This is an optimization exercise on Yosys and OpenROAD, whose aim is small area, a short achievable clock period and few clock cycles per item, not a production implementation.
The RTL was checked by simulation tests, not by an equivalence proof against the original design.
Some runs may be left out. An edit can pass the tests and still lose a function that they never use.
Power is estimated from default activity; no workload was simulated.

run_1/top_view.png
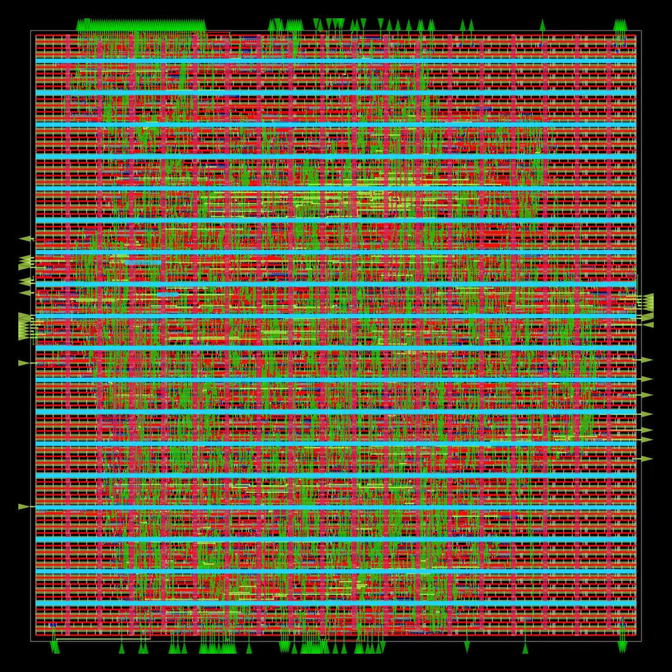
run_1/layers.png
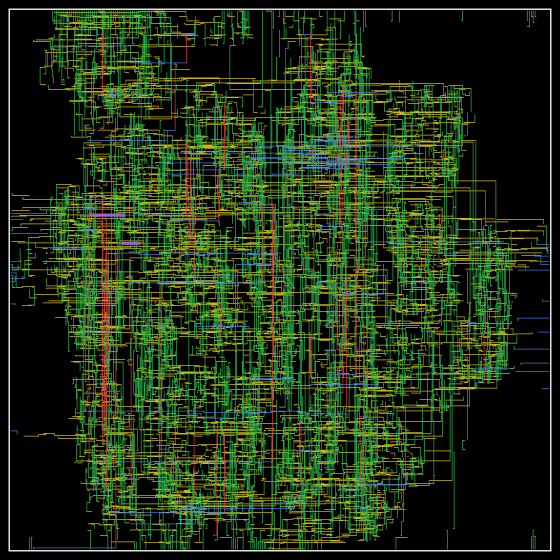
run_1/clock_nets.png
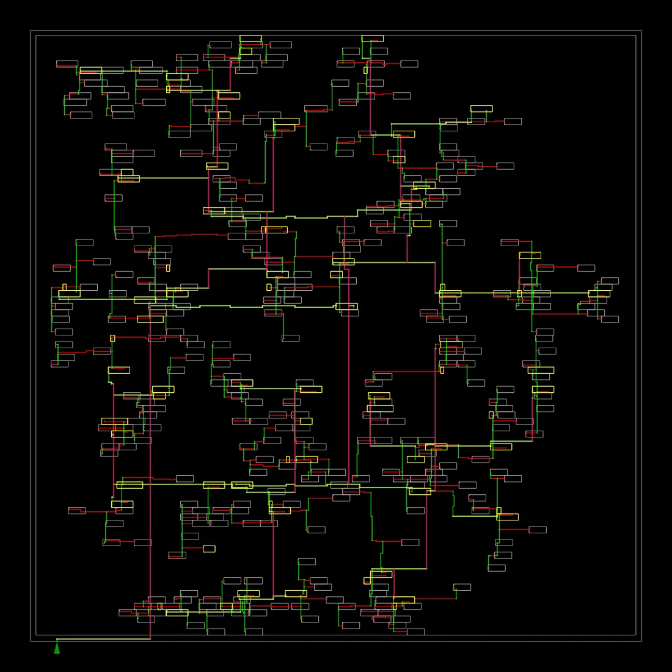
run_1/clock_wires.png
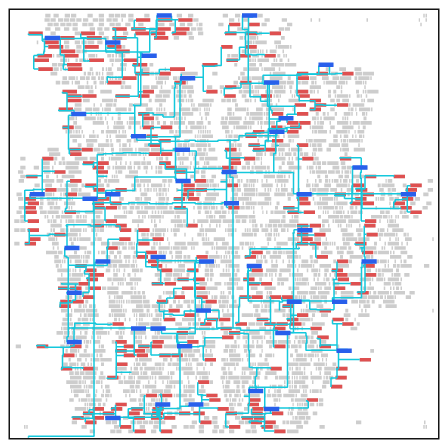
**design/flow/run.sh**
```bash
#!/bin/bash
# synth_recipe.tcl (not shown) runs the flow's synth.tcl, then flattens the netlist and writes it again
# the make line also repeats each setting of config.mk as NAME=value (left out here)
make -C /OpenROAD-flow-scripts/flow DESIGN_CONFIG=/design/flow/config.mk WORK_HOME=/design/flow/orfs CLKGATE_MAP_FILE= SYNTH_SCRIPT=/design/flow/synth_recipe.tcl finish
```
**design/flow/config.mk**
```make
export PLATFORM = sky130hd
export DESIGN_NAME = Main_DP
export DESIGN_NICKNAME = Main_DP
export VERILOG_FILES = /design/flow/design.v
export SDC_FILE = /design/flow/constraint.sdc
export NUM_CORES = 8
export LEC_CHECK = 0
export CAP_MARGIN = 20
export CORE_MARGIN = 2
export CORE_UTILIZATION = 40
export SLEW_MARGIN = 20
```
**design/flow/constraint.sdc**
```tcl
create_clock -name core_clock -period 10.0 [get_ports {clk}]
set_input_delay 2.0000 -clock core_clock [delete_from_list [all_inputs] [get_ports {clk}]]
set_output_delay 2.0000 -clock core_clock [all_outputs]
set_load 0.01 [all_outputs]
```
**design/flow/design.v**
```verilog
module Main_DP (
	input clk, rst,
	input en,
	output [31:0] Data_o,
	output [27:0] Addr_GBF_in,
	output [27:0] Addr_GBF_w,
	output [23:0] Addr_GBF_o,
	input [31:0] Data_in,
	input [31:0] Data_w,
	output [3:0] we_o,
	output done
	);
	reg [3:0] k;
	reg [2:0] T;
	reg done_r;
	wire last = (T == 3'd4) && (k == 4'd5);
	wire adv = en && !last;
	wire [3:0] kn = !adv ? k : (k == 4'd11) ? 4'd0 : k + 4'd1;
	wire [2:0] Tn = !adv ? T : (k == 4'd11) ? T + 3'd1 : T;
	reg [6:0] addr_a [0:3];
	reg [4:0] addr_bh [0:3];
	reg [3:0] first;      
	reg we_r;
	reg [1:0] wcol;
	reg [1:0] wtile;
	integer p;
	always @(posedge clk or posedge rst) begin
		if (rst) begin
			k <= 4'd0;
			T <= 3'd0;
			done_r <= 1'b0;
			for (p = 0; p < 4; p = p + 1) begin
				addr_a[p] <= 7'd12 * p;
				addr_bh[p] <= 5'd0;
			end
			first <= 4'd0;
			we_r <= 1'b0;
			wcol <= 2'd0;
			wtile <= 2'd0;
		end else begin
			k <= kn;
			T <= Tn;
			done_r <= (Tn == 3'd4) && (kn == 4'd5);
			for (p = 0; p < 4; p = p + 1)
				addr_a[p] <= {Tn[1], 2'b00} * 7'd12 + 7'd12 * p + kn;
			addr_bh[0] <= {kn, Tn[0]};
			for (p = 1; p < 4; p = p + 1)
				addr_bh[p] <= addr_bh[p-1];
			for (p = 0; p < 4; p = p + 1)
				first[p] <= (kn == p + 1);
			we_r <= (Tn != 3'd0) && (kn >= 4'd1) && (kn <= 4'd4);
			wcol <= kn[1:0] - 2'd1;
			wtile <= Tn[1:0] - 2'd1;
		end
	end
	reg [7:0] a_d [0:3][0:3];    
	reg [7:0] b_r [0:3];
	reg [7:0] acc [0:3][0:3];    
	integer i, j;
	always @(posedge clk) begin
		for (i = 0; i < 4; i = i + 1) begin
			a_d[0][i] <= Data_in[8*i +: 8];
			b_r[i] <= Data_w[8*i +: 8];
		end
		for (j = 1; j < 4; j = j + 1)
			for (i = 0; i < 4; i = i + 1)
				a_d[j][i] <= a_d[j-1][i];
		for (i = 0; i < 4; i = i + 1)
			for (j = 0; j < 4; j = j + 1)
				acc[i][j] <= (first[j] ? 8'd0 : acc[i][j]) + a_d[j][i] * b_r[j];
	end
	genvar g;
	generate
		for (g = 0; g < 4; g = g + 1) begin : ports
			assign Addr_GBF_in[7*g +: 7] = addr_a[g];
			assign Addr_GBF_w[7*g +: 7] = {addr_bh[g], g[1:0]};
			assign Addr_GBF_o[6*g +: 6] = {wtile[1], g[1:0], wtile[0], wcol};
			assign Data_o[8*g +: 8] = acc[g][wcol];
			assign we_o[g] = we_r;
		end
	endgenerate
	assign done = done_r;
endmodule
```
==> impl_summary.log, run 1 <==
INFO  metric design.final.nets = 3433
INFO  metric timing.critical_path.buf_inv = 2
INFO  metric first_global_vias = 19.31k
INFO  metric floorplan.core_area = around 65000 um2
INFO  metric whs_path_depth = 0
INFO  metric cts_inserted_buffers = 44
INFO  metric cts_resized = 0
INFO  metric slowest_stage = mux4_2
INFO  metric grt_pass1_wl = between 100000 and 150000 um
INFO  metric cts_max_path_buffers = 3
INFO  metric slowest_delay = 0.64 ns
INFO  metric final.period_utilization = 48.98%
INFO  metric hold_worst_slack = 0.3508 ns
INFO  metric placement.io_buffers = 166
INFO  metric setup-tns-final = 0 ns
INFO  metric tightestPinTransition = 1.021 ns
INFO  metric postSynthCellCount = roughly 2.7k
INFO  metric yosys_warning_total = 6
INFO  metric arrival = 2.90 ns
INFO  metric design_power_total = between 10 and 15 mW
INFO  metric place_hpwl = 50650 um
INFO  metric setup_repair_after_global_routing_missed_its_margin = false
INFO  metric path_max_fanout = 27
INFO  metric netlist.top_cell.by_area = dfxtp_1
INFO  metric powerDensity = 363.7 nW/um2
INFO  metric status = no timing/DRC/antenna violations
INFO  metric initial_utilization = 40.22%
INFO  metric clk_root_buffer_cell = clkbuf_16
INFO  metric route.detailed.wl_per_inst = 17.68 um
INFO  metric detailed_place.area = roughly 29000 um2
INFO  metric grt_start_max_net_pins = 44
INFO  metric min_path_type = reg -> reg
INFO  metric area_growth = 14.47%
INFO  metric timing_worst_setup_path_type = reg -> out
INFO  metric firstDrtPassIters = 5
INFO  metric worstHoldEndpoint = a_d[9][7]
INFO  metric placedCellCount = about 3.6k
INFO  metric timing.fmax = 0.2042 GHz
INFO  metric drv.max_cap_violation_count = 0
INFO  metric synth-seq-cells = 331
INFO  metric ff2ff_setup_slack = 5.76 ns
INFO  metric yosys.area.top_type_share = 21.92%
INFO  metric die_area = 67820 um2
INFO  metric finish.instance_area = 30110 um2
INFO  metric tritoncts_clock_tree = yes
INFO  metric ctsHoldBuffers = 0
INFO  metric post_drt_antenna_nets = 0
INFO  metric placement_row_count = 94
INFO  metric routed_via_density = 4.678
INFO  metric timing.critical_path.from_type = register
INFO  metric capturing_element_of_the_worst_setup_path = Data_o[2]
INFO  metric cp-startpoint = wcol[1]
INFO  metric floorplan.io_pins = 184
INFO  metric gp_congestion = 0.8651
INFO  metric ys_seq_area_share = 26.04%
INFO  metric crit_path_cell_trace = buf_4 > mux4_2 > clkdlybuf4s50_1
INFO  metric final_hold_viol_count = 0
INFO  metric r2r-start = b_r[2][3]
INFO  metric holdCritStartpoint = a_d[5][7]
INFO  metric irDropWorstVdd = 0.2005 mV
INFO  metric share_of_post_route_cells_with_drive_strength_above_1 = around 4.9%
INFO  metric detailroute.via_count = 17.25k
INFO  metric grt.total_usage = 20.10%
INFO  metric dp_slack = ~5.5 ns
INFO  metric period_needed = about 4.9 ns
INFO  metric r2r_end = acc[6][7]
INFO  metric drc = 0
INFO  metric worstSetupPathDepth = 3
INFO  metric end_kind = output port
INFO  metric synth_area_per_cell = slightly below 10 um2
INFO  metric synthTopCellsByArea = dfxtp_1 (22%), fa_1 (22%), ha_1 (14%)
INFO  metric cts-htree-levels = 2
INFO  metric power_leakage = 14.82 nW
INFO  metric worst_setup_hold_path_clk_slew = 0.06 ns
INFO  metric timing.slew.headroom = 31.85%
INFO  metric dr_iter_0_viols = 623
Testbench counts for the RTL of run 1, summed over its fixed seeds: cycles 6,784, jobs 128.
About top_view.png:
Chip Width: 260.4 um
vertical die dimension: 260.4 um
fin cells: 3687

About layers.png:
green -> M2  # wire length 32.9 mm
red -> M4  # wire length 3180 um
blue -> M3  # wire length 2910 um
yellow -> M1  # wire length 26.1 mm
purple -> M5  # wire length 21.2 um

About clock_nets.png:
Clock Skews: 0.01555 ns
power attributed to the clock group: 1.68 mW
clock sink count: 331
total of clock buffers placed in the layout: 62
Skew-Pair Late Insertion Delay: 0.59 ns

About clock_wires.png:
cyan -> clock wires  # length 5290 um
blue -> clock-net drivers  # count 44
red -> flip-flops  # count 331
routed clock nets = 45

## run 1: synthesized netlist by cell type, drive strengths merged
cell type  instances
a21o              33
xnor2            221
nor2b             38
conb               2
a21oi             33
dfstp              5
mux2i              1
ha               289
o21a               3
xnor3             12
and2             191
nand4              2
inv              520
o21ai              4
nand2b            91
a211oi             1
a22o               2
nand3              3
and4b              1
clkbuf            50
fa               288
a32oi              1
nor2               3
xor2              48
buf               68
nand2            395
dfrtp             38
mux4              32
dfxtp            288
## run 1: cell usage in the layout (no fill, tap or decap), types with 38 or more instances in the layout
| master | n |
|---|---|
| xnor2_1 | 215 |
| fa_1 | 288 |
| clkbuf_16 | 45 |
| inv_1 | 520 |
| nor2b_1 | 38 |
| xor2_1 | 48 |
| ha_1 | 289 |
| nand2b_1 | 91 |
| dfxtp_1 | 287 |
| and2_1 | 191 |
| clkdlybuf4s50_1 | 166 |
| nand2_1 | 392 |
## run 1: power breakdown
group | internal (mW) | leakage (nW) | switching (mW)
Clock | 1.05 | 0.762 | 0.629
Combinational | 3.52 | 11.1 | 3.46
Sequential | 1.84 | 2.95 | 0.451
Total | 6.41 | 14.8 | 4.54
## run 1: logic make-up (layout without fill, tap and decap cells)
| kind of cell | Yosys count | after routing | synth area share [%] |
|---|---|---|---|
| xor gates and xnor gates | 281 | 281 | 10.16 |
| other | 2 | 18 | 0.02855 |
| and+or+nand+nor | 724 | 724 | 13.46 |
| muxes | 33 | 33 | 2.793 |
| DFF | 331 | 331 | 26.04 |
| buffers and inverters | 638 | 782 | 9.990 |
| AOI/OAI and AO/OA | 77 | 77 | 1.860 |
| adders and majority gates | 577 | 577 | 35.67 |
## run 1: sequential cells by signal, summed over array words and instances (netlist names)
register / count
T: 1
a_d: 128
acc: 128
addr_a: 13
addr_bh: 19
b_r: 32
done_r: 1
first: 4
wcol: 2
we_r: 1
wtile: 2
## run 1: metal layers
layer	global-route usage, %	vias up	wire, um
li1	-	8143	-
met3	3.438	151	2914
met4	9.460	4	3181
met1	23.60	8599	26150
met5	0	-	21
met2	35.64	350	32930
## run 1: cell type report
class                      instances  area (um2)
tap                              864        1081
antenna                            1       2.502
multi-input combinational       1709       16880
fill                            6141       35290
clock inverter                    17       266.5
timing repair buffer             183        1789
clock buffer                      62        1280
inverter                         520        1952
sequential                       331        6853
--- run 2 (changed files replaced; the others as in run 1) ---
==> design/flow/design.v <==
module mac8(input [7:0] a, input [7:0] b, input [7:0] s, input [2:0] cx, output [7:0] ns, output [2:0] ncx);
wire w1;
wire w2;
wire w3;
wire w4;
wire w5;
wire w6;
wire w7;
wire w8;
wire w9;
wire w10;
wire w11;
wire w12;
wire w13;
wire w14;
wire w15;
wire w16;
wire w17;
wire w18;
wire w19;
wire w20;
wire w21;
wire w22;
wire w23;
wire w24;
wire w25;
wire w26;
wire w27;
wire w28;
wire w29;
wire w30;
wire w31;
wire w32;
wire w33;
wire w34;
wire w35;
wire w36;
wire w37;
wire w38;
wire w39;
wire w40;
wire w41;
wire w42;
wire w43;
wire w44;
wire w45;
wire w46;
wire w47;
wire w48;
wire w49;
wire w50;
wire w51;
wire w52;
wire w53;
wire w54;
wire w55;
wire w56;
wire w57;
wire w58;
wire w59;
wire w60;
wire w61;
wire w62;
wire w63;
wire w64;
assign w1 = s[0] ^ (a[0] & b[0]);
assign w2 = s[0] & (a[0] & b[0]);
assign w3 = s[1] ^ (a[0] & b[1]) ^ (a[1] & b[0]);
assign w4 = (s[1] & (a[0] & b[1])) | (s[1] & (a[1] & b[0])) | ((a[0] & b[1]) & (a[1] & b[0]));
assign w5 = w2 ^ w3;
assign w6 = w2 & w3;
assign w7 = s[2] ^ (a[0] & b[2]) ^ (a[1] & b[1]);
assign w8 = (s[2] & (a[0] & b[2])) | (s[2] & (a[1] & b[1])) | ((a[0] & b[2]) & (a[1] & b[1]));
assign w9 = (a[2] & b[0]) ^ w4 ^ w7;
assign w10 = ((a[2] & b[0]) & w4) | ((a[2] & b[0]) & w7) | (w4 & w7);
assign w11 = w6 ^ w9;
assign w12 = w6 & w9;
assign w13 = s[3] ^ (a[0] & b[3]) ^ (a[1] & b[2]);
assign w14 = (s[3] & (a[0] & b[3])) | (s[3] & (a[1] & b[2])) | ((a[0] & b[3]) & (a[1] & b[2]));
assign w15 = (a[2] & b[1]) ^ (a[3] & b[0]) ^ w8;
assign w16 = ((a[2] & b[1]) & (a[3] & b[0])) | ((a[2] & b[1]) & w8) | ((a[3] & b[0]) & w8);
assign w17 = w13 ^ w10 ^ w15;
assign w18 = (w13 & w10) | (w13 & w15) | (w10 & w15);
assign w19 = w12 ^ w17;
assign w20 = w12 & w17;
assign w21 = s[4] ^ (a[0] & b[4]) ^ (a[1] & b[3]);
assign w22 = (s[4] & (a[0] & b[4])) | (s[4] & (a[1] & b[3])) | ((a[0] & b[4]) & (a[1] & b[3]));
assign w23 = (a[2] & b[2]) ^ (a[3] & b[1]) ^ (a[4] & b[0]);
assign w24 = ((a[2] & b[2]) & (a[3] & b[1])) | ((a[2] & b[2]) & (a[4] & b[0])) | ((a[3] & b[1]) & (a[4] & b[0]));
assign w25 = w14 ^ w21 ^ w23;
assign w26 = (w14 & w21) | (w14 & w23) | (w21 & w23);
assign w27 = w16 ^ w25 ^ w18;
assign w28 = (w16 & w25) | (w16 & w18) | (w25 & w18);
assign w29 = w20 ^ w27;
assign w30 = w20 & w27;
assign w31 = s[5] ^ cx[0] ^ (a[0] & b[5]);
assign w32 = (s[5] & cx[0]) | (s[5] & (a[0] & b[5])) | (cx[0] & (a[0] & b[5]));
assign w33 = (a[1] & b[4]) ^ (a[2] & b[3]) ^ (a[3] & b[2]);
assign w34 = ((a[1] & b[4]) & (a[2] & b[3])) | ((a[1] & b[4]) & (a[3] & b[2])) | ((a[2] & b[3]) & (a[3] & b[2]));
assign w35 = (a[4] & b[1]) ^ (a[5] & b[0]) ^ w22;
assign w36 = ((a[4] & b[1]) & (a[5] & b[0])) | ((a[4] & b[1]) & w22) | ((a[5] & b[0]) & w22);
assign w37 = w24 ^ w31 ^ w33;
assign w38 = (w24 & w31) | (w24 & w33) | (w31 & w33);
assign w39 = w26 ^ w35 ^ w37;
assign w40 = (w26 & w35) | (w26 & w37) | (w35 & w37);
assign w41 = w39 ^ w28;
assign w42 = w39 & w28;
assign w43 = s[6] ^ cx[1] ^ (a[0] & b[6]);
assign w44 = (s[6] & cx[1]) | (s[6] & (a[0] & b[6])) | (cx[1] & (a[0] & b[6]));
assign w45 = (a[1] & b[5]) ^ (a[2] & b[4]) ^ (a[3] & b[3]);
assign w46 = ((a[1] & b[5]) & (a[2] & b[4])) | ((a[1] & b[5]) & (a[3] & b[3])) | ((a[2] & b[4]) & (a[3] & b[3]));
assign w47 = (a[4] & b[2]) ^ (a[5] & b[1]) ^ (a[6] & b[0]);
assign w48 = ((a[4] & b[2]) & (a[5] & b[1])) | ((a[4] & b[2]) & (a[6] & b[0])) | ((a[5] & b[1]) & (a[6] & b[0]));
assign w49 = w32 ^ w34 ^ w43;
assign w50 = (w32 & w34) | (w32 & w43) | (w34 & w43);
assign w51 = w45 ^ w47 ^ w36;
assign w52 = (w45 & w47) | (w45 & w36) | (w47 & w36);
assign w53 = w38 ^ w49 ^ w51;
assign w54 = (w38 & w49) | (w38 & w51) | (w49 & w51);
assign w55 = w40 ^ w53;
assign w56 = w40 & w53;
assign w57 = s[7] ^ cx[2] ^ (a[0] & b[7]);
assign w58 = (a[1] & b[6]) ^ (a[2] & b[5]) ^ (a[3] & b[4]);
assign w59 = (a[4] & b[3]) ^ (a[5] & b[2]) ^ (a[6] & b[1]);
assign w60 = (a[7] & b[0]) ^ w57 ^ w58;
assign w61 = w59 ^ w44 ^ w46;
assign w62 = w48 ^ w60 ^ w61;
assign w63 = w50 ^ w62 ^ w52;
assign w64 = w63 ^ w54;
assign ns = {w56, w42, w30, w29, w19, w11, w5, w1};
assign ncx = {w64, w55, w41};
endmodule
module Main_DP (
	input clk, rst,
	input en,
	output [31:0] Data_o,
	output [27:0] Addr_GBF_in,
	output [27:0] Addr_GBF_w,
	output [23:0] Addr_GBF_o,
	input [31:0] Data_in,
	input [31:0] Data_w,
	output [3:0] we_o,
	output done
	);
	reg [3:0] k;
	reg [2:0] T;
	reg done_r;
	wire last = (T == 3'd4) && (k == 4'd6);
	wire adv = en && !last;
	wire [3:0] kn = !adv ? k : (k == 4'd11) ? 4'd0 : k + 4'd1;
	wire [2:0] Tn = !adv ? T : (k == 4'd11) ? T + 3'd1 : T;
	reg [6:0] addr_a [0:3];
	reg [4:0] addr_bh [0:3];
	reg [3:0] first;
	reg [3:0] sel;
	reg we_r;
	reg [1:0] wcol;
	reg [1:0] wtile;
	integer p;
	always @(posedge clk or posedge rst) begin
		if (rst) begin
			k <= 4'd0;
			T <= 3'd0;
			done_r <= 1'b0;
			for (p = 0; p < 4; p = p + 1) begin
				addr_a[p] <= 7'd12 * p;
				addr_bh[p] <= 5'd0;
			end
			first <= 4'd0;
			sel <= 4'd0;
			we_r <= 1'b0;
			wcol <= 2'd0;
			wtile <= 2'd0;
		end else begin
			k <= kn;
			T <= Tn;
			done_r <= (Tn == 3'd4) && (kn == 4'd6);
			for (p = 0; p < 4; p = p + 1)
				addr_a[p] <= {Tn[1], 2'b00} * 7'd12 + 7'd12 * p + kn;
			addr_bh[0] <= {kn, Tn[0]};
			for (p = 1; p < 4; p = p + 1)
				addr_bh[p] <= addr_bh[p-1];
			for (p = 0; p < 4; p = p + 1) begin
				first[p] <= (kn == p + 1);
				sel[p] <= (kn == p + 1);
			end
			we_r <= (T != 3'd0) && (k >= 4'd1) && (k <= 4'd4);
			wcol <= k[1:0] - 2'd1;
			wtile <= T[1:0] - 2'd1;
		end
	end
	reg [7:0] a_d [0:3][0:3];    
	reg [7:0] b_r [0:3];
	reg [7:0] acc_s [0:3][0:3];  
	reg [2:0] acc_c [0:3][0:3];  
	wire [7:0] nxt_s [0:3][0:3];
	wire [2:0] nxt_c [0:3][0:3];
	reg [7:0] dout [0:3];
	genvar gi, gj;
	generate
		for (gi = 0; gi < 4; gi = gi + 1) begin : row
			for (gj = 0; gj < 4; gj = gj + 1) begin : col
				mac8 u (
					.a(a_d[gj][gi]),
					.b(b_r[gj]),
					.s(first[gj] ? 8'd0 : acc_s[gi][gj]),
					.cx(first[gj] ? 3'd0 : acc_c[gi][gj]),
					.ns(nxt_s[gi][gj]),
					.ncx(nxt_c[gi][gj])
				);
			end
		end
	endgenerate
	integer i, j;
	reg [7:0] ms;
	reg [2:0] mc;
	always @(posedge clk) begin
		for (i = 0; i < 4; i = i + 1) begin
			a_d[0][i] <= Data_in[8*i +: 8];
			b_r[i] <= Data_w[8*i +: 8];
		end
		for (j = 1; j < 4; j = j + 1)
			for (i = 0; i < 4; i = i + 1)
				a_d[j][i] <= a_d[j-1][i];
		for (i = 0; i < 4; i = i + 1)
			for (j = 0; j < 4; j = j + 1) begin
				acc_s[i][j] <= nxt_s[i][j];
				acc_c[i][j] <= nxt_c[i][j];
			end
		for (i = 0; i < 4; i = i + 1) begin
			ms = 8'd0;
			mc = 3'd0;
			for (j = 0; j < 4; j = j + 1) begin
				ms = ms | ({8{sel[j]}} & acc_s[i][j]);
				mc = mc | ({3{sel[j]}} & acc_c[i][j]);
			end
			dout[i] <= {ms[7:5] + mc, ms[4:0]};
		end
	end
	genvar g;
	generate
		for (g = 0; g < 4; g = g + 1) begin : ports
			assign Addr_GBF_in[7*g +: 7] = addr_a[g];
			assign Addr_GBF_w[7*g +: 7] = {addr_bh[g], g[1:0]};
			assign Addr_GBF_o[6*g +: 6] = {wtile[1], g[1:0], wtile[0], wcol};
			assign Data_o[8*g +: 8] = dout[g];
			assign we_o[g] = we_r;
		end
	endgenerate
	assign done = done_r;
endmodule
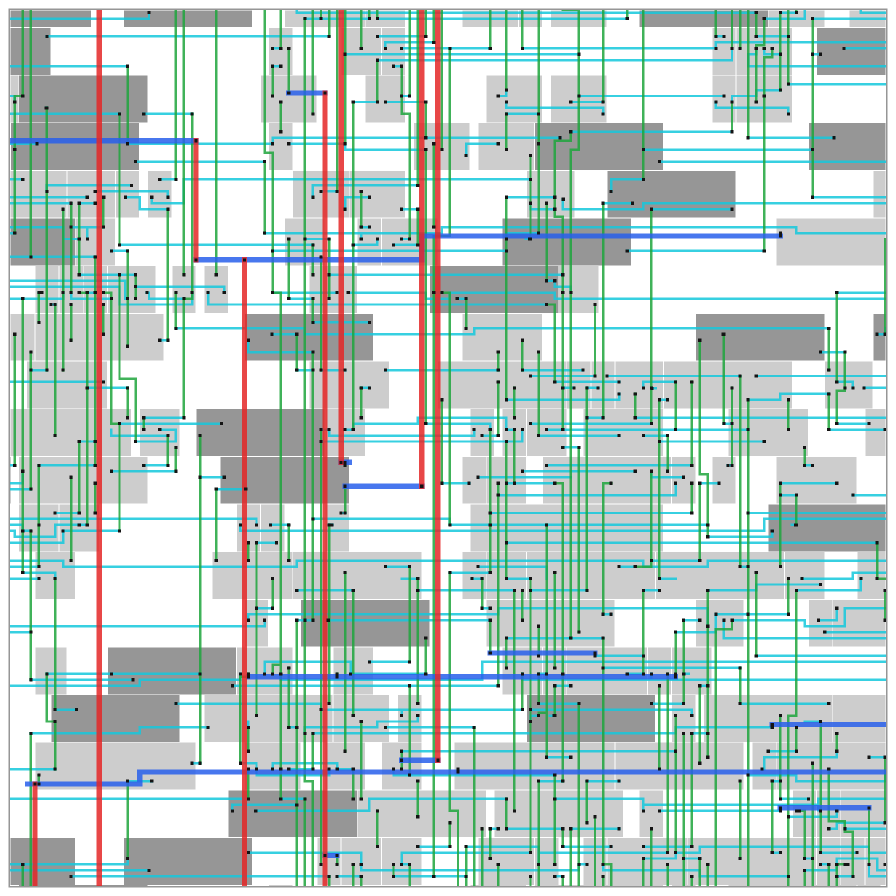
run_2/closeup.png
Window x 103 to 153, y 155 to 205 um. Cells in grey, sequential cells in the stronger grey; small squares are vias.
cyan -> M1
blue -> M3
green -> M2
red -> M4
sequential cells in the window = 21
netlist names of flops here include = a_d (8), acc_s (8), acc_c (4)
cells with their middle in the window = 138
most frequent = nand2_1 (25), dfxtp_1 (21), fa_1 (17)

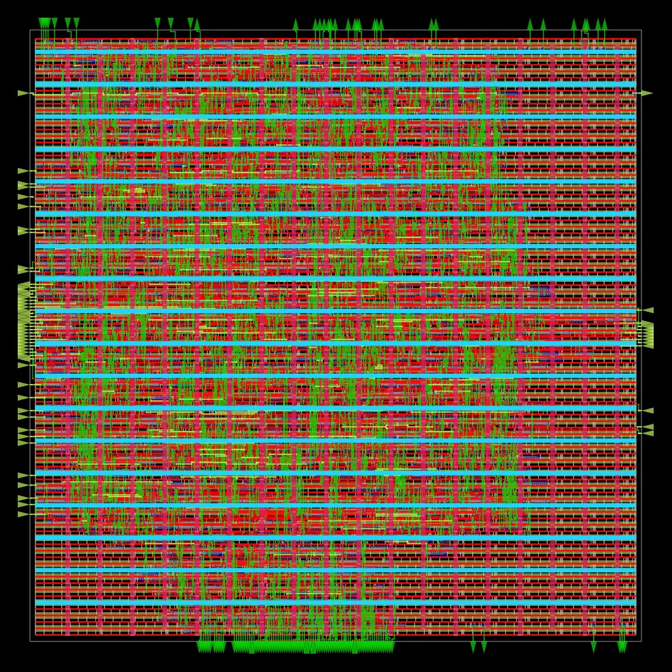
run_2/top_view.png
Final Cell Area: 29510 um2
vertical die dimension: 256.7 um

==> impl_summary.log, run 2 <==
INFO  metric status = no timing/DRC/antenna violations
INFO  metric powerDensity = approximately 310 nW/um2
INFO  metric r2r-start = first[3]
INFO  metric tightestPinTransition = 1.061 ns
INFO  metric cts.sink_count = 411
INFO  metric postSynthCellCount = 2423
INFO  metric first_global_vias = 17.73k
INFO  metric grt_busiest_layer = met2
INFO  metric clock-skew-final = 0.02347 ns
INFO  metric period_needed = 3.829 ns
INFO  metric r2r_end = acc_c[7][2]
INFO  metric ff2ff_setup_slack = 6.22 ns
INFO  metric arrival = between 1.5 and 2 ns
INFO  metric use_met3 = 2.807%
INFO  metric path_max_fanout = 13
INFO  metric die_area = 65900 um2
INFO  metric ctsHoldBuffers = 0
INFO  metric regs_by_ff_count = a_d x128, acc_s x128, acc_c x48
INFO  metric ys_async_sr_fraction = 10.46%
INFO  metric timing_worst_setup_path_type = reg -> out
INFO  metric worst_setup_hold_path_clk_slew = 0.06 ns
INFO  metric floorplan.core_area = 63080 um2
INFO  metric detailroute.via_count = between 15k and 20k
INFO  metric cts_resized = 0
INFO  metric clk_root_buffer_cell = clkbuf_16
INFO  metric grt_pass1_wl = 97940 um
INFO  metric synth_common_cells = nand2_1 (382), dfxtp_1 (368), fa_1 (340), inv_1 (262), and2_1 (224)
INFO  metric tritoncts_clock_tree = yes
INFO  metric post_drt_antenna_nets = 0
INFO  metric final_cells = 3422
INFO  metric timing.critical_path.buf_inv = 1
INFO  metric setup_repair_after_global_routing_missed_its_margin = false
INFO  metric routed_via_density = around 4.7
INFO  metric timing.fmax = around 0.26 GHz
INFO  metric synthTopCellsByArea = dfxtp_1 (29%), fa_1 (27%), xnor2_1 (7.4%)
INFO  metric end_kind = output port
INFO  metric mostFrequentLayoutCell = nand2_1
INFO  metric cts_inserted_buffers = 49
INFO  metric grt.total_usage = 18.82%
INFO  metric gp_congestion = between 0.8 and 0.9
INFO  metric place_hpwl = between 40000 and 50000 um
INFO  metric holdCritStartpoint = a_d[11][7]
INFO  metric ys_seq_area_share = 33.08%
INFO  metric die_w = 256.7 um
INFO  metric grt_start_max_net_pins = 85
INFO  metric synth_area_per_cell = 10.54 um2
INFO  metric design.final.nets = slightly above 3k
INFO  metric final_hold_viol_count = 0
INFO  metric placement.io_buffers = 166
INFO  metric crit_path_cell_trace = clkdlybuf4s50_1
INFO  metric dr_iter_0_viols = 851
INFO  metric slowest_delay = 0.63 ns
INFO  metric floorplan.io_pins = 184
INFO  metric grt_use_met1 = 27.46%
INFO  metric edff_count_synth = 0
INFO  metric placement_row_count = 92
INFO  metric drv.max_cap_violation_count = 0
INFO  metric yosys.area.top_type_share = 28.84%
INFO  metric drc = 0
INFO  metric netlist.top_cell.by_area = dfxtp_1
INFO  metric timing.slew.headroom = 29.19%
INFO  metric final.period_utilization = around two fifths
INFO  metric share_of_post_route_cells_with_drive_strength_above_1 = 4.466%
INFO  metric min_path_type = reg -> reg
INFO  metric initial_utilization = around two fifths
INFO  metric timing.critical_path.from_type = register
INFO  metric placedCellCount = about 3.3k
INFO  metric whs_path_depth = 0
INFO  metric synth-seq-cells = between 400 and 500
INFO  metric grt_use_met2 = 29.32%
INFO  metric setup-tns-final = 0 ns
INFO  metric firstDrtPassIters = 5
INFO  metric insertion_delay = 0.60 ns
INFO  metric cts-htree-levels = 2
INFO  metric cts_max_path_buffers = 3
INFO  metric area_growth = 15.52%
INFO  metric route.detailed.wl_per_inst = roughly 18 um
INFO  metric post-synth-top-count-cell = nand2_1
INFO  metric finalMaxSlewViolations = 0
INFO  metric slowest_stage = clkdlybuf4s50_1
INFO  metric worst-endpoint-required = 8.00 ns
INFO  metric yosys_warning_total = 15
Testbench counts for the RTL of run 2, summed over its fixed seeds: cycles 6,912, jobs 128.
-- run 2: cell count changes in the layout (fill, tap and decap cells not counted), sizes merged, moves of 32 or more --
| cell | delta |
|---|---|
| fa | +52 |
| ha | -159 |
| and2 | +33 |
| inv | -256 |
| dfxtp | +80 |
| mux4 | -32 |
| a22oi | +56 |
-- run 2: per-layer routing --
metal,vias to the layer above,wire length (um)
met4,0,1219
li1,7503,-
met5,-,0
met1,8285,28840
met3,80,2877
met2,354,27120
-- run 2: cell families after synthesis --
family / after synthesis / share of synthesized area, %
buffers and inverters: 401 / 6.642
other: 2 / 0.02940
multiplexers: 2 / 0.1273
flip-flops: 411 / 33.08
adder cells (fa/ha/maj): 470 / 33.01
AND/OR/NAND/NOR: 785 / 15.36
AO/OA/AOI/OAI: 99 / 3.076
XOR/XNOR: 253 / 8.675
-- run 2: worst max-delay path by stage --
stage | cells after the start | slack [ns] | to | start
after floorplan | 14 | 6.46 | acc_c[15][2] | first[3]
after global placement | 8 | 5.86 | done_r | en
after detailed placement | 8 | 5.85 | done_r | en
after CTS | 1 | 6.13 | Addr_GBF_in[7] | addr_bh[0][1]
after global routing | 13 | 5.96 | acc_c[15][2] | first[3]
final | 1 | 6.17 | Addr_GBF_in[7] | addr_bh[0][1]
-- run 2: report_power, final --
| group | switching (mW) | total [mW] | internal, mW |
|---|---|---|---|
| registers | 0.397 | 2.62 | 2.23 |
| clock network | 0.747 | 1.93 | 1.19 |
| logic | 2.32 | 4.53 | 2.21 |
-- run 2: layout make-up --
class | instances | area (um2)
clock inverter | 29 | 419.2
multi-input combinational | 1626 | 15450
tap | 846 | 1059
inverter | 262 | 983.4
fill | 5910 | 33570
sequential | 411 | 8454
antenna | 1 | 2.502
clock buffer | 63 | 1339
timing repair buffer | 184 | 1797
-- run 2: metrics by stage --
step	hold slack [ns]	setup WS, ns	area (um2)	total power [mW]
finish	0.3382	6.171	29510	9.084
global route	0.3514	5.956	29510	9.991
CTS	0.3387	6.128	29510	9.225
detailed placement	0.3464	5.852	27750	7.214
global placement	0.3385	5.859	27750	7.019
floorplan	0.3306	6.455	25600	5.857
## Run 3: what changed since run 2
==> design/flow/flow/run.sh (new file) <==
#!/bin/bash
# Standard layout (standard.sh: ORFS synthesis, floorplan, placement, CTS, routing),
# with the timing repair asked to leave a larger setup margin than the 10 ns clock needs, so
# that it sizes the design for a shorter achieved period. Clock, constraints and every other
# setting are the standard ones.
set -euo pipefail
bash standard.sh SETUP_SLACK_MARGIN=7.0 finish > run_standard.log 2>&1
==> design/flow/standard.sh (new file) <==
#!/bin/bash
# synth_recipe.tcl (not shown) runs the flow's synth.tcl, then flattens the netlist and writes it again
# the make line also repeats each setting of config.mk as NAME=value (left out here)
make -C /OpenROAD-flow-scripts/flow DESIGN_CONFIG=/design/flow/config.mk WORK_HOME=/design/flow/orfs CLKGATE_MAP_FILE= SYNTH_SCRIPT=/design/flow/synth_recipe.tcl "${@:-finish}"
removed: design/flow/run.sh
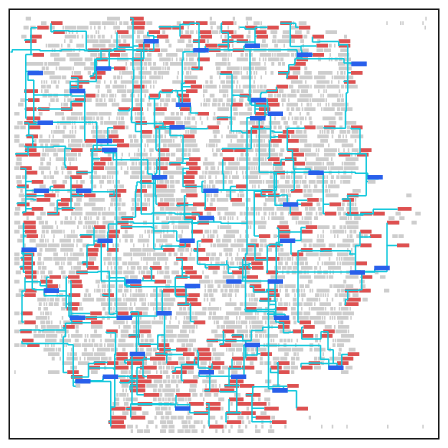
run_3/clock_wires.png
cyan -> clock wires  # length 6060 um
red -> flip-flops  # count 411
blue -> clock-net drivers  # count 48
routed clock nets = 49
flops lie = spread over the die

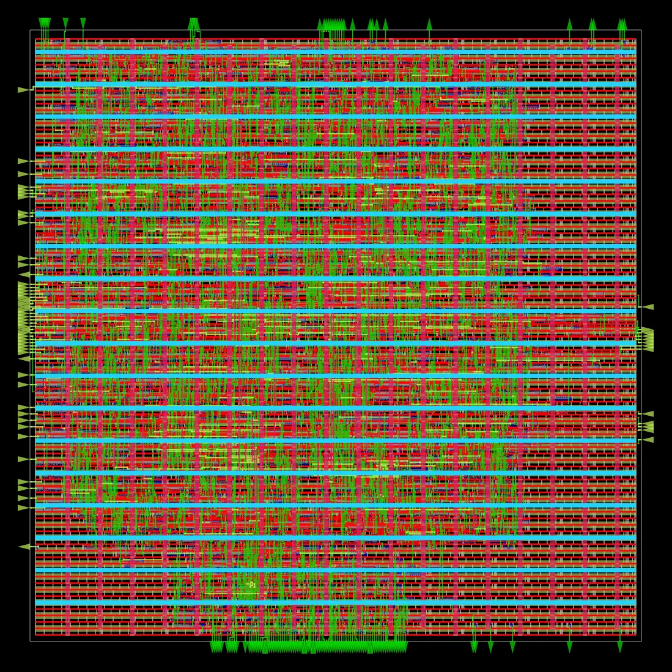
run_3/top_view.png
Chip Width: 256.7 um
die area: 65900 um2
final core occ: 49.42%

==> impl_summary.log, run 3 <==
INFO  metric grt_start_max_net_pins = 44
INFO  metric synth_top_family_by_area = adder cells
INFO  metric drc = 0
INFO  metric floorplan.core_area = 63080 um2
INFO  metric synth_area_in_compound_gates = approximately 3.1%
INFO  metric power_leakage = 13.64 nW
INFO  metric cts_max_path_buffers = 3
INFO  metric area_growth = 22.05%
INFO  metric timing_worst_setup_path_type = reg -> out
INFO  metric holdCritStartpoint = a_d[2][7]
INFO  metric initial_utilization = around two fifths
INFO  metric sequentialPowerShare = 27.3%
INFO  metric final.period_utilization = 32.42%
INFO  metric timing.slew.headroom = between 60% and 70%
INFO  metric tightestPinTransition = 0.5465 ns
INFO  metric final_cell_mix = nand2_1 (382), dfxtp_1 (330), inv_1 (254)
INFO  metric final_hold_viol_count = 0
INFO  metric synthTopCellsByArea = dfxtp_1 (29%), fa_1 (27%), xnor2_1 (7.4%)
INFO  metric final_cells = 3481
INFO  metric drv.max_cap_violation_count = 0
INFO  metric clockPowerShare = 18.4%
INFO  metric cts.sink_count = 411
INFO  metric edff_count_synth = 0
INFO  metric ctsHoldBuffers = 0
INFO  metric postSynthCellCount = 2423
INFO  metric switching_share = a little under two fifths
INFO  metric mostFrequentLayoutCell = nand2_1
INFO  metric timing.fmax = 0.3084 GHz
INFO  metric setup_repair_after_global_routing_missed_its_margin = true
INFO  metric synth_flop_cell = dfxtp_1
INFO  metric yosys.area_share.simple = 15.36%
INFO  metric slowest_stage = dfstp_2
INFO  metric share_of_post_route_cells_with_drive_strength_above_1 = between 10% and 20%
INFO  metric ys_seq_area_share = 33.08%
INFO  metric firstDrtPassIters = 5
INFO  metric placement.io_buffers = 166
INFO  metric netlist.top_cell.by_area = dfxtp_1
INFO  metric yosys_warning_total = 15
INFO  metric combPwrFrac = 54.3%
INFO  metric synth_area_per_cell = 10.54 um2
INFO  metric irDropWorstVdd = roughly 0.15 mV
INFO  metric cp-startpoint = addr_a[3][2]
INFO  metric design_power_total = 9.744 mW
INFO  metric antenna_cells_inserted = 0
INFO  metric detailroute.via_count = 16.70k
INFO  metric min_path_type = reg -> reg
INFO  metric synth-seq-cells = 411
INFO  metric synthesized_area_fraction_occupied_by_adder_cells = 33.01%
INFO  metric end_kind = output port
INFO  metric post-synth-top-count-cell = nand2_1
INFO  metric timing.critical_path.buf_inv = 1
INFO  metric powerDensity = 312.5 nW/um2
INFO  metric post_drt_antenna_nets = 0
INFO  metric clk_root_buffer_cell = clkbuf_16
INFO  metric dr_iter_0_viols = 986
INFO  metric route.detailed.wl_per_inst = 18.97 um
INFO  metric setup-tns-final = 0 ns
INFO  metric finalMaxSlewViolations = 0
INFO  metric worst_setup_hold_path_clk_slew = 0.06 ns
INFO  metric post_synth_mux_area_share = 0.1274%
INFO  metric timing.critical_path.from_type = register
INFO  metric floorplan.io_pins = approximately 180
INFO  metric design.final.nets = 3135
INFO  metric slowest_delay = 0.56 ns
INFO  metric grt.total_usage = 20.58%
INFO  metric cts_inserted_buffers = 48
INFO  metric period_needed = 3.242 ns
INFO  metric grt_pass1_wl = approximately 110000 um
INFO  metric routed_via_density = 4.797
INFO  metric arrival = roughly 1.2 ns
INFO  metric yosys.area.top_type_share = 28.84%
INFO  metric worst-endpoint-required = roughly 8 ns
INFO  metric total_switching_power = 3.732 mW
INFO  metric cts-htree-levels = 2
INFO  metric placement_row_count = about 90
INFO  metric clock-skew-final = between 0.015 and 0.02 ns
INFO  metric placedCellCount = 3326
INFO  metric path_max_fanout = 2
INFO  metric synth-xor-area-share = under 10%
INFO  metric synth_common_cells = nand2_1 (382), dfxtp_1 (368), fa_1 (340), inv_1 (262), and2_1 (224)
INFO  metric status = no timing/DRC/antenna violations
INFO  metric ys_async_sr_fraction = about a tenth
INFO  metric regs_by_ff_count = a_d x128, acc_s x128, acc_c x48
INFO  metric insertion_delay = 0.59 ns
INFO  metric tritoncts_clock_tree = yes
INFO  metric crit_path_cell_trace = buf_6
INFO  metric place_hpwl = ~45000 um
INFO  metric ff2ff_setup_slack = 6.90 ns
INFO  metric internal-power = 6.012 mW
INFO  metric r2r-start = first[3]
INFO  metric first_global_vias = about 18k
INFO  metric gp_congestion = 0.8310
run 3: cell counts after synthesis:
No cell type changed its count.
run 3: final timing paths:
check,endpoint,cells after the start
max reg2reg,acc_s[7][4],9
max,Addr_GBF_in[23],1
min,a_d[6][7],0
max in group asynchronous,first[3],3
min reg2reg,a_d[6][7],0
min in group asynchronous,addr_bh[3][4],3
run 3: area by class of cell:
class	count	area [um2]
repair buffers	249	2658
clock inverters	21	219.0
inverters	262	983.4
multi-input cells	1626	16340
flip-flops and latches	411	8538
clock buffers	66	1380
fillers	5729	31900
well taps	846	1059
run 3: power by group through the flow:
stage / Clock, mW / Combinational (mW) / Sequential (mW)
after global routing: 1.90 / 6.01 / 2.71
final: 1.79 / 5.29 / 2.66
after global placement: 0 / 4.45 / 2.67
after floorplan: 0 / 3.49 / 2.52
after CTS: 1.84 / 5.14 / 2.64
after detailed placement: 0 / 4.62 / 2.68
run 3: per-stage QoR:
| stage | setup slack (ns) | hold slack, ns | instance area [um2] |
|---|---|---|---|
| after floorplan | 6.763 | 0.3306 | 26030 |
| after global placement | 5.949 | 0.3399 | 27960 |
| after detailed placement | 5.887 | 0.3459 | 27960 |
| after CTS | 6.724 | 0.3498 | 30680 |
| after global routing | 6.726 | 0.3580 | 31180 |
| final | 6.758 | 0.3505 | 31180 |
run 3: routing by layer:
| metal | routed length (um) | vias up | global-route usage [%] | part of all wire [%] |
|---|---|---|---|---|
| met5 | 0 | - | 0 | 0 |
| met4 | 1967 | 0 | 6.815 | 3.0 |
| met3 | 3752 | 108 | 3.480 | 5.7 |
| met2 | 31150 | 470 | 32.99 | 47 |
| met1 | 29170 | 8489 | 28.32 | 44 |
| li1 | - | 7633 | - | - |
run 3: timing repair:
| action | CTS | global route |
|---|---|---|
| pin swaps | 116 | 105 |
| resized for setup | 617 | 107 |
| hold endpoints to repair | 0 | 0 |
| buffers inserted | 47 | 8 |
| cloned | 13 | 0 |
| endpoints found under the setup margin | 238 | 170 |
run 3: worst reg2reg max path: cells and delay by family, from the launching register on:
kind	cells	cell delay, ns
buffers and inverters	3	0.46
AND/OR/NAND/NOR	1	0.11
flip-flops	1	0.49
adder cells (fa/ha/maj)	5	1.95
==> run 4: a larger rewrite; changed files in full <==
==> design/flow/design.v <==
module mac8(input [3:0] one, input [3:0] two, input [3:0] neg, input [7:0] b, input [7:0] s, input [2:0] cx, output [7:0] ns, output [2:0] ncx);
wire w1;
wire w2;
wire w3;
wire w4;
wire w5;
wire w6;
wire w7;
wire w8;
wire w9;
wire w10;
wire w11;
wire w12;
wire w13;
wire w14;
wire w15;
wire w16;
wire w17;
wire w18;
wire w19;
wire w20;
wire w21;
wire w22;
wire w23;
wire w24;
wire w25;
wire w26;
wire w27;
wire w28;
wire w29;
wire w30;
wire w31;
wire w32;
wire w33;
wire w34;
wire w35;
wire w36;
wire w37;
wire w38;
wire w39;
wire w40;
assign w1 = neg[0] ^ s[0] ^ ((one[0] & b[0]) ^ neg[0]);
assign w2 = (neg[0] & s[0]) | (neg[0] & ((one[0] & b[0]) ^ neg[0])) | (s[0] & ((one[0] & b[0]) ^ neg[0]));
assign w3 = s[1] ^ (((one[0] & b[1]) | (two[0] & b[0])) ^ neg[0]) ^ w2;
assign w4 = (s[1] & (((one[0] & b[1]) | (two[0] & b[0])) ^ neg[0])) | (s[1] & w2) | ((((one[0] & b[1]) | (two[0] & b[0])) ^ neg[0]) & w2);
assign w5 = neg[1] ^ s[2] ^ (((one[0] & b[2]) | (two[0] & b[1])) ^ neg[0]);
assign w6 = (neg[1] & s[2]) | (neg[1] & (((one[0] & b[2]) | (two[0] & b[1])) ^ neg[0])) | (s[2] & (((one[0] & b[2]) | (two[0] & b[1])) ^ neg[0]));
assign w7 = ((one[1] & b[0]) ^ neg[1]) ^ w5 ^ w4;
assign w8 = (((one[1] & b[0]) ^ neg[1]) & w5) | (((one[1] & b[0]) ^ neg[1]) & w4) | (w5 & w4);
assign w9 = s[3] ^ (((one[0] & b[3]) | (two[0] & b[2])) ^ neg[0]) ^ (((one[1] & b[1]) | (two[1] & b[0])) ^ neg[1]);
assign w10 = (s[3] & (((one[0] & b[3]) | (two[0] & b[2])) ^ neg[0])) | (s[3] & (((one[1] & b[1]) | (two[1] & b[0])) ^ neg[1])) | ((((one[0] & b[3]) | (two[0] & b[2])) ^ neg[0]) & (((one[1] & b[1]) | (two[1] & b[0])) ^ neg[1]));
assign w11 = w6 ^ w9 ^ w8;
assign w12 = (w6 & w9) | (w6 & w8) | (w9 & w8);
assign w13 = neg[2] ^ s[4] ^ (((one[0] & b[4]) | (two[0] & b[3])) ^ neg[0]);
assign w14 = (neg[2] & s[4]) | (neg[2] & (((one[0] & b[4]) | (two[0] & b[3])) ^ neg[0])) | (s[4] & (((one[0] & b[4]) | (two[0] & b[3])) ^ neg[0]));
assign w15 = (((one[1] & b[2]) | (two[1] & b[1])) ^ neg[1]) ^ ((one[2] & b[0]) ^ neg[2]) ^ w10;
assign w16 = ((((one[1] & b[2]) | (two[1] & b[1])) ^ neg[1]) & ((one[2] & b[0]) ^ neg[2])) | ((((one[1] & b[2]) | (two[1] & b[1])) ^ neg[1]) & w10) | (((one[2] & b[0]) ^ neg[2]) & w10);
assign w17 = w13 ^ w15 ^ w12;
assign w18 = (w13 & w15) | (w13 & w12) | (w15 & w12);
assign w19 = s[5] ^ cx[0] ^ (((one[0] & b[5]) | (two[0] & b[4])) ^ neg[0]);
assign w20 = (s[5] & cx[0]) | (s[5] & (((one[0] & b[5]) | (two[0] & b[4])) ^ neg[0])) | (cx[0] & (((one[0] & b[5]) | (two[0] & b[4])) ^ neg[0]));
assign w21 = (((one[1] & b[3]) | (two[1] & b[2])) ^ neg[1]) ^ (((one[2] & b[1]) | (two[2] & b[0])) ^ neg[2]) ^ w14;
assign w22 = ((((one[1] & b[3]) | (two[1] & b[2])) ^ neg[1]) & (((one[2] & b[1]) | (two[2] & b[0])) ^ neg[2])) | ((((one[1] & b[3]) | (two[1] & b[2])) ^ neg[1]) & w14) | ((((one[2] & b[1]) | (two[2] & b[0])) ^ neg[2]) & w14);
assign w23 = w19 ^ w16 ^ w21;
assign w24 = (w19 & w16) | (w19 & w21) | (w16 & w21);
assign w25 = neg[3] ^ s[6] ^ cx[1];
assign w26 = (neg[3] & s[6]) | (neg[3] & cx[1]) | (s[6] & cx[1]);
assign w27 = (((one[0] & b[6]) | (two[0] & b[5])) ^ neg[0]) ^ (((one[1] & b[4]) | (two[1] & b[3])) ^ neg[1]) ^ (((one[2] & b[2]) | (two[2] & b[1])) ^ neg[2]);
assign w28 = ((((one[0] & b[6]) | (two[0] & b[5])) ^ neg[0]) & (((one[1] & b[4]) | (two[1] & b[3])) ^ neg[1])) | ((((one[0] & b[6]) | (two[0] & b[5])) ^ neg[0]) & (((one[2] & b[2]) | (two[2] & b[1])) ^ neg[2])) | ((((one[1] & b[4]) | (two[1] & b[3])) ^ neg[1]) & (((one[2] & b[2]) | (two[2] & b[1])) ^ neg[2]));
assign w29 = ((one[3] & b[0]) ^ neg[3]) ^ w25 ^ w20;
assign w30 = (((one[3] & b[0]) ^ neg[3]) & w25) | (((one[3] & b[0]) ^ neg[3]) & w20) | (w25 & w20);
assign w31 = w27 ^ w22 ^ w29;
assign w32 = (w27 & w22) | (w27 & w29) | (w22 & w29);
assign w33 = s[7] ^ cx[2];
assign w34 = w33 ^ (((one[0] & b[7]) | (two[0] & b[6])) ^ neg[0]);
assign w35 = (((one[1] & b[5]) | (two[1] & b[4])) ^ neg[1]) ^ (((one[2] & b[3]) | (two[2] & b[2])) ^ neg[2]);
assign w36 = (((one[3] & b[1]) | (two[3] & b[0])) ^ neg[3]) ^ w26;
assign w37 = w34 ^ w35;
assign w38 = w36 ^ w37;
assign w39 = w28 ^ w38;
assign w40 = w39 ^ w30;
assign ns = {w32, w24, w18, w17, w11, w7, w3, w1};
assign ncx = {w40, w31, w23};
endmodule
module Main_DP (
	input clk, rst,
	input en,
	output [31:0] Data_o,
	output [27:0] Addr_GBF_in,
	output [27:0] Addr_GBF_w,
	output [23:0] Addr_GBF_o,
	input [31:0] Data_in,
	input [31:0] Data_w,
	output [3:0] we_o,
	output done
	);
	localparam NC = 3;           
	localparam LAST = 54;        
	reg [3:0] ka;
	reg [2:0] ta;
	wire stop = (ta == 3'd4) && (ka == 4'd7);     
	reg [3:0] first;     
	reg wstart;          
	reg done_r;
	reg [3:0] we_r;
	reg [1:0] wrow [0:3];
	reg [1:0] wtile [0:3];
	reg [6:0] addr_a [0:3];
	reg [4:0] addr_bh [0:3];    
	integer p;
	always @(posedge clk or posedge rst) begin
		if (rst) begin
			ka <= 4'd1;
			ta <= 3'd0;
			wstart <= 1'b0;
			done_r <= 1'b0;
			addr_a[0] <= 7'd0;
			for (p = 0; p < 4; p = p + 1) begin
				addr_bh[p] <= 5'd0;
				we_r[p] <= 1'b0;
				wrow[p] <= 2'd0;
				wtile[p] <= 2'd0;
			end
		end else if (en) begin
			if (!stop) begin
				ka <= (ka == 4'd11) ? 4'd0 : ka + 4'd1;
				ta <= (ka == 4'd11) ? ta + 3'd1 : ta;
			end
			wstart <= (ta != 3'd0) && (ka == 4'd1);
			done_r <= (ta == 3'd4) && (ka >= 4'd6);
			addr_a[0] <= {ta[1], 2'b00} * 7'd12 + ka;
			for (p = 0; p < 4; p = p + 1) begin
				addr_bh[p] <= (addr_bh[p][4:1] == 4'd11) ? {4'd0, ~addr_bh[p][0]} : addr_bh[p] + 5'd2;
				we_r[p] <= wstart || (we_r[p] && wrow[p] != 2'd3);
				wrow[p] <= we_r[p] ? wrow[p] + 2'd1 : 2'd0;
				if (we_r[p] && wrow[p] == 2'd3)
					wtile[p] <= wtile[p] + 2'd1;
			end
		end
	end
	always @(posedge clk)
		for (p = 0; p < 4; p = p + 1)
			first[p] <= en && (ka == p + 1);
	always @(posedge clk)
		for (p = 1; p < 4; p = p + 1)
			addr_a[p] <= addr_a[p-1] + 7'd12;
	reg [3:0] one [0:3];
	reg [3:0] two [0:3];
	reg [3:0] neg [0:3];
	reg [7:0] b_d [0:3][0:3];       
	reg [7:0] acc_s [0:3][0:3];     
	reg [NC-1:0] acc_c [0:3][0:3];  
	wire [7:0] nxt_s [0:3][0:3];
	wire [NC-1:0] nxt_c [0:3][0:3];
	reg [7:0] dout [0:3];
	genvar gi, gj;
	generate
		for (gi = 0; gi < 4; gi = gi + 1) begin : row
			for (gj = 0; gj < 4; gj = gj + 1) begin : col
				mac8 u (
					.one(one[gi]),
					.two(two[gi]),
					.neg(neg[gi]),
					.b(b_d[gi][gj]),
					.s(first[gi] ? 8'd0 : acc_s[gi][gj]),
					.cx(first[gi] ? {NC{1'b0}} : acc_c[gi][gj]),
					.ns(nxt_s[gi][gj]),
					.ncx(nxt_c[gi][gj])
				);
			end
		end
	endgenerate
	integer i, j, d;
	reg [7:0] ms;
	reg [NC-1:0] mc;
	reg [8:0] ax;
	always @(posedge clk) begin
		for (i = 0; i < 4; i = i + 1) begin
			ax = {Data_in[8*i +: 8], 1'b0};
			for (d = 0; d < 4; d = d + 1) begin
				one[i][d] <= ax[2*d+1] ^ ax[2*d];
				two[i][d] <= (ax[2*d+2] & ~ax[2*d+1] & ~ax[2*d]) | (~ax[2*d+2] & ax[2*d+1] & ax[2*d]);
				neg[i][d] <= ax[2*d+2];
			end
			b_d[0][i] <= Data_w[8*i +: 8];
		end
		for (i = 1; i < 4; i = i + 1)
			for (j = 0; j < 4; j = j + 1)
				b_d[i][j] <= b_d[i-1][j];
		for (i = 0; i < 4; i = i + 1)
			for (j = 0; j < 4; j = j + 1) begin
				acc_s[i][j] <= nxt_s[i][j];
				acc_c[i][j] <= nxt_c[i][j];
			end
		for (j = 0; j < 4; j = j + 1) begin
			ms = 8'd0;
			mc = {NC{1'b0}};
			for (i = 0; i < 4; i = i + 1) begin
				ms = ms | ({8{first[i]}} & acc_s[i][j]);
				mc = mc | ({NC{first[i]}} & acc_c[i][j]);
			end
			dout[j] <= {ms[7:8-NC] + mc, ms[7-NC:0]};
		end
	end
	genvar g;
	generate
		for (g = 0; g < 4; g = g + 1) begin : ports
			assign Addr_GBF_in[7*g +: 7] = addr_a[g];
			assign Addr_GBF_w[7*g +: 7] = {addr_bh[g], g[1:0]};
			assign Addr_GBF_o[6*g +: 6] = {wtile[g][1], wrow[g], wtile[g][0], g[1:0]};
			assign Data_o[8*g +: 8] = dout[g];
			assign we_o[g] = we_r[g];
		end
	endgenerate
	assign done = done_r;
endmodule
==> design/flow/flow/run.sh <==
#!/bin/bash
# The standard layout (standard.sh: ORFS synthesis, floorplan, placement, CTS, routing)
# at the design's clock and constraints, with these settings changed:
# - timing repair keeps a setup margin of 7 ns on the 10 ns clock, so it sizes the design
#   for a shorter achieved period;
# - port buffers are buf_2 cells;
# - CTS clusters up to 30 sinks within 100 um.
set -euo pipefail
bash standard.sh SETUP_SLACK_MARGIN=7.0 CTS_CLUSTER_SIZE=30 CTS_CLUSTER_DIAMETER=100 \
  "BUFFER_PORTS_ARGS=-buffer_cell sky130_fd_sc_hd__buf_2" finish > run_standard.log 2>&1
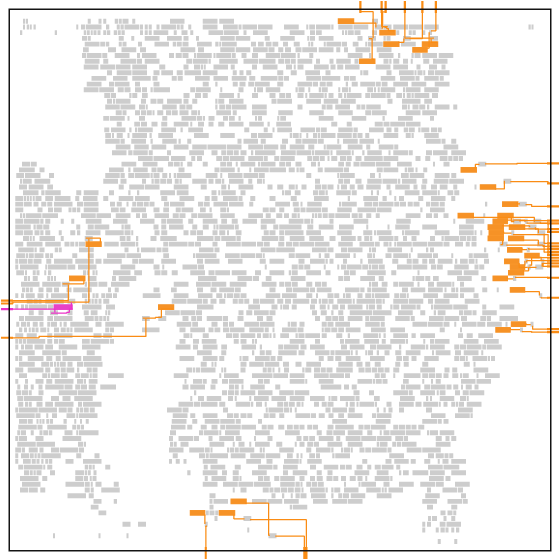
run_4/port_trees.png
orange -> Data_o  # bits 32, direction output, end cells 32, buffers 32, wire 855 um
magenta -> done  # bits 1, direction output, end cells 1, buffers 1, wire 37.7 um

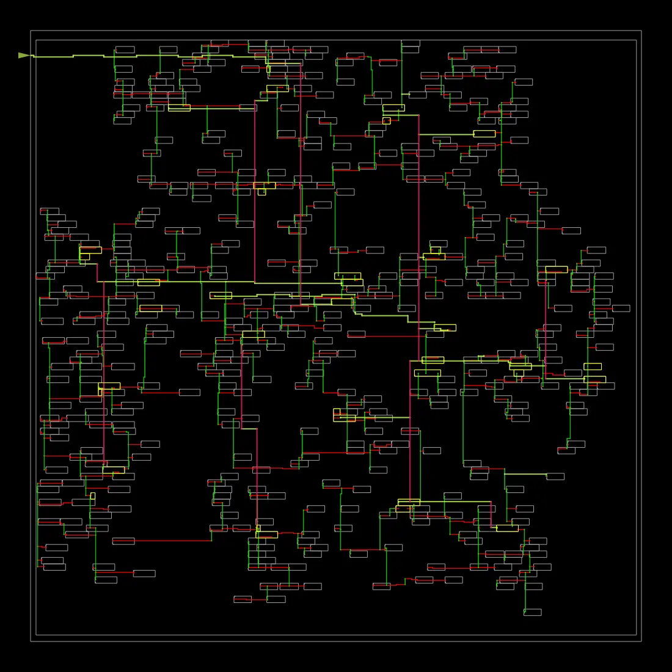
run_4/clock_nets.png
total of clock buffers placed in the layout: 27
total number of sequential cells: 463
power attributed to the clock group: 1.15 mW
Clock Skews: 0.03136 ns

==> impl_summary.log, run 4 <==
INFO  metric area_growth = 12.68%
INFO  metric antenna_cells_inserted = 0
INFO  metric post_synth_mux_area_share = 1.354%
INFO  metric path_max_fanout = 3
INFO  metric setup_repair_after_global_routing_missed_its_margin = true
INFO  metric drv.max_cap_violation_count = 0
INFO  metric total_switching_power = 3.614 mW
INFO  metric clockPowerShare = between 10 and 15%
INFO  metric wirelength = 72580 um
INFO  metric share_of_post_route_cells_with_drive_strength_above_1 = 15.86%
INFO  metric cp-startpoint = addr_a[0][1]
INFO  metric final_hold_viol_count = 0
INFO  metric detailroute.via_count = 17.38k
INFO  metric timing_worst_setup_path_type = reg -> out
INFO  metric route.detailed.wl_per_inst = 21.76 um
INFO  metric tritoncts_clock_tree = yes
INFO  metric finish.instance_area = 28840 um2
INFO  metric finalMaxSlewViolations = 0
INFO  metric die_h = 256.9 um
INFO  metric ff2ff_path_depth = 9
INFO  metric cts_inserted_buffers = 23
INFO  metric netlist.top_cell.by_area = dfxtp_1
INFO  metric r2r_end = acc_s[4][4]
INFO  metric timing.critical_path.buf_inv = 1
INFO  metric power_leakage = about 12 nW
INFO  metric dr.max_layer_used = met4
INFO  metric mappedNetlistArea = 25590 um2
INFO  metric ys_async_sr_fraction = 11.66%
INFO  metric firstDrtPassIters = 5
INFO  metric design.final.nets = 2810
INFO  metric period_needed = about 3.2 ns
INFO  metric synthesized_area_fraction_occupied_by_adder_cells = 20.16%
INFO  metric slowest_stage = dfrtp_1
INFO  metric grt_busiest_layer = met2
INFO  metric synth-seq-cells = 463
INFO  metric synth_top_family_by_area = adder cells
INFO  metric tightestPinTransition = about 0.94 ns
INFO  metric grt_use_met1 = 29.59%
INFO  metric metal3_wl = 4373 um
INFO  metric final.period_utilization = 31.76%
INFO  metric grt_use_met2 = between 30% and 40%
INFO  metric grt_start_max_net_pins = 69
INFO  metric clk_root_buffer_cell = clkbuf_16
INFO  metric yosys_warning_total = 23
INFO  metric worstSetupPathDepth = 1
INFO  metric capturing_element_of_the_worst_setup_path = Addr_GBF_in[1]
INFO  metric post_drt_antenna_nets = 0
INFO  metric synth-xor-area-share = 15.99%
INFO  metric edff_count_synth = 0
INFO  metric switching_share = 40.32%
INFO  metric yosys.area_share.simple = 7.074%
INFO  metric combPwrFrac = roughly half
INFO  metric grt_overflow_total = 0
INFO  metric setup-tns-final = 0 ns
INFO  metric gp_congestion = 0.8738
INFO  metric timing.critical_path.from_type = register
INFO  metric floorplan.core_area = 63200 um2
INFO  metric r2r-start = first[1]
INFO  metric min_path_type = reg -> reg
INFO  metric dr_iter_0_viols = 1469
INFO  metric post-synth-top-count-cell = dfxtp_1
INFO  metric grt_pass1_wl = 111400 um
INFO  metric synth.distinct_cells = 39
INFO  metric detailed_place.area = 26930 um2
INFO  metric timing.slew.headroom = between 30 and 40%
INFO  metric grt.total_usage = 21.67%
INFO  metric met2WireLength = around 35000 um
INFO  metric ff2ff_setup_slack = 7.09 ns
INFO  metric drc = 0
INFO  metric synth_flop_cell = dfxtp_1
INFO  metric die_area = 66020 um2
INFO  metric irDropWorstVdd = 0.1971 mV
INFO  metric cts-htree-levels = 1
INFO  metric first_global_vias = approximately 18k
INFO  metric place_hpwl = 52160 um
INFO  metric die_w = 256.9 um
INFO  metric synth_common_cells = dfxtp_1 (409), a22oi_1 (312), xnor2_1 (301), fa_1 (244), inv_1 (227)
INFO  metric ctsHoldBuffers = 0
INFO  metric synthTopCellsByArea = dfxtp_1 (32%), fa_1 (19%), xnor2_1 (10%)
INFO  metric yosys.area.top_type_share = 31.99%
INFO  metric powerDensity = 310.8 nW/um2
INFO  metric sequentialPowerShare = 35.4%
INFO  metric arrival = 1.18 ns
INFO  metric end_kind = output port
INFO  metric internal-power = 5.349 mW
INFO  metric slowest_delay = around 0.43 ns
INFO  metric cts_max_path_buffers = 3
INFO  metric worst-endpoint-required = 8.00 ns
INFO  metric postSynthCellCount = approximately 2.3k
INFO  metric placement.io_buffers = ~170
INFO  metric placement_row_count = 92
INFO  metric status = no timing/DRC/antenna violations
INFO  metric floorplan.io_pins = around 180
INFO  metric synth_area_per_cell = 10.93 um2
INFO  metric insertion_delay = just under 0.6 ns
INFO  metric mostFrequentLayoutCell = dfxtp_1
INFO  metric initial_utilization = 40.50%
INFO  metric use_met3 = 2.729%
INFO  metric ys_seq_area_share = 37.28%
INFO  metric largest_delay_contributor_family_on_the_critical_path = flip-flops
INFO  metric regs_by_ff_count = acc_s x128, b_d x128, acc_c x48
INFO  metric synth_area_in_compound_gates = 11.54%
INFO  metric routed_via_density = 5.209
INFO  metric cts.sink_count = roughly 460
INFO  metric number_of_antenna_violations_at_the_first_check_in_global_routing = 0
INFO  metric crit_path_cell_trace = buf_2
INFO  metric final_cell_mix = dfxtp_1 (357), a22oi_1 (311), xnor2_1 (300)
INFO  metric detail_route.wirelength.met1 = just over 30000 um
INFO  metric worst_setup_hold_path_clk_slew = approximately 0.12 ns
INFO  metric report.final.setup_viol = 0
INFO  metric timing.fmax = 0.3148 GHz
Testbench counts for the RTL of run 4, summed over its fixed seeds: cycles 6,912, jobs 128.
[run 4: cell count changes after synthesis, moves of 35 or more]
cell	previous run	this run
nand2_1	382	119
a22oi_1	56	312
and2_1	224	3
ha_1	130	22
fa_1	340	244
xnor2_1	217	301
xor2_1	36	114
nor2b_1	66	117
dfxtp_1	368	409
buf_2	0	37
inv_1	262	227
nand2b_1	81	46
[run 4: worst min path at each step]
stage	from	to	slack, ns	cells after the start
after detailed placement	addr_a[1][1]	addr_a[2][1]	0.34	0
after global placement	addr_a[1][1]	addr_a[2][1]	0.34	0
final	b_d[11][7]	b_d[15][7]	0.36	0
after CTS	b_d[11][7]	b_d[15][7]	0.36	0
after floorplan	b_d[8][0]	b_d[12][0]	0.33	0
after global routing	b_d[11][7]	b_d[15][7]	0.37	0
[run 4: cell families after synthesis]
family                     count (synthesis)
xor gates and xnor gates                 437
adders and majority gates                266
DFF                                      463
other                                      2
and+or+nand+nor                          346
AOI/OAI and AO/OA                        400
buffers and inverters                    397
muxes                                     31
[run 4: area by class of cell]
class	instances	area, um2
clock buffers	27	611.8
clock inverters	11	160.2
fillers	5851	34360
inverters	231	888.4
multi-input cells	1497	14440
flip-flops and latches	463	9619
well taps	846	1059
repair buffers	261	2056
[run 4: power groups by stage]
stage	clock network (mW)	registers, mW	logic [mW]
6_report	1.15	3.17	4.64
5_1_grt	1.25	3.23	5.28
4_1_cts	1.19	3.15	4.54
3_5_place_dp	0	3.20	4.23
3_3_place_gp	0	3.19	4.03
2_1_floorplan	0	3.01	3.09
[run 4: metrics by stage]
stage | std cells | hold WS [ns] | utilization [%] | worst slack, ns | power [mW]
floorplan | 2357 | 0.3258 | - | 7.007 | 6.102
global placement | 3229 | 0.3366 | 42.61 | 6.227 | 7.225
detailed placement | 3229 | 0.3392 | 42.61 | 6.153 | 7.428
CTS | 3318 | 0.3639 | 45.00 | 6.804 | 8.885
global route | 3336 | 0.3677 | 45.63 | 6.777 | 9.756
finish | 3336 | 0.3639 | 45.63 | 6.824 | 8.963
[run 4: what timing repair did]
action                                  4_1_cts  5_1_grt
gates cloned                                  0        3
endpoints found under the setup margin      232      124
setup buffers                                51       15
resized for setup                            95       50
hold endpoints to repair                      0        0
--- run 5 (changed files replaced; the others as in run 4) ---
==> design/flow/design.v <==
module mac8(input [3:0] one, input [3:0] two, input [3:0] neg, input [7:0] b, input [7:0] s, input [1:0] cx, output [7:0] ns, output [1:0] ncx);
wire w1;
wire w2;
wire w3;
wire w4;
wire w5;
wire w6;
wire w7;
wire w8;
wire w9;
wire w10;
wire w11;
wire w12;
wire w13;
wire w14;
wire w15;
wire w16;
wire w17;
wire w18;
wire w19;
wire w20;
wire w21;
wire w22;
wire w23;
wire w24;
wire w25;
wire w26;
wire w27;
wire w28;
wire w29;
wire w30;
wire w31;
wire w32;
wire w33;
wire w34;
wire w35;
wire w36;
wire w37;
wire w38;
wire w39;
wire w40;
assign w1 = neg[0] ^ s[0] ^ ((one[0] & b[0]) ^ neg[0]);
assign w2 = (neg[0] & s[0]) | (neg[0] & ((one[0] & b[0]) ^ neg[0])) | (s[0] & ((one[0] & b[0]) ^ neg[0]));
assign w3 = s[1] ^ (((one[0] & b[1]) | (two[0] & b[0])) ^ neg[0]) ^ w2;
assign w4 = (s[1] & (((one[0] & b[1]) | (two[0] & b[0])) ^ neg[0])) | (s[1] & w2) | ((((one[0] & b[1]) | (two[0] & b[0])) ^ neg[0]) & w2);
assign w5 = neg[1] ^ s[2] ^ (((one[0] & b[2]) | (two[0] & b[1])) ^ neg[0]);
assign w6 = (neg[1] & s[2]) | (neg[1] & (((one[0] & b[2]) | (two[0] & b[1])) ^ neg[0])) | (s[2] & (((one[0] & b[2]) | (two[0] & b[1])) ^ neg[0]));
assign w7 = ((one[1] & b[0]) ^ neg[1]) ^ w5 ^ w4;
assign w8 = (((one[1] & b[0]) ^ neg[1]) & w5) | (((one[1] & b[0]) ^ neg[1]) & w4) | (w5 & w4);
assign w9 = s[3] ^ (((one[0] & b[3]) | (two[0] & b[2])) ^ neg[0]) ^ (((one[1] & b[1]) | (two[1] & b[0])) ^ neg[1]);
assign w10 = (s[3] & (((one[0] & b[3]) | (two[0] & b[2])) ^ neg[0])) | (s[3] & (((one[1] & b[1]) | (two[1] & b[0])) ^ neg[1])) | ((((one[0] & b[3]) | (two[0] & b[2])) ^ neg[0]) & (((one[1] & b[1]) | (two[1] & b[0])) ^ neg[1]));
assign w11 = w6 ^ w9 ^ w8;
assign w12 = (w6 & w9) | (w6 & w8) | (w9 & w8);
assign w13 = neg[2] ^ s[4] ^ (((one[0] & b[4]) | (two[0] & b[3])) ^ neg[0]);
assign w14 = (neg[2] & s[4]) | (neg[2] & (((one[0] & b[4]) | (two[0] & b[3])) ^ neg[0])) | (s[4] & (((one[0] & b[4]) | (two[0] & b[3])) ^ neg[0]));
assign w15 = (((one[1] & b[2]) | (two[1] & b[1])) ^ neg[1]) ^ ((one[2] & b[0]) ^ neg[2]) ^ w10;
assign w16 = ((((one[1] & b[2]) | (two[1] & b[1])) ^ neg[1]) & ((one[2] & b[0]) ^ neg[2])) | ((((one[1] & b[2]) | (two[1] & b[1])) ^ neg[1]) & w10) | (((one[2] & b[0]) ^ neg[2]) & w10);
assign w17 = w13 ^ w15 ^ w12;
assign w18 = (w13 & w15) | (w13 & w12) | (w15 & w12);
assign w19 = s[5] ^ cx[0] ^ (((one[0] & b[5]) | (two[0] & b[4])) ^ neg[0]);
assign w20 = (s[5] & cx[0]) | (s[5] & (((one[0] & b[5]) | (two[0] & b[4])) ^ neg[0])) | (cx[0] & (((one[0] & b[5]) | (two[0] & b[4])) ^ neg[0]));
assign w21 = (((one[1] & b[3]) | (two[1] & b[2])) ^ neg[1]) ^ (((one[2] & b[1]) | (two[2] & b[0])) ^ neg[2]) ^ w14;
assign w22 = ((((one[1] & b[3]) | (two[1] & b[2])) ^ neg[1]) & (((one[2] & b[1]) | (two[2] & b[0])) ^ neg[2])) | ((((one[1] & b[3]) | (two[1] & b[2])) ^ neg[1]) & w14) | ((((one[2] & b[1]) | (two[2] & b[0])) ^ neg[2]) & w14);
assign w23 = w19 ^ w16 ^ w21;
assign w24 = (w19 & w16) | (w19 & w21) | (w16 & w21);
assign w25 = neg[3] ^ s[6] ^ (((one[0] & b[6]) | (two[0] & b[5])) ^ neg[0]);
assign w26 = (neg[3] & s[6]) | (neg[3] & (((one[0] & b[6]) | (two[0] & b[5])) ^ neg[0])) | (s[6] & (((one[0] & b[6]) | (two[0] & b[5])) ^ neg[0]));
assign w27 = (((one[1] & b[4]) | (two[1] & b[3])) ^ neg[1]) ^ (((one[2] & b[2]) | (two[2] & b[1])) ^ neg[2]) ^ ((one[3] & b[0]) ^ neg[3]);
assign w28 = ((((one[1] & b[4]) | (two[1] & b[3])) ^ neg[1]) & (((one[2] & b[2]) | (two[2] & b[1])) ^ neg[2])) | ((((one[1] & b[4]) | (two[1] & b[3])) ^ neg[1]) & ((one[3] & b[0]) ^ neg[3])) | ((((one[2] & b[2]) | (two[2] & b[1])) ^ neg[2]) & ((one[3] & b[0]) ^ neg[3]));
assign w29 = w20 ^ w25 ^ w27;
assign w30 = (w20 & w25) | (w20 & w27) | (w25 & w27);
assign w31 = w22 ^ w29 ^ w24;
assign w32 = (w22 & w29) | (w22 & w24) | (w29 & w24);
assign w33 = s[7] ^ cx[1];
assign w34 = w33 ^ (((one[0] & b[7]) | (two[0] & b[6])) ^ neg[0]);
assign w35 = (((one[1] & b[5]) | (two[1] & b[4])) ^ neg[1]) ^ (((one[2] & b[3]) | (two[2] & b[2])) ^ neg[2]);
assign w36 = (((one[3] & b[1]) | (two[3] & b[0])) ^ neg[3]) ^ w34;
assign w37 = w35 ^ w36;
assign w38 = w26 ^ w28;
assign w39 = w37 ^ w38;
assign w40 = w39 ^ w30;
assign ns = {w32, w31, w18, w17, w11, w7, w3, w1};
assign ncx = {w40, w23};
endmodule
module Main_DP (
	input clk, rst,
	input en,
	output [31:0] Data_o,
	output [27:0] Addr_GBF_in,
	output [27:0] Addr_GBF_w,
	output [23:0] Addr_GBF_o,
	input [31:0] Data_in,
	input [31:0] Data_w,
	output [3:0] we_o,
	output done
	);
	localparam NC = 2;           
	reg [3:0] ka;
	reg [2:0] ta;
	wire stop = (ta == 3'd4) && (ka == 4'd7);     
	reg [3:0] first;     
	reg done_r;
	reg we_r;
	reg [1:0] wrow;      
	reg [1:0] wtile;
	reg [6:0] addr_a [0:3];
	reg [4:0] addr_bh;   
	integer p;
	always @(posedge clk or posedge rst) begin
		if (rst) begin
			ka <= 4'd1;
			ta <= 3'd0;
		end else if (en && !stop) begin
			ka <= (ka == 4'd11) ? 4'd0 : ka + 4'd1;
			ta <= (ka == 4'd11) ? ta + 3'd1 : ta;
		end
	end
	always @(posedge clk) begin
		done_r <= !rst && en && (ta == 3'd4) && (ka >= 4'd6);
		we_r <= !rst && en && (ta != 3'd0) && (ka >= 4'd2) && (ka <= 4'd5);
		wrow <= ka[1:0] - 2'd2;
		wtile <= ta[1:0] - 2'd1;
		addr_a[0] <= (!rst && en) ? {ta[1], 2'b00} * 7'd12 + ka : 7'd0;
		addr_bh <= (!rst && en) ? {ka, ta[0]} : 5'd0;
	end
	always @(posedge clk)
		for (p = 0; p < 4; p = p + 1)
			first[p] <= en && (ka == p + 1);
	always @(posedge clk)
		for (p = 1; p < 4; p = p + 1)
			addr_a[p] <= addr_a[p-1] + 7'd12;
	reg [3:0] one [0:3];
	reg [3:0] two [0:3];
	reg [3:0] neg [0:3];
	reg [7:0] b_d [0:3][0:3];       
	reg [7:0] acc_s [0:3][0:3];     
	reg [NC-1:0] acc_c [0:3][0:3];  
	wire [7:0] nxt_s [0:3][0:3];
	wire [NC-1:0] nxt_c [0:3][0:3];
	reg [7:0] dout [0:3];
	genvar gi, gj;
	generate
		for (gi = 0; gi < 4; gi = gi + 1) begin : row
			for (gj = 0; gj < 4; gj = gj + 1) begin : col
				mac8 u (
					.one(one[gi]),
					.two(two[gi]),
					.neg(neg[gi]),
					.b(b_d[gi][gj]),
					.s(first[gi] ? 8'd0 : acc_s[gi][gj]),
					.cx(first[gi] ? {NC{1'b0}} : acc_c[gi][gj]),
					.ns(nxt_s[gi][gj]),
					.ncx(nxt_c[gi][gj])
				);
			end
		end
	endgenerate
	integer i, j, d;
	reg [7:0] ms;
	reg [NC-1:0] mc;
	reg [8:0] ax;
	always @(posedge clk) begin
		for (i = 0; i < 4; i = i + 1) begin
			ax = {Data_in[8*i +: 8], 1'b0};
			for (d = 0; d < 4; d = d + 1) begin
				one[i][d] <= ax[2*d+1] ^ ax[2*d];
				two[i][d] <= (ax[2*d+2] & ~ax[2*d+1] & ~ax[2*d]) | (~ax[2*d+2] & ax[2*d+1] & ax[2*d]);
				neg[i][d] <= ax[2*d+2];
			end
			b_d[0][i] <= Data_w[8*i +: 8];
		end
		for (i = 1; i < 4; i = i + 1)
			for (j = 0; j < 4; j = j + 1)
				b_d[i][j] <= b_d[i-1][j];
		for (i = 0; i < 4; i = i + 1)
			for (j = 0; j < 4; j = j + 1) begin
				acc_s[i][j] <= nxt_s[i][j];
				acc_c[i][j] <= nxt_c[i][j];
			end
		for (j = 0; j < 4; j = j + 1) begin
			ms = 8'd0;
			mc = {NC{1'b0}};
			for (i = 0; i < 4; i = i + 1) begin
				ms = ms | ({8{first[i]}} & acc_s[i][j]);
				mc = mc | ({NC{first[i]}} & acc_c[i][j]);
			end
			dout[j] <= ms + {mc[1], 1'b0, mc[0], 5'd0};
		end
	end
	genvar g;
	generate
		for (g = 0; g < 4; g = g + 1) begin : ports
			assign Addr_GBF_in[7*g +: 7] = addr_a[g];
			assign Addr_GBF_w[7*g +: 7] = {addr_bh, g[1:0]};
			assign Addr_GBF_o[6*g +: 6] = {wtile[1], wrow, wtile[0], g[1:0]};
			assign Data_o[8*g +: 8] = dout[g];
			assign we_o[g] = we_r;
		end
	endgenerate
	assign done = done_r;
endmodule
==> design/flow/flow/run.sh <==
#!/bin/bash
# The standard layout (standard.sh: ORFS synthesis, floorplan, placement, CTS, routing)
# at the design's clock and constraints, with these settings changed:
# - timing repair keeps a setup margin of 6.9 ns on the 10 ns clock, so it sizes the
#   design for a shorter achieved period;
# - the core is 70% full (a smaller die, shorter wires);
# - port buffers are buf_2 cells;
# - CTS clusters up to 25 sinks within 90 um.
set -euo pipefail
bash standard.sh SETUP_SLACK_MARGIN=6.9 CORE_UTILIZATION=70 CTS_CLUSTER_SIZE=25 CTS_CLUSTER_DIAMETER=90 \
  "BUFFER_PORTS_ARGS=-buffer_cell sky130_fd_sc_hd__buf_2" finish > run_standard.log 2>&1
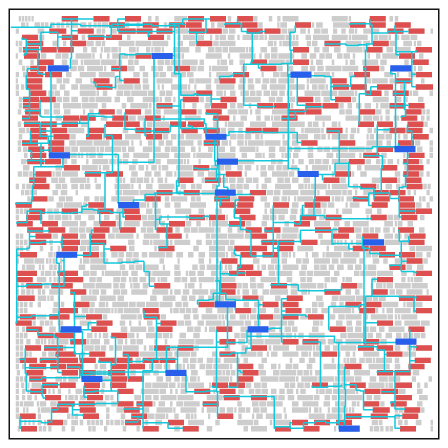
run_5/clock_wires.png
cyan -> clock wires  # length 4370 um
red -> flip-flops  # count 412
blue -> clock-net drivers  # count 20
routed clock nets = 21
flops lie = spread over the die

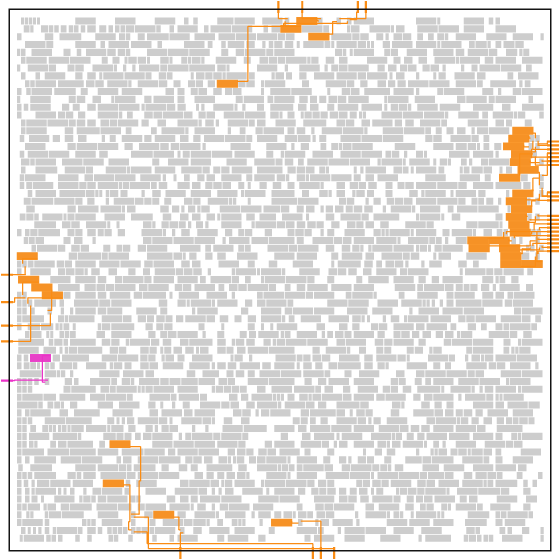
run_5/port_trees.png
orange -> Data_o  # bits 32, direction output, end cells 32, buffers 32, wire 675 um
magenta -> done  # bits 1, direction output, end cells 1, buffers 1, wire 25.7 um
I/O Pins: 184
IO buf count: 166

==> impl_summary.log, run 5 <==
INFO  metric final.setup.worst_slack = between 6 and 7 ns
INFO  metric ff2ff_setup_slack = 6.94 ns
INFO  metric netlist.top_cell.by_area = dfxtp_1
INFO  metric design_power_total = roughly 7.4 mW
INFO  metric detailroute.via_count = 15.82k
INFO  metric area_growth = 5.477%
INFO  metric powerDensity = approximately 300 nW/um2
INFO  metric dr_iter_0_viols = 1605
INFO  metric die_w = ~190 um
INFO  metric crit_path_cell_trace = buf_2
INFO  metric irDropWorstVdd = 0.1981 mV
INFO  metric place_hpwl = roughly 44000 um
INFO  metric synth-seq-cells = 412
INFO  metric grt.total_usage = 35.15%
INFO  metric postSynthCellCount = about 2.2k
INFO  metric timing.critical_path.from_type = register
INFO  metric post-synth-top-count-cell = dfxtp_1
INFO  metric finish.instance_area = 24840 um2
INFO  metric timing.fmax = 0.3243 GHz
INFO  metric number_of_antenna_violations_at_the_first_check_in_global_routing = 1
INFO  metric firstDrtPassIters = 6
INFO  metric initial_utilization = between 70% and 80%
INFO  metric final_cell_mix = dfxtp_1 (372), a22oi_1 (319), xnor2_1 (280)
INFO  metric final_hold_viol_count = 0
INFO  metric clock-skew-final = 0.02245 ns
INFO  metric wirelength = 60640 um
INFO  metric edff_count_synth = 0
INFO  metric regs_by_ff_count = acc_s x128, b_d x128
INFO  metric finalMaxSlewViolations = 0
INFO  metric route.detailed.wl_per_inst = 22.89 um
INFO  metric worst-endpoint-required = 8.00 ns
INFO  metric largest_delay_contributor_family_on_the_critical_path = flip-flops
INFO  metric report.final.setup_viol = 0
INFO  metric synth_common_cells = dfxtp_1 (405), a22oi_1 (320), xnor2_1 (280), fa_1 (240), inv_1 (193)
INFO  metric grt_overflow_total = 0
INFO  metric insertion_delay = roughly 0.56 ns
INFO  metric min_path_type = reg -> reg
INFO  metric placement_row_count = 67
INFO  metric timing.critical_path.buf_inv = 1
INFO  metric yosys_warning_total = 17
INFO  metric ctsHoldBuffers = 0
INFO  metric timing_worst_setup_path_type = reg -> out
INFO  metric routed_via_density = between 5 and 6
INFO  metric hold_worst_slack = about 0.35 ns
INFO  metric setup_repair_after_global_routing_missed_its_margin = true
INFO  metric arrival = 1.08 ns
INFO  metric antenna_cells_inserted = 0
INFO  metric synth_flop_cell = dfxtp_1
INFO  metric clk_root_buffer_cell = clkbuf_16
INFO  metric synth.distinct_cells = 39
INFO  metric ys_async_sr_fraction = ~1.7%
INFO  metric floorplan.core_area = 33360 um2
INFO  metric drc = 0
INFO  metric path_max_fanout = 1
INFO  metric tightestPinTransition = 0.8500 ns
INFO  metric synthTopCellsByArea = dfxtp_1 (34%), fa_1 (20%), xnor2_1 (10%)
INFO  metric yosys.area.top_type_share = 34.43%
INFO  metric mappedNetlistArea = 23550 um2
INFO  metric final.period_utilization = 30.84%
INFO  metric period_needed = 3.084 ns
INFO  metric first_global_vias = 15.89k
INFO  metric die_h = ~190 um
INFO  metric slowest_delay = ~0.38 ns
INFO  metric timing.slew.headroom = 43.25%
INFO  metric detailed_place.area = about 24000 um2
INFO  metric mostFrequentLayoutCell = dfxtp_1
INFO  metric drv.max_cap_violation_count = 0
INFO  metric status = no timing/DRC/antenna violations
INFO  metric end_kind = output port
INFO  metric tritoncts_clock_tree = yes
INFO  metric design.final.nets = 2522
INFO  metric gp_congestion = a little over 0.9
INFO  metric share_of_post_route_cells_with_drive_strength_above_1 = about 13%
INFO  metric post_drt_antenna_nets = 0
INFO  metric cts-htree-levels = 1
INFO  metric grt_start_max_net_pins = between 70 and 80
INFO  metric synth_area_per_cell = ~11 um2
INFO  metric cts_max_path_buffers = 3
INFO  metric grt_pass1_wl = 94300 um
INFO  metric worst_setup_hold_path_clk_slew = roughly 0.1 ns
INFO  metric slowest_stage = dfxtp_1
Testbench counts for the RTL of run 5, summed over its fixed seeds: cycles 6,912, jobs 128.
run 5: cell types whose count changed after synthesis, sizes merged, moves of 13 or more:
cell,before,now
inv,227,197
buf,94,110
xnor2,307,288
dfrtp,53,6
nand2,119,104
nor2b,117,53
nand2b,46,93
a22o,22,9
run 5: area by class of cell:
class / instances / area (um2)
multi-input combinational: 1377 / 13580
tap: 448 / 560.5
clock inverter: 2 / 16.27
inverter: 201 / 774.5
clock buffer: 24 / 546.8
sequential: 412 / 8335
fill: 2494 / 8523
timing repair buffer: 185 / 1031
run 5: timing repair:
item                       in CTS  in global routing
gates resized for setup        26                 26
buffers inserted                2                  1
setup endpoints to repair     141                 60
pin swaps                       0                  0
run 5: final timing paths:
kind                                 start  cells past startpoint      endpoint
min in group asynchronous              rst                      2         ka[1]
worst max-delay path            dout[3][4]                      1    Data_o[28]
worst max register to register    first[2]                      9  acc_s[11][4]
worst min-delay path             b_d[8][7]                      0    b_d[12][7]
worst min register to register   b_d[8][7]                      0    b_d[12][7]
max in group asynchronous              rst                      2         ka[0]
run 5: cells by family after synthesis:
| logic type | count (synthesis) | share of synthesized area, % |
|---|---|---|
| buffers and inverters | 388 | 7.438 |
| AO/OA/AOI/OAI | 362 | 11.42 |
| XOR/XNOR | 425 | 17.12 |
| multiplexers | 17 | 0.8128 |
| flip-flops | 412 | 35.18 |
| other | 2 | 0.03189 |
| adder cells (fa/ha/maj) | 258 | 21.36 |
| AND/OR/NAND/NOR | 298 | 6.641 |
run 5: stage by stage:
stage,instances,utilization [%]
2_1_floorplan,2177,-
3_3_place_gp,2620,72.31
3_5_place_dp,2620,72.31
4_1_cts,2648,74.26
5_1_grt,2649,74.45
6_report,2649,74.45
run 5: where the power goes:
group	internal, mW	switching, mW	leakage, nW
clock	0.391	0.531	0.273
sequential	2.25	0.497	3.49
combinational	1.74	1.98	6.97
total	4.38	3.01	10.7
run 5: metal layers:
layer  wire [um]  track usage (%)  up-vias
met5           0                0        -
li1            -                -     6973
met3        6381            6.454      128
met2       27450            53.45      915
met4        2148            11.39        0
met1       24660            51.47     7807
## Run 6: what changed since run 5
--- a/design/flow/design.v
+++ b/design/flow/design.v
@@ -117,5 +117,5 @@
 	end
 	always @(posedge clk) begin
-		done_r <= !rst && en && (ta == 3'd4) && (ka >= 4'd6);
+		done_r <= !rst && (done_r || (en && (ta == 3'd4) && (ka >= 4'd6)));
 		we_r <= !rst && en && (ta != 3'd0) && (ka >= 4'd2) && (ka <= 4'd5);
 		wrow <= ka[1:0] - 2'd2;
--- a/design/flow/flow/run.sh
+++ b/design/flow/flow/run.sh
@@ -5,7 +5,7 @@
 #   design for a shorter achieved period;
 # - the core is 70% full (a smaller die, shorter wires);
-# - port buffers are buf_2 cells;
+# - port buffers are buf_1 cells;
 # - CTS clusters up to 25 sinks within 90 um.
 set -euo pipefail
 bash standard.sh SETUP_SLACK_MARGIN=6.9 CORE_UTILIZATION=70 CTS_CLUSTER_SIZE=25 CTS_CLUSTER_DIAMETER=90 \
-  "BUFFER_PORTS_ARGS=-buffer_cell sky130_fd_sc_hd__buf_2" finish > run_standard.log 2>&1
+  "BUFFER_PORTS_ARGS=-buffer_cell sky130_fd_sc_hd__buf_1" finish > run_standard.log 2>&1
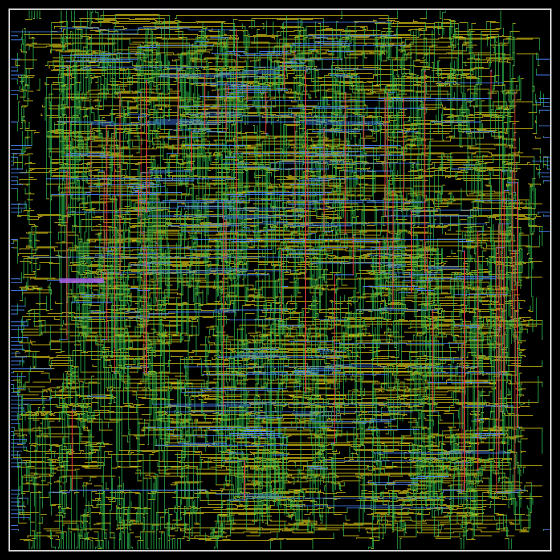
run_6/layers.png
red -> M4  # wire length 2470 um
blue -> M3  # wire length 5560 um
yellow -> M1  # wire length 24.7 mm
green -> M2  # wire length 27.0 mm
purple -> M5  # wire length 13.8 um
Total Routed Length: 59750 um
routed wirelength normalized by instance count: 22.59 um
vias after detailed routing: 15.63k
combined global-route utilization of all metal layers: 34.98%

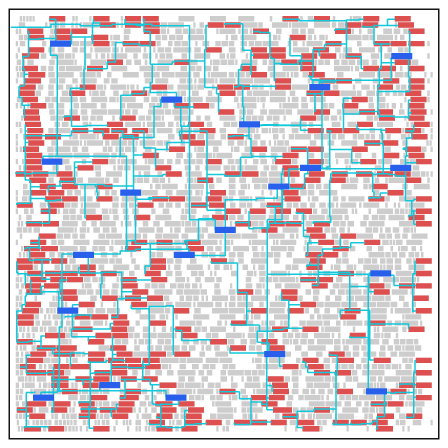
run_6/clock_wires.png
blue -> clock-net drivers  # count 20
red -> flip-flops  # count 412
cyan -> clock wires  # length 4410 um
flops lie = spread over the die
routed clock nets = 21
Skew-Pair Late Insertion Delay: 0.56 ns
power attributed to the clock group: 0.916 mW
clock network fraction of design power: 12.4%

==> impl_summary.log, run 6 <==
INFO  metric min_path_type = reg -> reg
INFO  metric cts.sink_count = 412
INFO  metric area_growth = 4.456%
INFO  metric die_area = between 30000 and 40000 um2
INFO  metric ctsHoldBuffers = 0
INFO  metric worst_setup_hold_path_clk_slew = approximately 0.1 ns
INFO  metric first_global_vias = 15.81k
INFO  metric tightestPinTransition = roughly 0.78 ns
INFO  metric die_w = 187.5 um
INFO  metric netlist.top_cell.by_area = dfxtp_1
INFO  metric clock-skew-final = 0.01881 ns
INFO  metric design_power_total = 7.362 mW
INFO  metric end_kind = output port
INFO  metric synthTopCellsByArea = dfxtp_1 (34%), fa_1 (20%), xnor2_1 (10%)
INFO  metric design.final.nets = 2519
INFO  metric slowest_delay = ~0.38 ns
INFO  metric setup_repair_after_global_routing_missed_its_margin = true
INFO  metric final_cell_mix = dfxtp_1 (371), a22oi_1 (320), xnor2_1 (280)
INFO  metric period_needed = roughly 3.1 ns
INFO  metric share_of_post_route_cells_with_drive_strength_above_1 = 6.827%
INFO  metric floorplan.io_pins = 184
INFO  metric drv.max_cap_violation_count = 0
INFO  metric post-cts-setup-buffers = 0
INFO  metric firstDrtPassIters = 6
INFO  metric ys_seq_area_share = between 30% and 40%
INFO  metric total_switching_power = 3.012 mW
INFO  metric synth_area_per_cell = 10.88 um2
INFO  metric timing_worst_setup_path_type = reg -> out
INFO  metric tritoncts_clock_tree = yes
INFO  metric arrival = 1.08 ns
INFO  metric mostFrequentLayoutCell = dfxtp_1
INFO  metric sequentialPowerShare = between 30% and 40%
INFO  metric antenna_cells_inserted = 0
INFO  metric cts-htree-levels = 1
INFO  metric timing.critical_path.buf_inv = 1
INFO  metric status = no timing/DRC/antenna violations
INFO  metric synth-seq-cells = 412
INFO  metric final_hold_viol_count = 0
INFO  metric internal-power = approximately 4.3 mW
INFO  metric placement.io_buffers = 166
INFO  metric floorplan.core_area = 33360 um2
INFO  metric edff_count_synth = 0
INFO  metric slowest_stage = dfxtp_1
INFO  metric power_leakage = 10.28 nW
INFO  metric largest_delay_contributor_family_on_the_critical_path = flip-flops
INFO  metric detailed_place.area = 23910 um2
INFO  metric initial_utilization = between 70 and 80%
INFO  metric final.period_utilization = between 30% and 40%
INFO  metric drc = 0
INFO  metric timing.fmax = ~0.33 GHz
INFO  metric worst-endpoint-required = approximately 8.0 ns
INFO  metric yosys.area.top_type_share = 34.41%
INFO  metric grt_pass1_wl = about 94000 um
INFO  metric crit_path_cell_trace = buf_1
INFO  metric finalMaxSlewViolations = 0
INFO  metric clk_root_buffer_cell = clkbuf_16
INFO  metric gp_congestion = roughly 0.94
INFO  metric switching_share = about two fifths
INFO  metric post-synth-top-count-cell = dfxtp_1
INFO  metric powerDensity = between 200 and 300 nW/um2
INFO  metric routed_via_density = 5.909
INFO  metric number_of_antenna_violations_at_the_first_check_in_global_routing = 1
INFO  metric finish.instance_area = 24610 um2
INFO  metric dr_iter_0_viols = 1630
INFO  metric cts_resized = 38
INFO  metric grt_overflow_total = 0
INFO  metric yosys_warning_total = 17
INFO  metric timing.slew.headroom = approximately 48%
INFO  metric mappedNetlistArea = 23560 um2
INFO  metric irDropWorstVdd = 0.2611 mV
INFO  metric cts_max_path_buffers = 3
INFO  metric cts_inserted_buffers = 20
INFO  metric path_max_fanout = 4
INFO  metric synth_common_cells = dfxtp_1 (405), a22oi_1 (320), xnor2_1 (280), fa_1 (240), inv_1 (193)
INFO  metric timing.critical_path.from_type = register
INFO  metric combPwrFrac = 50.3%
INFO  metric place_hpwl = ~44000 um
INFO  metric post_drt_antenna_nets = 0
INFO  metric postSynthCellCount = approximately 2.2k
INFO  metric grt_start_max_net_pins = just under 80
INFO  metric synth.distinct_cells = 39
INFO  metric die_h = 187.5 um
INFO  metric setup-tns-final = 0 ns
INFO  metric placement_row_count = 67
INFO  metric report.final.setup_viol = 0
INFO  metric regs_by_ff_count = acc_s x128, b_d x128
INFO  metric ys_async_sr_fraction = 1.699%
Testbench counts for the RTL of run 6, summed over its fixed seeds: cycles 6,912, jobs 128.
## run 6: power groups by stage
| stage | Clock, mW | Combinational (mW) | Sequential [mW] |
|---|---|---|---|
| global route | 0.984 | 4.27 | 2.79 |
| finish | 0.916 | 3.70 | 2.74 |
| detailed placement | 0 | 3.68 | 2.75 |
| CTS | 0.930 | 3.71 | 2.72 |
| global placement | 0 | 3.47 | 2.74 |
| floorplan | 0 | 2.89 | 2.54 |
## run 6: kinds of logic (layout without fill, tap and decap cells)
logic type,count (synthesis),in the layout,share of synthesized area (%)
xor gates and xnor gates,425,425,17.12
DFF,412,412,35.16
buffers and inverters,389,406,7.446
AOI/OAI and AO/OA,362,362,11.40
and+or+nand+nor,300,300,6.681
adders and majority gates,258,258,21.35
muxes,17,17,0.8126
other,2,17,0.03188
## run 6: area by class of cell
cell class                      count  area, um2
Timing Repair Buffer              180      809.5
Inverter                          201      774.5
Clock buffer                       24      536.8
Tap cell                          448      560.5
Fill cell                        2487       8756
Clock inverter                      1      16.27
Sequential cell                   412       8334
Multi-Input combinational cell   1379      13580
## run 6: worst paths after layout
kind	from	end	slack, ns	depth (start not counted)
min in group asynchronous	rst	ka[1]	1.39	2
worst min register to register	b_d[8][7]	b_d[12][7]	0.35	0
worst max register to register	first[1]	acc_s[7][4]	6.99	9
worst max-delay path	wtile[1]	Addr_GBF_o[17]	6.92	1
max in group asynchronous	rst	ka[0]	8.33	2
worst min-delay path	b_d[8][7]	b_d[12][7]	0.35	0
## run 6: per-layer routing
layer | vias to the layer above | wire length [um] | global-route usage (%)
met3 | 125 | 5559 | 7.054
met4 | 2 | 2468 | 13.17
met1 | 7777 | 24730 | 50.18
met2 | 767 | 26980 | 53.02
li1 | 6957 | - | -
met5 | - | 13 | 0
## run 6: through the flow
| step | hold slack, ns | utilization [%] | setup slack, ns | cells |
|---|---|---|---|---|
| 2_1_floorplan | 0.3258 | - | 6.955 | 2180 |
| 3_3_place_gp | 0.3305 | 71.66 | 6.132 | 2620 |
| 3_5_place_dp | 0.3386 | 71.66 | 6.009 | 2620 |
| 4_1_cts | 0.3534 | 73.52 | 6.900 | 2645 |
| 5_1_grt | 0.3618 | 73.76 | 6.844 | 2645 |
| 6_report | 0.3508 | 73.76 | 6.925 | 2645 |
## Run 7: files that changed since run 6, shown whole
==> design/flow/design.v <==
module mac8(input [3:0] one, input [3:0] two, input [3:0] neg, input [7:0] b, input [7:0] s, input [1:0] cx, output [7:0] ns, output [1:0] ncx);
wire w1;
wire w2;
wire w3;
wire w4;
wire w5;
wire w6;
wire w7;
wire w8;
wire w9;
wire w10;
wire w11;
wire w12;
wire w13;
wire w14;
wire w15;
wire w16;
wire w17;
wire w18;
wire w19;
wire w20;
wire w21;
wire w22;
wire w23;
wire w24;
wire w25;
wire w26;
wire w27;
wire w28;
wire w29;
wire w30;
wire w31;
wire w32;
wire w33;
wire w34;
wire w35;
wire w36;
wire w37;
wire w38;
wire w39;
wire w40;
assign w1 = neg[0] ^ ((one[0] & b[0]) ^ neg[0]) ^ s[0];
assign w2 = (neg[0] & ((one[0] & b[0]) ^ neg[0])) | (neg[0] & s[0]) | (((one[0] & b[0]) ^ neg[0]) & s[0]);
assign w3 = (((one[0] & b[1]) | (two[0] & b[0])) ^ neg[0]) ^ s[1] ^ w2;
assign w4 = ((((one[0] & b[1]) | (two[0] & b[0])) ^ neg[0]) & s[1]) | ((((one[0] & b[1]) | (two[0] & b[0])) ^ neg[0]) & w2) | (s[1] & w2);
assign w5 = neg[1] ^ (((one[0] & b[2]) | (two[0] & b[1])) ^ neg[0]) ^ ((one[1] & b[0]) ^ neg[1]);
assign w6 = (neg[1] & (((one[0] & b[2]) | (two[0] & b[1])) ^ neg[0])) | (neg[1] & ((one[1] & b[0]) ^ neg[1])) | ((((one[0] & b[2]) | (two[0] & b[1])) ^ neg[0]) & ((one[1] & b[0]) ^ neg[1]));
assign w7 = s[2] ^ w5 ^ w4;
assign w8 = (s[2] & w5) | (s[2] & w4) | (w5 & w4);
assign w9 = (((one[0] & b[3]) | (two[0] & b[2])) ^ neg[0]) ^ (((one[1] & b[1]) | (two[1] & b[0])) ^ neg[1]) ^ s[3];
assign w10 = ((((one[0] & b[3]) | (two[0] & b[2])) ^ neg[0]) & (((one[1] & b[1]) | (two[1] & b[0])) ^ neg[1])) | ((((one[0] & b[3]) | (two[0] & b[2])) ^ neg[0]) & s[3]) | ((((one[1] & b[1]) | (two[1] & b[0])) ^ neg[1]) & s[3]);
assign w11 = w6 ^ w9 ^ w8;
assign w12 = (w6 & w9) | (w6 & w8) | (w9 & w8);
assign w13 = neg[2] ^ (((one[0] & b[4]) | (two[0] & b[3])) ^ neg[0]) ^ (((one[1] & b[2]) | (two[1] & b[1])) ^ neg[1]);
assign w14 = (neg[2] & (((one[0] & b[4]) | (two[0] & b[3])) ^ neg[0])) | (neg[2] & (((one[1] & b[2]) | (two[1] & b[1])) ^ neg[1])) | ((((one[0] & b[4]) | (two[0] & b[3])) ^ neg[0]) & (((one[1] & b[2]) | (two[1] & b[1])) ^ neg[1]));
assign w15 = ((one[2] & b[0]) ^ neg[2]) ^ s[4] ^ w10;
assign w16 = (((one[2] & b[0]) ^ neg[2]) & s[4]) | (((one[2] & b[0]) ^ neg[2]) & w10) | (s[4] & w10);
assign w17 = w13 ^ w15 ^ w12;
assign w18 = (w13 & w15) | (w13 & w12) | (w15 & w12);
assign w19 = (((one[0] & b[5]) | (two[0] & b[4])) ^ neg[0]) ^ (((one[1] & b[3]) | (two[1] & b[2])) ^ neg[1]) ^ (((one[2] & b[1]) | (two[2] & b[0])) ^ neg[2]);
assign w20 = ((((one[0] & b[5]) | (two[0] & b[4])) ^ neg[0]) & (((one[1] & b[3]) | (two[1] & b[2])) ^ neg[1])) | ((((one[0] & b[5]) | (two[0] & b[4])) ^ neg[0]) & (((one[2] & b[1]) | (two[2] & b[0])) ^ neg[2])) | ((((one[1] & b[3]) | (two[1] & b[2])) ^ neg[1]) & (((one[2] & b[1]) | (two[2] & b[0])) ^ neg[2]));
assign w21 = s[5] ^ cx[0] ^ w14;
assign w22 = (s[5] & cx[0]) | (s[5] & w14) | (cx[0] & w14);
assign w23 = w19 ^ w16 ^ w21;
assign w24 = (w19 & w16) | (w19 & w21) | (w16 & w21);
assign w25 = neg[3] ^ (((one[0] & b[6]) | (two[0] & b[5])) ^ neg[0]) ^ (((one[1] & b[4]) | (two[1] & b[3])) ^ neg[1]);
assign w26 = (neg[3] & (((one[0] & b[6]) | (two[0] & b[5])) ^ neg[0])) | (neg[3] & (((one[1] & b[4]) | (two[1] & b[3])) ^ neg[1])) | ((((one[0] & b[6]) | (two[0] & b[5])) ^ neg[0]) & (((one[1] & b[4]) | (two[1] & b[3])) ^ neg[1]));
assign w27 = (((one[2] & b[2]) | (two[2] & b[1])) ^ neg[2]) ^ ((one[3] & b[0]) ^ neg[3]) ^ s[6];
assign w28 = ((((one[2] & b[2]) | (two[2] & b[1])) ^ neg[2]) & ((one[3] & b[0]) ^ neg[3])) | ((((one[2] & b[2]) | (two[2] & b[1])) ^ neg[2]) & s[6]) | (((one[3] & b[0]) ^ neg[3]) & s[6]);
assign w29 = w20 ^ w25 ^ w27;
assign w30 = (w20 & w25) | (w20 & w27) | (w25 & w27);
assign w31 = w22 ^ w29 ^ w24;
assign w32 = (w22 & w29) | (w22 & w24) | (w29 & w24);
assign w33 = (((one[0] & b[7]) | (two[0] & b[6])) ^ neg[0]) ^ (((one[1] & b[5]) | (two[1] & b[4])) ^ neg[1]);
assign w34 = (((one[2] & b[3]) | (two[2] & b[2])) ^ neg[2]) ^ (((one[3] & b[1]) | (two[3] & b[0])) ^ neg[3]);
assign w35 = s[7] ^ cx[1];
assign w36 = w33 ^ w34;
assign w37 = w35 ^ w36;
assign w38 = w26 ^ w28;
assign w39 = w37 ^ w38;
assign w40 = w39 ^ w30;
assign ns = {w32, w31, w18, w17, w11, w7, w3, w1};
assign ncx = {w40, w23};
endmodule
module Main_DP (
	input clk, rst,
	input en,
	output [31:0] Data_o,
	output [27:0] Addr_GBF_in,
	output [27:0] Addr_GBF_w,
	output [23:0] Addr_GBF_o,
	input [31:0] Data_in,
	input [31:0] Data_w,
	output [3:0] we_o,
	output done
	);
	localparam NC = 2;           
	reg [3:0] ka;
	reg [2:0] ta;
	wire stop = (ta == 3'd4) && (ka == 4'd7);     
	reg [3:0] first;     
	reg done_r;
	reg we_r;
	reg [1:0] wrow;      
	reg [1:0] wtile;
	reg [6:0] addr_a [0:3];
	reg [4:0] addr_bh;   
	integer p;
	always @(posedge clk or posedge rst) begin
		if (rst) begin
			ka <= 4'd1;
			ta <= 3'd0;
		end else if (en && !stop) begin
			ka <= (ka == 4'd11) ? 4'd0 : ka + 4'd1;
			ta <= (ka == 4'd11) ? ta + 3'd1 : ta;
		end
	end
	always @(posedge clk) begin
		done_r <= !rst && (done_r || (en && (ta == 3'd4) && (ka >= 4'd6)));
		we_r <= !rst && en && (ta != 3'd0) && (ka >= 4'd2) && (ka <= 4'd5);
		wrow <= ka[1:0] - 2'd2;
		wtile <= ta[1:0] - 2'd1;
		addr_a[0] <= (!rst && en) ? {ta[1], 2'b00} * 7'd12 + ka : 7'd0;
		addr_bh <= (!rst && en) ? {ka, ta[0]} : 5'd0;
	end
	always @(posedge clk)
		for (p = 0; p < 4; p = p + 1)
			first[p] <= en && (ka == p + 1);
	always @(posedge clk)
		for (p = 1; p < 4; p = p + 1)
			addr_a[p] <= addr_a[p-1] + 7'd12;
	reg [3:0] one [0:3];
	reg [3:0] two [0:3];
	reg [3:0] neg [0:3];
	reg [7:0] b_d [0:3][0:3];       
	reg [7:0] acc_s [0:3][0:3];     
	reg [NC-1:0] acc_c [0:3][0:3];  
	wire [7:0] nxt_s [0:3][0:3];
	wire [NC-1:0] nxt_c [0:3][0:3];
	reg [7:0] dout [0:3];
	genvar gi, gj;
	generate
		for (gi = 0; gi < 4; gi = gi + 1) begin : row
			for (gj = 0; gj < 4; gj = gj + 1) begin : col
				mac8 u (
					.one(one[gi]),
					.two(two[gi]),
					.neg(neg[gi]),
					.b(b_d[gi][gj]),
					.s(first[gi] ? 8'd0 : acc_s[gi][gj]),
					.cx(first[gi] ? {NC{1'b0}} : acc_c[gi][gj]),
					.ns(nxt_s[gi][gj]),
					.ncx(nxt_c[gi][gj])
				);
			end
		end
	endgenerate
	integer i, j, d;
	reg [7:0] ms;
	reg [NC-1:0] mc;
	reg [8:0] ax;
	always @(posedge clk) begin
		for (i = 0; i < 4; i = i + 1) begin
			ax = {Data_in[8*i +: 8], 1'b0};
			for (d = 0; d < 4; d = d + 1) begin
				one[i][d] <= ax[2*d+1] ^ ax[2*d];
				two[i][d] <= (ax[2*d+2] & ~ax[2*d+1] & ~ax[2*d]) | (~ax[2*d+2] & ax[2*d+1] & ax[2*d]);
				neg[i][d] <= ax[2*d+2];
			end
			b_d[0][i] <= Data_w[8*i +: 8];
		end
		for (i = 1; i < 4; i = i + 1)
			for (j = 0; j < 4; j = j + 1)
				b_d[i][j] <= b_d[i-1][j];
		for (i = 0; i < 4; i = i + 1)
			for (j = 0; j < 4; j = j + 1) begin
				acc_s[i][j] <= nxt_s[i][j];
				acc_c[i][j] <= nxt_c[i][j];
			end
		for (j = 0; j < 4; j = j + 1) begin
			ms = 8'd0;
			mc = {NC{1'b0}};
			for (i = 0; i < 4; i = i + 1) begin
				ms = ms | ({8{first[i]}} & acc_s[i][j]);
				mc = mc | ({NC{first[i]}} & acc_c[i][j]);
			end
			dout[j] <= ms + {mc[1], 1'b0, mc[0], 5'd0};
		end
	end
	genvar g;
	generate
		for (g = 0; g < 4; g = g + 1) begin : ports
			assign Addr_GBF_in[7*g +: 7] = addr_a[g];
			assign Addr_GBF_w[7*g +: 7] = {addr_bh, g[1:0]};
			assign Addr_GBF_o[6*g +: 6] = {wtile[1], wrow, wtile[0], g[1:0]};
			assign Data_o[8*g +: 8] = dout[g];
			assign we_o[g] = we_r;
		end
	endgenerate
	assign done = done_r;
endmodule
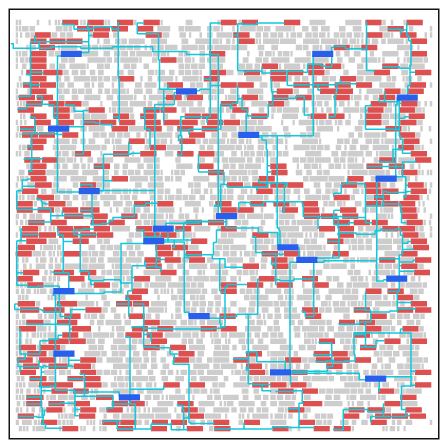
run_7/clock_wires.png
cyan -> clock wires  # length 4370 um
blue -> clock-net drivers  # count 20
red -> flip-flops  # count 412
flops lie = spread over the die
routed clock nets = 21
clock network fraction of design power: 13.5%
power attributed to the clock group: 0.944 mW
Clock Skews: 0.01395 ns
Skew-Pair Late Insertion Delay: 0.55 ns

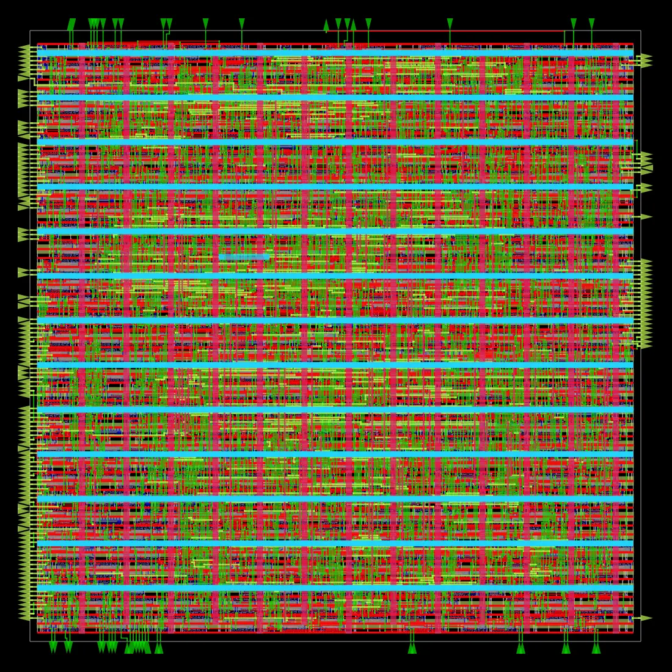
run_7/top_view.png
fin cells: 2629
Chip Width: 186.3 um
Total Routed Length: 57300 um

==> impl_summary.log, run 7 <==
INFO  metric min_path_type = reg -> reg
INFO  metric status = no timing/DRC/antenna violations
INFO  metric cts_max_path_buffers = 3
INFO  metric ctsHoldBuffers = 0
INFO  metric gp_congestion = 0.8861
INFO  metric yosys.area.top_type_share = 34.84%
INFO  metric synth_flop_cell = dfxtp_1
INFO  metric first_global_vias = about 16k
INFO  metric floorplan.io_pins = 184
INFO  metric end_kind = output port
INFO  metric final.period_utilization = 30.67%
INFO  metric area_growth = 4.833%
INFO  metric routed_via_density = 5.943
INFO  metric cts.sink_count = around 410
INFO  metric regs_by_ff_count = acc_s x128, b_d x128
INFO  metric edff_count_synth = 0
INFO  metric final_hold_viol_count = 0
INFO  metric dp_slack = 6.592 ns
INFO  metric powerDensity = 286.9 nW/um2
INFO  metric synth-seq-cells = 412
INFO  metric power_leakage = between 10 and 15 nW
INFO  metric slowest_stage = dfxtp_4
INFO  metric design.final.nets = 2493
INFO  metric final.setup.worst_slack = slightly below 7 ns
INFO  metric route.detailed.wl_per_inst = between 20 and 25 um
INFO  metric mostFrequentLayoutCell = dfxtp_1
INFO  metric ys_async_sr_fraction = under 10%
INFO  metric period_needed = 3.067 ns
INFO  metric share_of_post_route_cells_with_drive_strength_above_1 = 6.630%
INFO  metric synthTopCellsByArea = dfxtp_1 (35%), fa_1 (19%), a22oi_1 (10%)
INFO  metric ys_seq_area_share = 35.59%
INFO  metric drc = 0
INFO  metric cts-htree-levels = 1
INFO  metric placement.io_buffers = 166
INFO  metric timing.critical_path.from_type = register
INFO  metric grt_overflow_total = 0
INFO  metric yosys_warning_total = 17
INFO  metric area_of_the_multi_input_gates = between 10000 and 15000 um2
INFO  metric final_cell_mix = dfxtp_1 (373), a22oi_1 (320), fa_1 (224)
INFO  metric detailroute.via_count = roughly 16k
INFO  metric postSynthCellCount = 2149
INFO  metric num-fill-cells = roughly 2.3k
INFO  metric die_area = ~35000 um2
INFO  metric drv.max_cap_violation_count = 0
INFO  metric timing_worst_setup_path_type = reg -> out
INFO  metric worst_setup_hold_path_clk_slew = 0.10 ns
INFO  metric setup-tns-final = 0 ns
INFO  metric irDropWorstVdd = between 0.2 and 0.25 mV
INFO  metric slowest_delay = about 0.38 ns
INFO  metric setup_repair_after_global_routing_missed_its_margin = false
INFO  metric tritoncts_clock_tree = yes
INFO  metric post-synth-top-count-cell = dfxtp_1
INFO  metric mappedNetlistArea = 23270 um2
INFO  metric grt_pass1_wl = 91070 um
INFO  metric largest_delay_contributor_family_on_the_critical_path = flip-flops
INFO  metric netlist.top_cell.by_area = dfxtp_1
INFO  metric cts_inserted_buffers = 20
INFO  metric post_drt_antenna_nets = 0
INFO  metric clk_root_buffer_cell = clkbuf_16
INFO  metric whs_path_depth = 0
INFO  metric grt_start_max_net_pins = 72
INFO  metric firstDrtPassIters = 7
INFO  metric worst-endpoint-required = 8.00 ns
INFO  metric path_max_fanout = 6
INFO  metric place_hpwl = 42220 um
INFO  metric dr_iter_0_viols = ~1.6k
INFO  metric synth.distinct_cells = 39
INFO  metric ff_latch_area = around 8300 um2
INFO  metric crit_path_cell_trace = buf_1
INFO  metric timing.critical_path.buf_inv = 1
INFO  metric antenna_cells_inserted = 0
INFO  metric tightestPinTransition = 0.7779 ns
INFO  metric worstSetupPathDepth = 1
INFO  metric initial_utilization = 71.35%
INFO  metric report.final.setup_viol = 0
INFO  metric floorplan.core_area = 32620 um2
INFO  metric synth_common_cells = dfxtp_1 (405), a22oi_1 (320), fa_1 (224), xnor2_1 (220), xor2_1 (183)
INFO  metric timing.fmax = 0.3260 GHz
INFO  metric finalMaxSlewViolations = 0
INFO  metric placement_row_count = 66
INFO  metric timing.slew.headroom = 48.07%
INFO  metric arrival = roughly 1.1 ns
INFO  metric number_of_antenna_violations_at_the_first_check_in_global_routing = 1
INFO  metric synth_area_per_cell = 10.83 um2
INFO  metric ff2ff_path_depth = 7
INFO  metric grt.total_usage = 33.47%
Testbench counts for the RTL of run 7, summed over its fixed seeds: cycles 6,912, jobs 128.
## run 7: area by class of cell
| class | count | share of cell area (%) |
|---|---|---|
| inverters | 185 | 2.846 |
| well taps | 442 | 2.267 |
| multi-input cells | 1379 | 54.81 |
| flip-flops and latches | 412 | 34.21 |
| clock inverters | 2 | 0.1590 |
| repair buffers | 186 | 3.487 |
| clock buffers | 23 | 2.226 |
## run 7: worst paths after layout
check	from	endpoint	slack (ns)
min reg2reg	b_d[10][7]	b_d[14][7]	0.36
max in group asynchronous	rst	ka[0]	8.33
max	addr_a[0][2]	Addr_GBF_w[26]	6.93
min	b_d[10][7]	b_d[14][7]	0.36
min in group asynchronous	rst	ka[1]	1.39
max reg2reg	two[2][1]	acc_s[11][6]	7.02
## run 7: cells by family after synthesis
group / count (synthesis) / synth area share (%)
other: 2 / 0.03227
DFF: 412 / 35.59
buffers and inverters: 373 / 7.193
AOI/OAI and AO/OA: 362 / 11.54
adders and majority gates: 242 / 20.24
and+or+nand+nor: 300 / 6.763
muxes: 33 / 1.511
xor gates and xnor gates: 425 / 17.13
## run 7: timing repair
item                                    CTS  global route
pin swaps                                 0             0
gates resized for setup                  40            46
endpoints found under the setup margin  102            76
hold endpoints to repair                  0             0
setup buffers                             0             0
## run 7: power breakdown
group	switching (mW)	total [mW]	leakage (nW)	internal, mW
Clock	0.529	0.944	0.286	0.415
Combinational	1.80	3.37	6.55	1.57
Sequential	0.442	2.69	3.49	2.24
## run 7: stage by stage
stage	total power, mW	instances	cell area, um2	util [%]	hold slack (ns)
detailed placement	6.043	2604	23680	72.60	0.3428
global placement	5.825	2604	23680	72.60	0.3377
floorplan	5.149	2164	23330	-	0.3258
finish	6.999	2629	24400	74.80	0.3576
CTS	7.013	2629	24320	74.56	0.3574
global route	7.611	2629	24400	74.80	0.3671
## run 7: layer usage
layer	routed length (um)	vias up	track usage, %
met5	13	-	0
met3	4875	137	5.229
met2	26240	782	52.44
met1	23710	7754	47.54
met4	2452	2	12.31
li1	-	6949	-
## Run 8: what changed since run 7
==> design/flow/run.sh (new file) <==
#!/bin/bash
# synth_recipe.tcl (not shown) runs the flow's synth.tcl, then flattens the netlist and writes it again
# the make line also repeats each setting of config.mk as NAME=value (left out here)
make -C /OpenROAD-flow-scripts/flow DESIGN_CONFIG=/design/flow/config.mk WORK_HOME=/design/flow/orfs CLKGATE_MAP_FILE= SYNTH_SCRIPT=/design/flow/synth_recipe.tcl finish
--- a/design/flow/config.mk
+++ b/design/flow/config.mk
@@ -8,4 +8,7 @@
 export CAP_MARGIN = 20
 export CORE_MARGIN = 2
-export CORE_UTILIZATION = 40
+export CORE_UTILIZATION = 70
+export CTS_CLUSTER_DIAMETER = 90
+export CTS_CLUSTER_SIZE = 25
+export SETUP_SLACK_MARGIN = 5
 export SLEW_MARGIN = 20
removed: design/flow/flow/run.sh
removed: design/flow/standard.sh
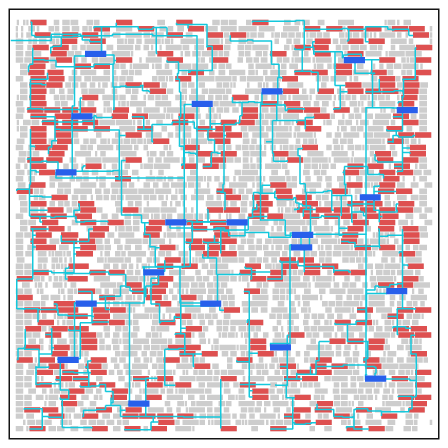
run_8/clock_wires.png
cyan -> clock wires  # length 4340 um
blue -> clock-net drivers  # count 20
red -> flip-flops  # count 412
routed clock nets = 21
flops lie = spread over the die

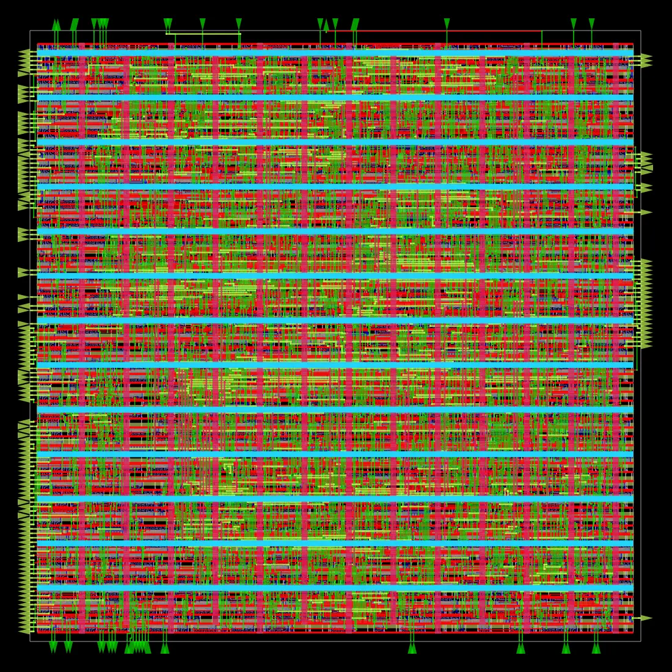
run_8/top_view.png
Total Routed Length: 58130 um
placement row count: 66
die area: 34720 um2

==> impl_summary.log, run 8 <==
INFO  metric hold_worst_slack = around 0.36 ns
INFO  metric first_global_vias = between 15k and 20k
INFO  metric grt_busiest_layer = met2
INFO  metric post_drt_antenna_nets = 0
INFO  metric timing.fmax = 0.2804 GHz
INFO  metric drv.max_cap_violation_count = 0
INFO  metric floorplan.io_pins = 184
INFO  metric worst-endpoint-required = 8.00 ns
INFO  metric grt_overflow_total = 0
INFO  metric worst_setup_hold_path_clk_slew = 0.10 ns
INFO  metric cts_resized = 0
INFO  metric ff_latch_area = 8292 um2
INFO  metric powerDensity = 284.3 nW/um2
INFO  metric initial_utilization = 71.35%
INFO  metric finalMaxSlewViolations = 0
INFO  metric end_kind = output port
INFO  metric synth_common_cells = dfxtp_1 (405), a22oi_1 (320), fa_1 (224), xnor2_1 (220), xor2_1 (183)
INFO  metric slowest_stage = clkdlybuf4s50_1
INFO  metric cts_inserted_buffers = 20
INFO  metric use_met3 = approximately 6%
INFO  metric cp-startpoint = addr_a[0][1]
INFO  metric placement.io_buffers = 166
INFO  metric final_cell_mix = dfxtp_1 (399), a22oi_1 (320), fa_1 (224)
INFO  metric cts-htree-levels = 1
INFO  metric period_needed = 3.567 ns
INFO  metric drc = 0
INFO  metric detailroute.via_count = 15.74k
INFO  metric setup-tns-final = 0 ns
INFO  metric r2r-start = first[0]
INFO  metric status = no timing/DRC/antenna violations
INFO  metric mappedNetlistArea = 23270 um2
INFO  metric floorplan.core_area = between 30000 and 40000 um2
INFO  metric report.final.setup_viol = 0
INFO  metric synth_flop_cell = dfxtp_1
INFO  metric grt_use_met1 = 46.61%
INFO  metric postSynthCellCount = 2149
INFO  metric grt_pass1_wl = ~92000 um
INFO  metric min_path_type = reg -> reg
INFO  metric synthTopCellsByArea = dfxtp_1 (35%), fa_1 (19%), a22oi_1 (10%)
INFO  metric netlist.top_cell.by_area = dfxtp_1
INFO  metric ctsHoldBuffers = 0
INFO  metric ys_seq_area_share = 35.59%
INFO  metric place_hpwl = 42230 um
INFO  metric crit_path_cell_trace = clkdlybuf4s50_1
INFO  metric post-synth-top-count-cell = dfxtp_1
INFO  metric slowest_delay = around 0.58 ns
INFO  metric routed_via_density = 5.976
INFO  metric design.final.nets = 2495
INFO  metric route.detailed.wl_per_inst = 22.07 um
INFO  metric power_leakage = 10.61 nW
INFO  metric clk_root_buffer_cell = clkbuf_16
INFO  metric holdCritStartpoint = addr_a[1][0]
INFO  metric edff_count_synth = 0
INFO  metric ys_async_sr_fraction = 1.699%
INFO  metric grt.total_usage = 33.82%
INFO  metric synth-seq-cells = approximately 410
INFO  metric irDropWorstVdd = 0.1757 mV
INFO  metric tritoncts_clock_tree = yes
INFO  metric die_w = 186.3 um
INFO  metric grt_start_max_net_pins = 77
INFO  metric timing.critical_path.buf_inv = 1
INFO  metric path_max_fanout = 6
INFO  metric number_of_antenna_violations_at_the_first_check_in_global_routing = 1
INFO  metric die_h = 186.3 um
INFO  metric cts.sink_count = 412
INFO  metric final.period_utilization = between 30% and 40%
INFO  metric firstDrtPassIters = 5
INFO  metric num-fill-cells = 2245
INFO  metric largest_delay_contributor_family_on_the_critical_path = buffers and inverters
INFO  metric grt_use_met2 = 52.74%
INFO  metric timing.critical_path.from_type = register
INFO  metric synth_area_per_cell = 10.83 um2
INFO  metric placedCellCount = 2606
INFO  metric clock-skew-final = 0.01960 ns
INFO  metric final_hold_viol_count = 0
INFO  metric gp_congestion = about 0.88
INFO  metric timing_worst_setup_path_type = reg -> out
INFO  metric mostFrequentLayoutCell = dfxtp_1
INFO  metric yosys_warning_total = 17
INFO  metric final_cells = 2634
INFO  metric timing.slew.headroom = 31.96%
INFO  metric tightestPinTransition = 1.019 ns
INFO  metric synth.distinct_cells = 39
INFO  metric setup_repair_after_global_routing_missed_its_margin = false
INFO  metric yosys.area.top_type_share = 34.84%
INFO  metric area_growth = 8.790%
INFO  metric area_of_the_multi_input_gates = 13370 um2
INFO  metric regs_by_ff_count = acc_s x128, b_d x128
INFO  metric post-cts-setup-buffers = 0
INFO  metric share_of_post_route_cells_with_drive_strength_above_1 = 3.606%
INFO  metric insertion_delay = approximately 0.55 ns
INFO  metric dr_iter_0_viols = around 1.7k
INFO  metric arrival = 1.57 ns
INFO  metric cts_max_path_buffers = 3
## run 8: final cells by class
| class | count | area share (%) |
|---|---|---|
| multi-input combinational | 1379 | 52.81 |
| sequential | 412 | 32.75 |
| timing repair buffer | 188 | 7.215 |
| inverter | 185 | 2.743 |
| tap | 442 | 2.184 |
| clock buffer | 25 | 2.135 |
| clock inverter | 2 | 0.1532 |
| antenna | 1 | 0.009883 |
## run 8: cells by family after synthesis
| kind of cell | Yosys count | synth area share (%) |
|---|---|---|
| other | 2 | 0.03227 |
| AO/OA/AOI/OAI | 362 | 11.54 |
| AND/OR/NAND/NOR | 300 | 6.763 |
| adder cells (fa/ha/maj) | 242 | 20.24 |
| flip-flops | 412 | 35.59 |
| buffers and inverters | 373 | 7.193 |
| XOR/XNOR | 425 | 17.13 |
| multiplexers | 33 | 1.511 |
## run 8: through the flow
stage	area (um2)	setup slack [ns]	utilization (%)	power (mW)
after floorplan	23330	6.836	-	5.148
after CTS	25310	6.403	77.61	7.208
final	25320	6.433	77.62	7.198
after global placement	24740	6.274	75.83	5.993
after detailed placement	24740	6.265	75.83	6.241
after global routing	25320	6.365	77.61	7.781
## run 8: routing by layer
layer	part of all wire [%]	routed length, um	up-vias
li1	-	-	6966
met1	40	23410	7723
met2	45	26370	898
met3	9.3	5435	155
met4	5.0	2914	0
met5	0	0	-
## run 8: power breakdown
group          switching (mW)  internal [mW]
clock network           0.527          0.411
registers               0.437           2.24
logic                    1.84           1.75
total                    2.80           4.40
## run 8: final timing paths
kind	end	slack, ns	cells after the start
worst max-delay path	Addr_GBF_w[18]	6.43	1
worst min-delay path	addr_a[2][0]	0.36	0
worst max register to register	acc_s[0][4]	6.61	8
worst min register to register	addr_a[2][0]	0.36	0
max in group asynchronous	ka[0]	7.99	2
min in group asynchronous	ka[2]	1.73	2

[what the ideal ports hide]
In the flow no input, the clock included, has a driving cell. The finished layouts below were timed again as built, in two steps. Step 1, drivers: a clkbuf_16 drives clk and a buf_2 each remaining input, both assumed. Step 2, shift: input delay + t, output delay - t, t = (earliest + latest rising clock arrival at the registers) / 2. This alone moves slack from input paths to output paths. a / b / c = no drivers / after step 1 / after step 2; a / b = the first two.
| run | shift t [ns] | setup slack, ns | worst setup path after step 2 | pins driven straight from the clock port |
|---|---|---|---|---|
| run 1 | 0.645 | 5.102 / 5.038 / 5.683 | register to output | 1 |
| run 2 | 0.644 | 6.171 / 6.113 / 5.851 | input to register | 1 |
| run 3 | 0.643 | 6.758 / 6.698 / 6.466 | input to register | 1 |
| run 4 | 0.639 | 6.824 / 6.757 / 6.572 | input to register | 1 |
| run 5 | 0.599 | 6.916 / 6.862 / 6.723 | input to register | 1 |
| run 6 | 0.601 | 6.925 / 6.868 / 6.556 | input to register | 1 |
| run 7 | 0.598 | 6.933 / 6.877 / 6.577 | input to register | 1 |
| run 8 | 0.593 | 6.433 / 6.376 / 6.239 | input to register | 1 |
After both steps every run listed still meets setup and hold. The setup slack of run 6, which loses most, moves by -0.057 ns with the drivers and by -0.369 ns with both steps.
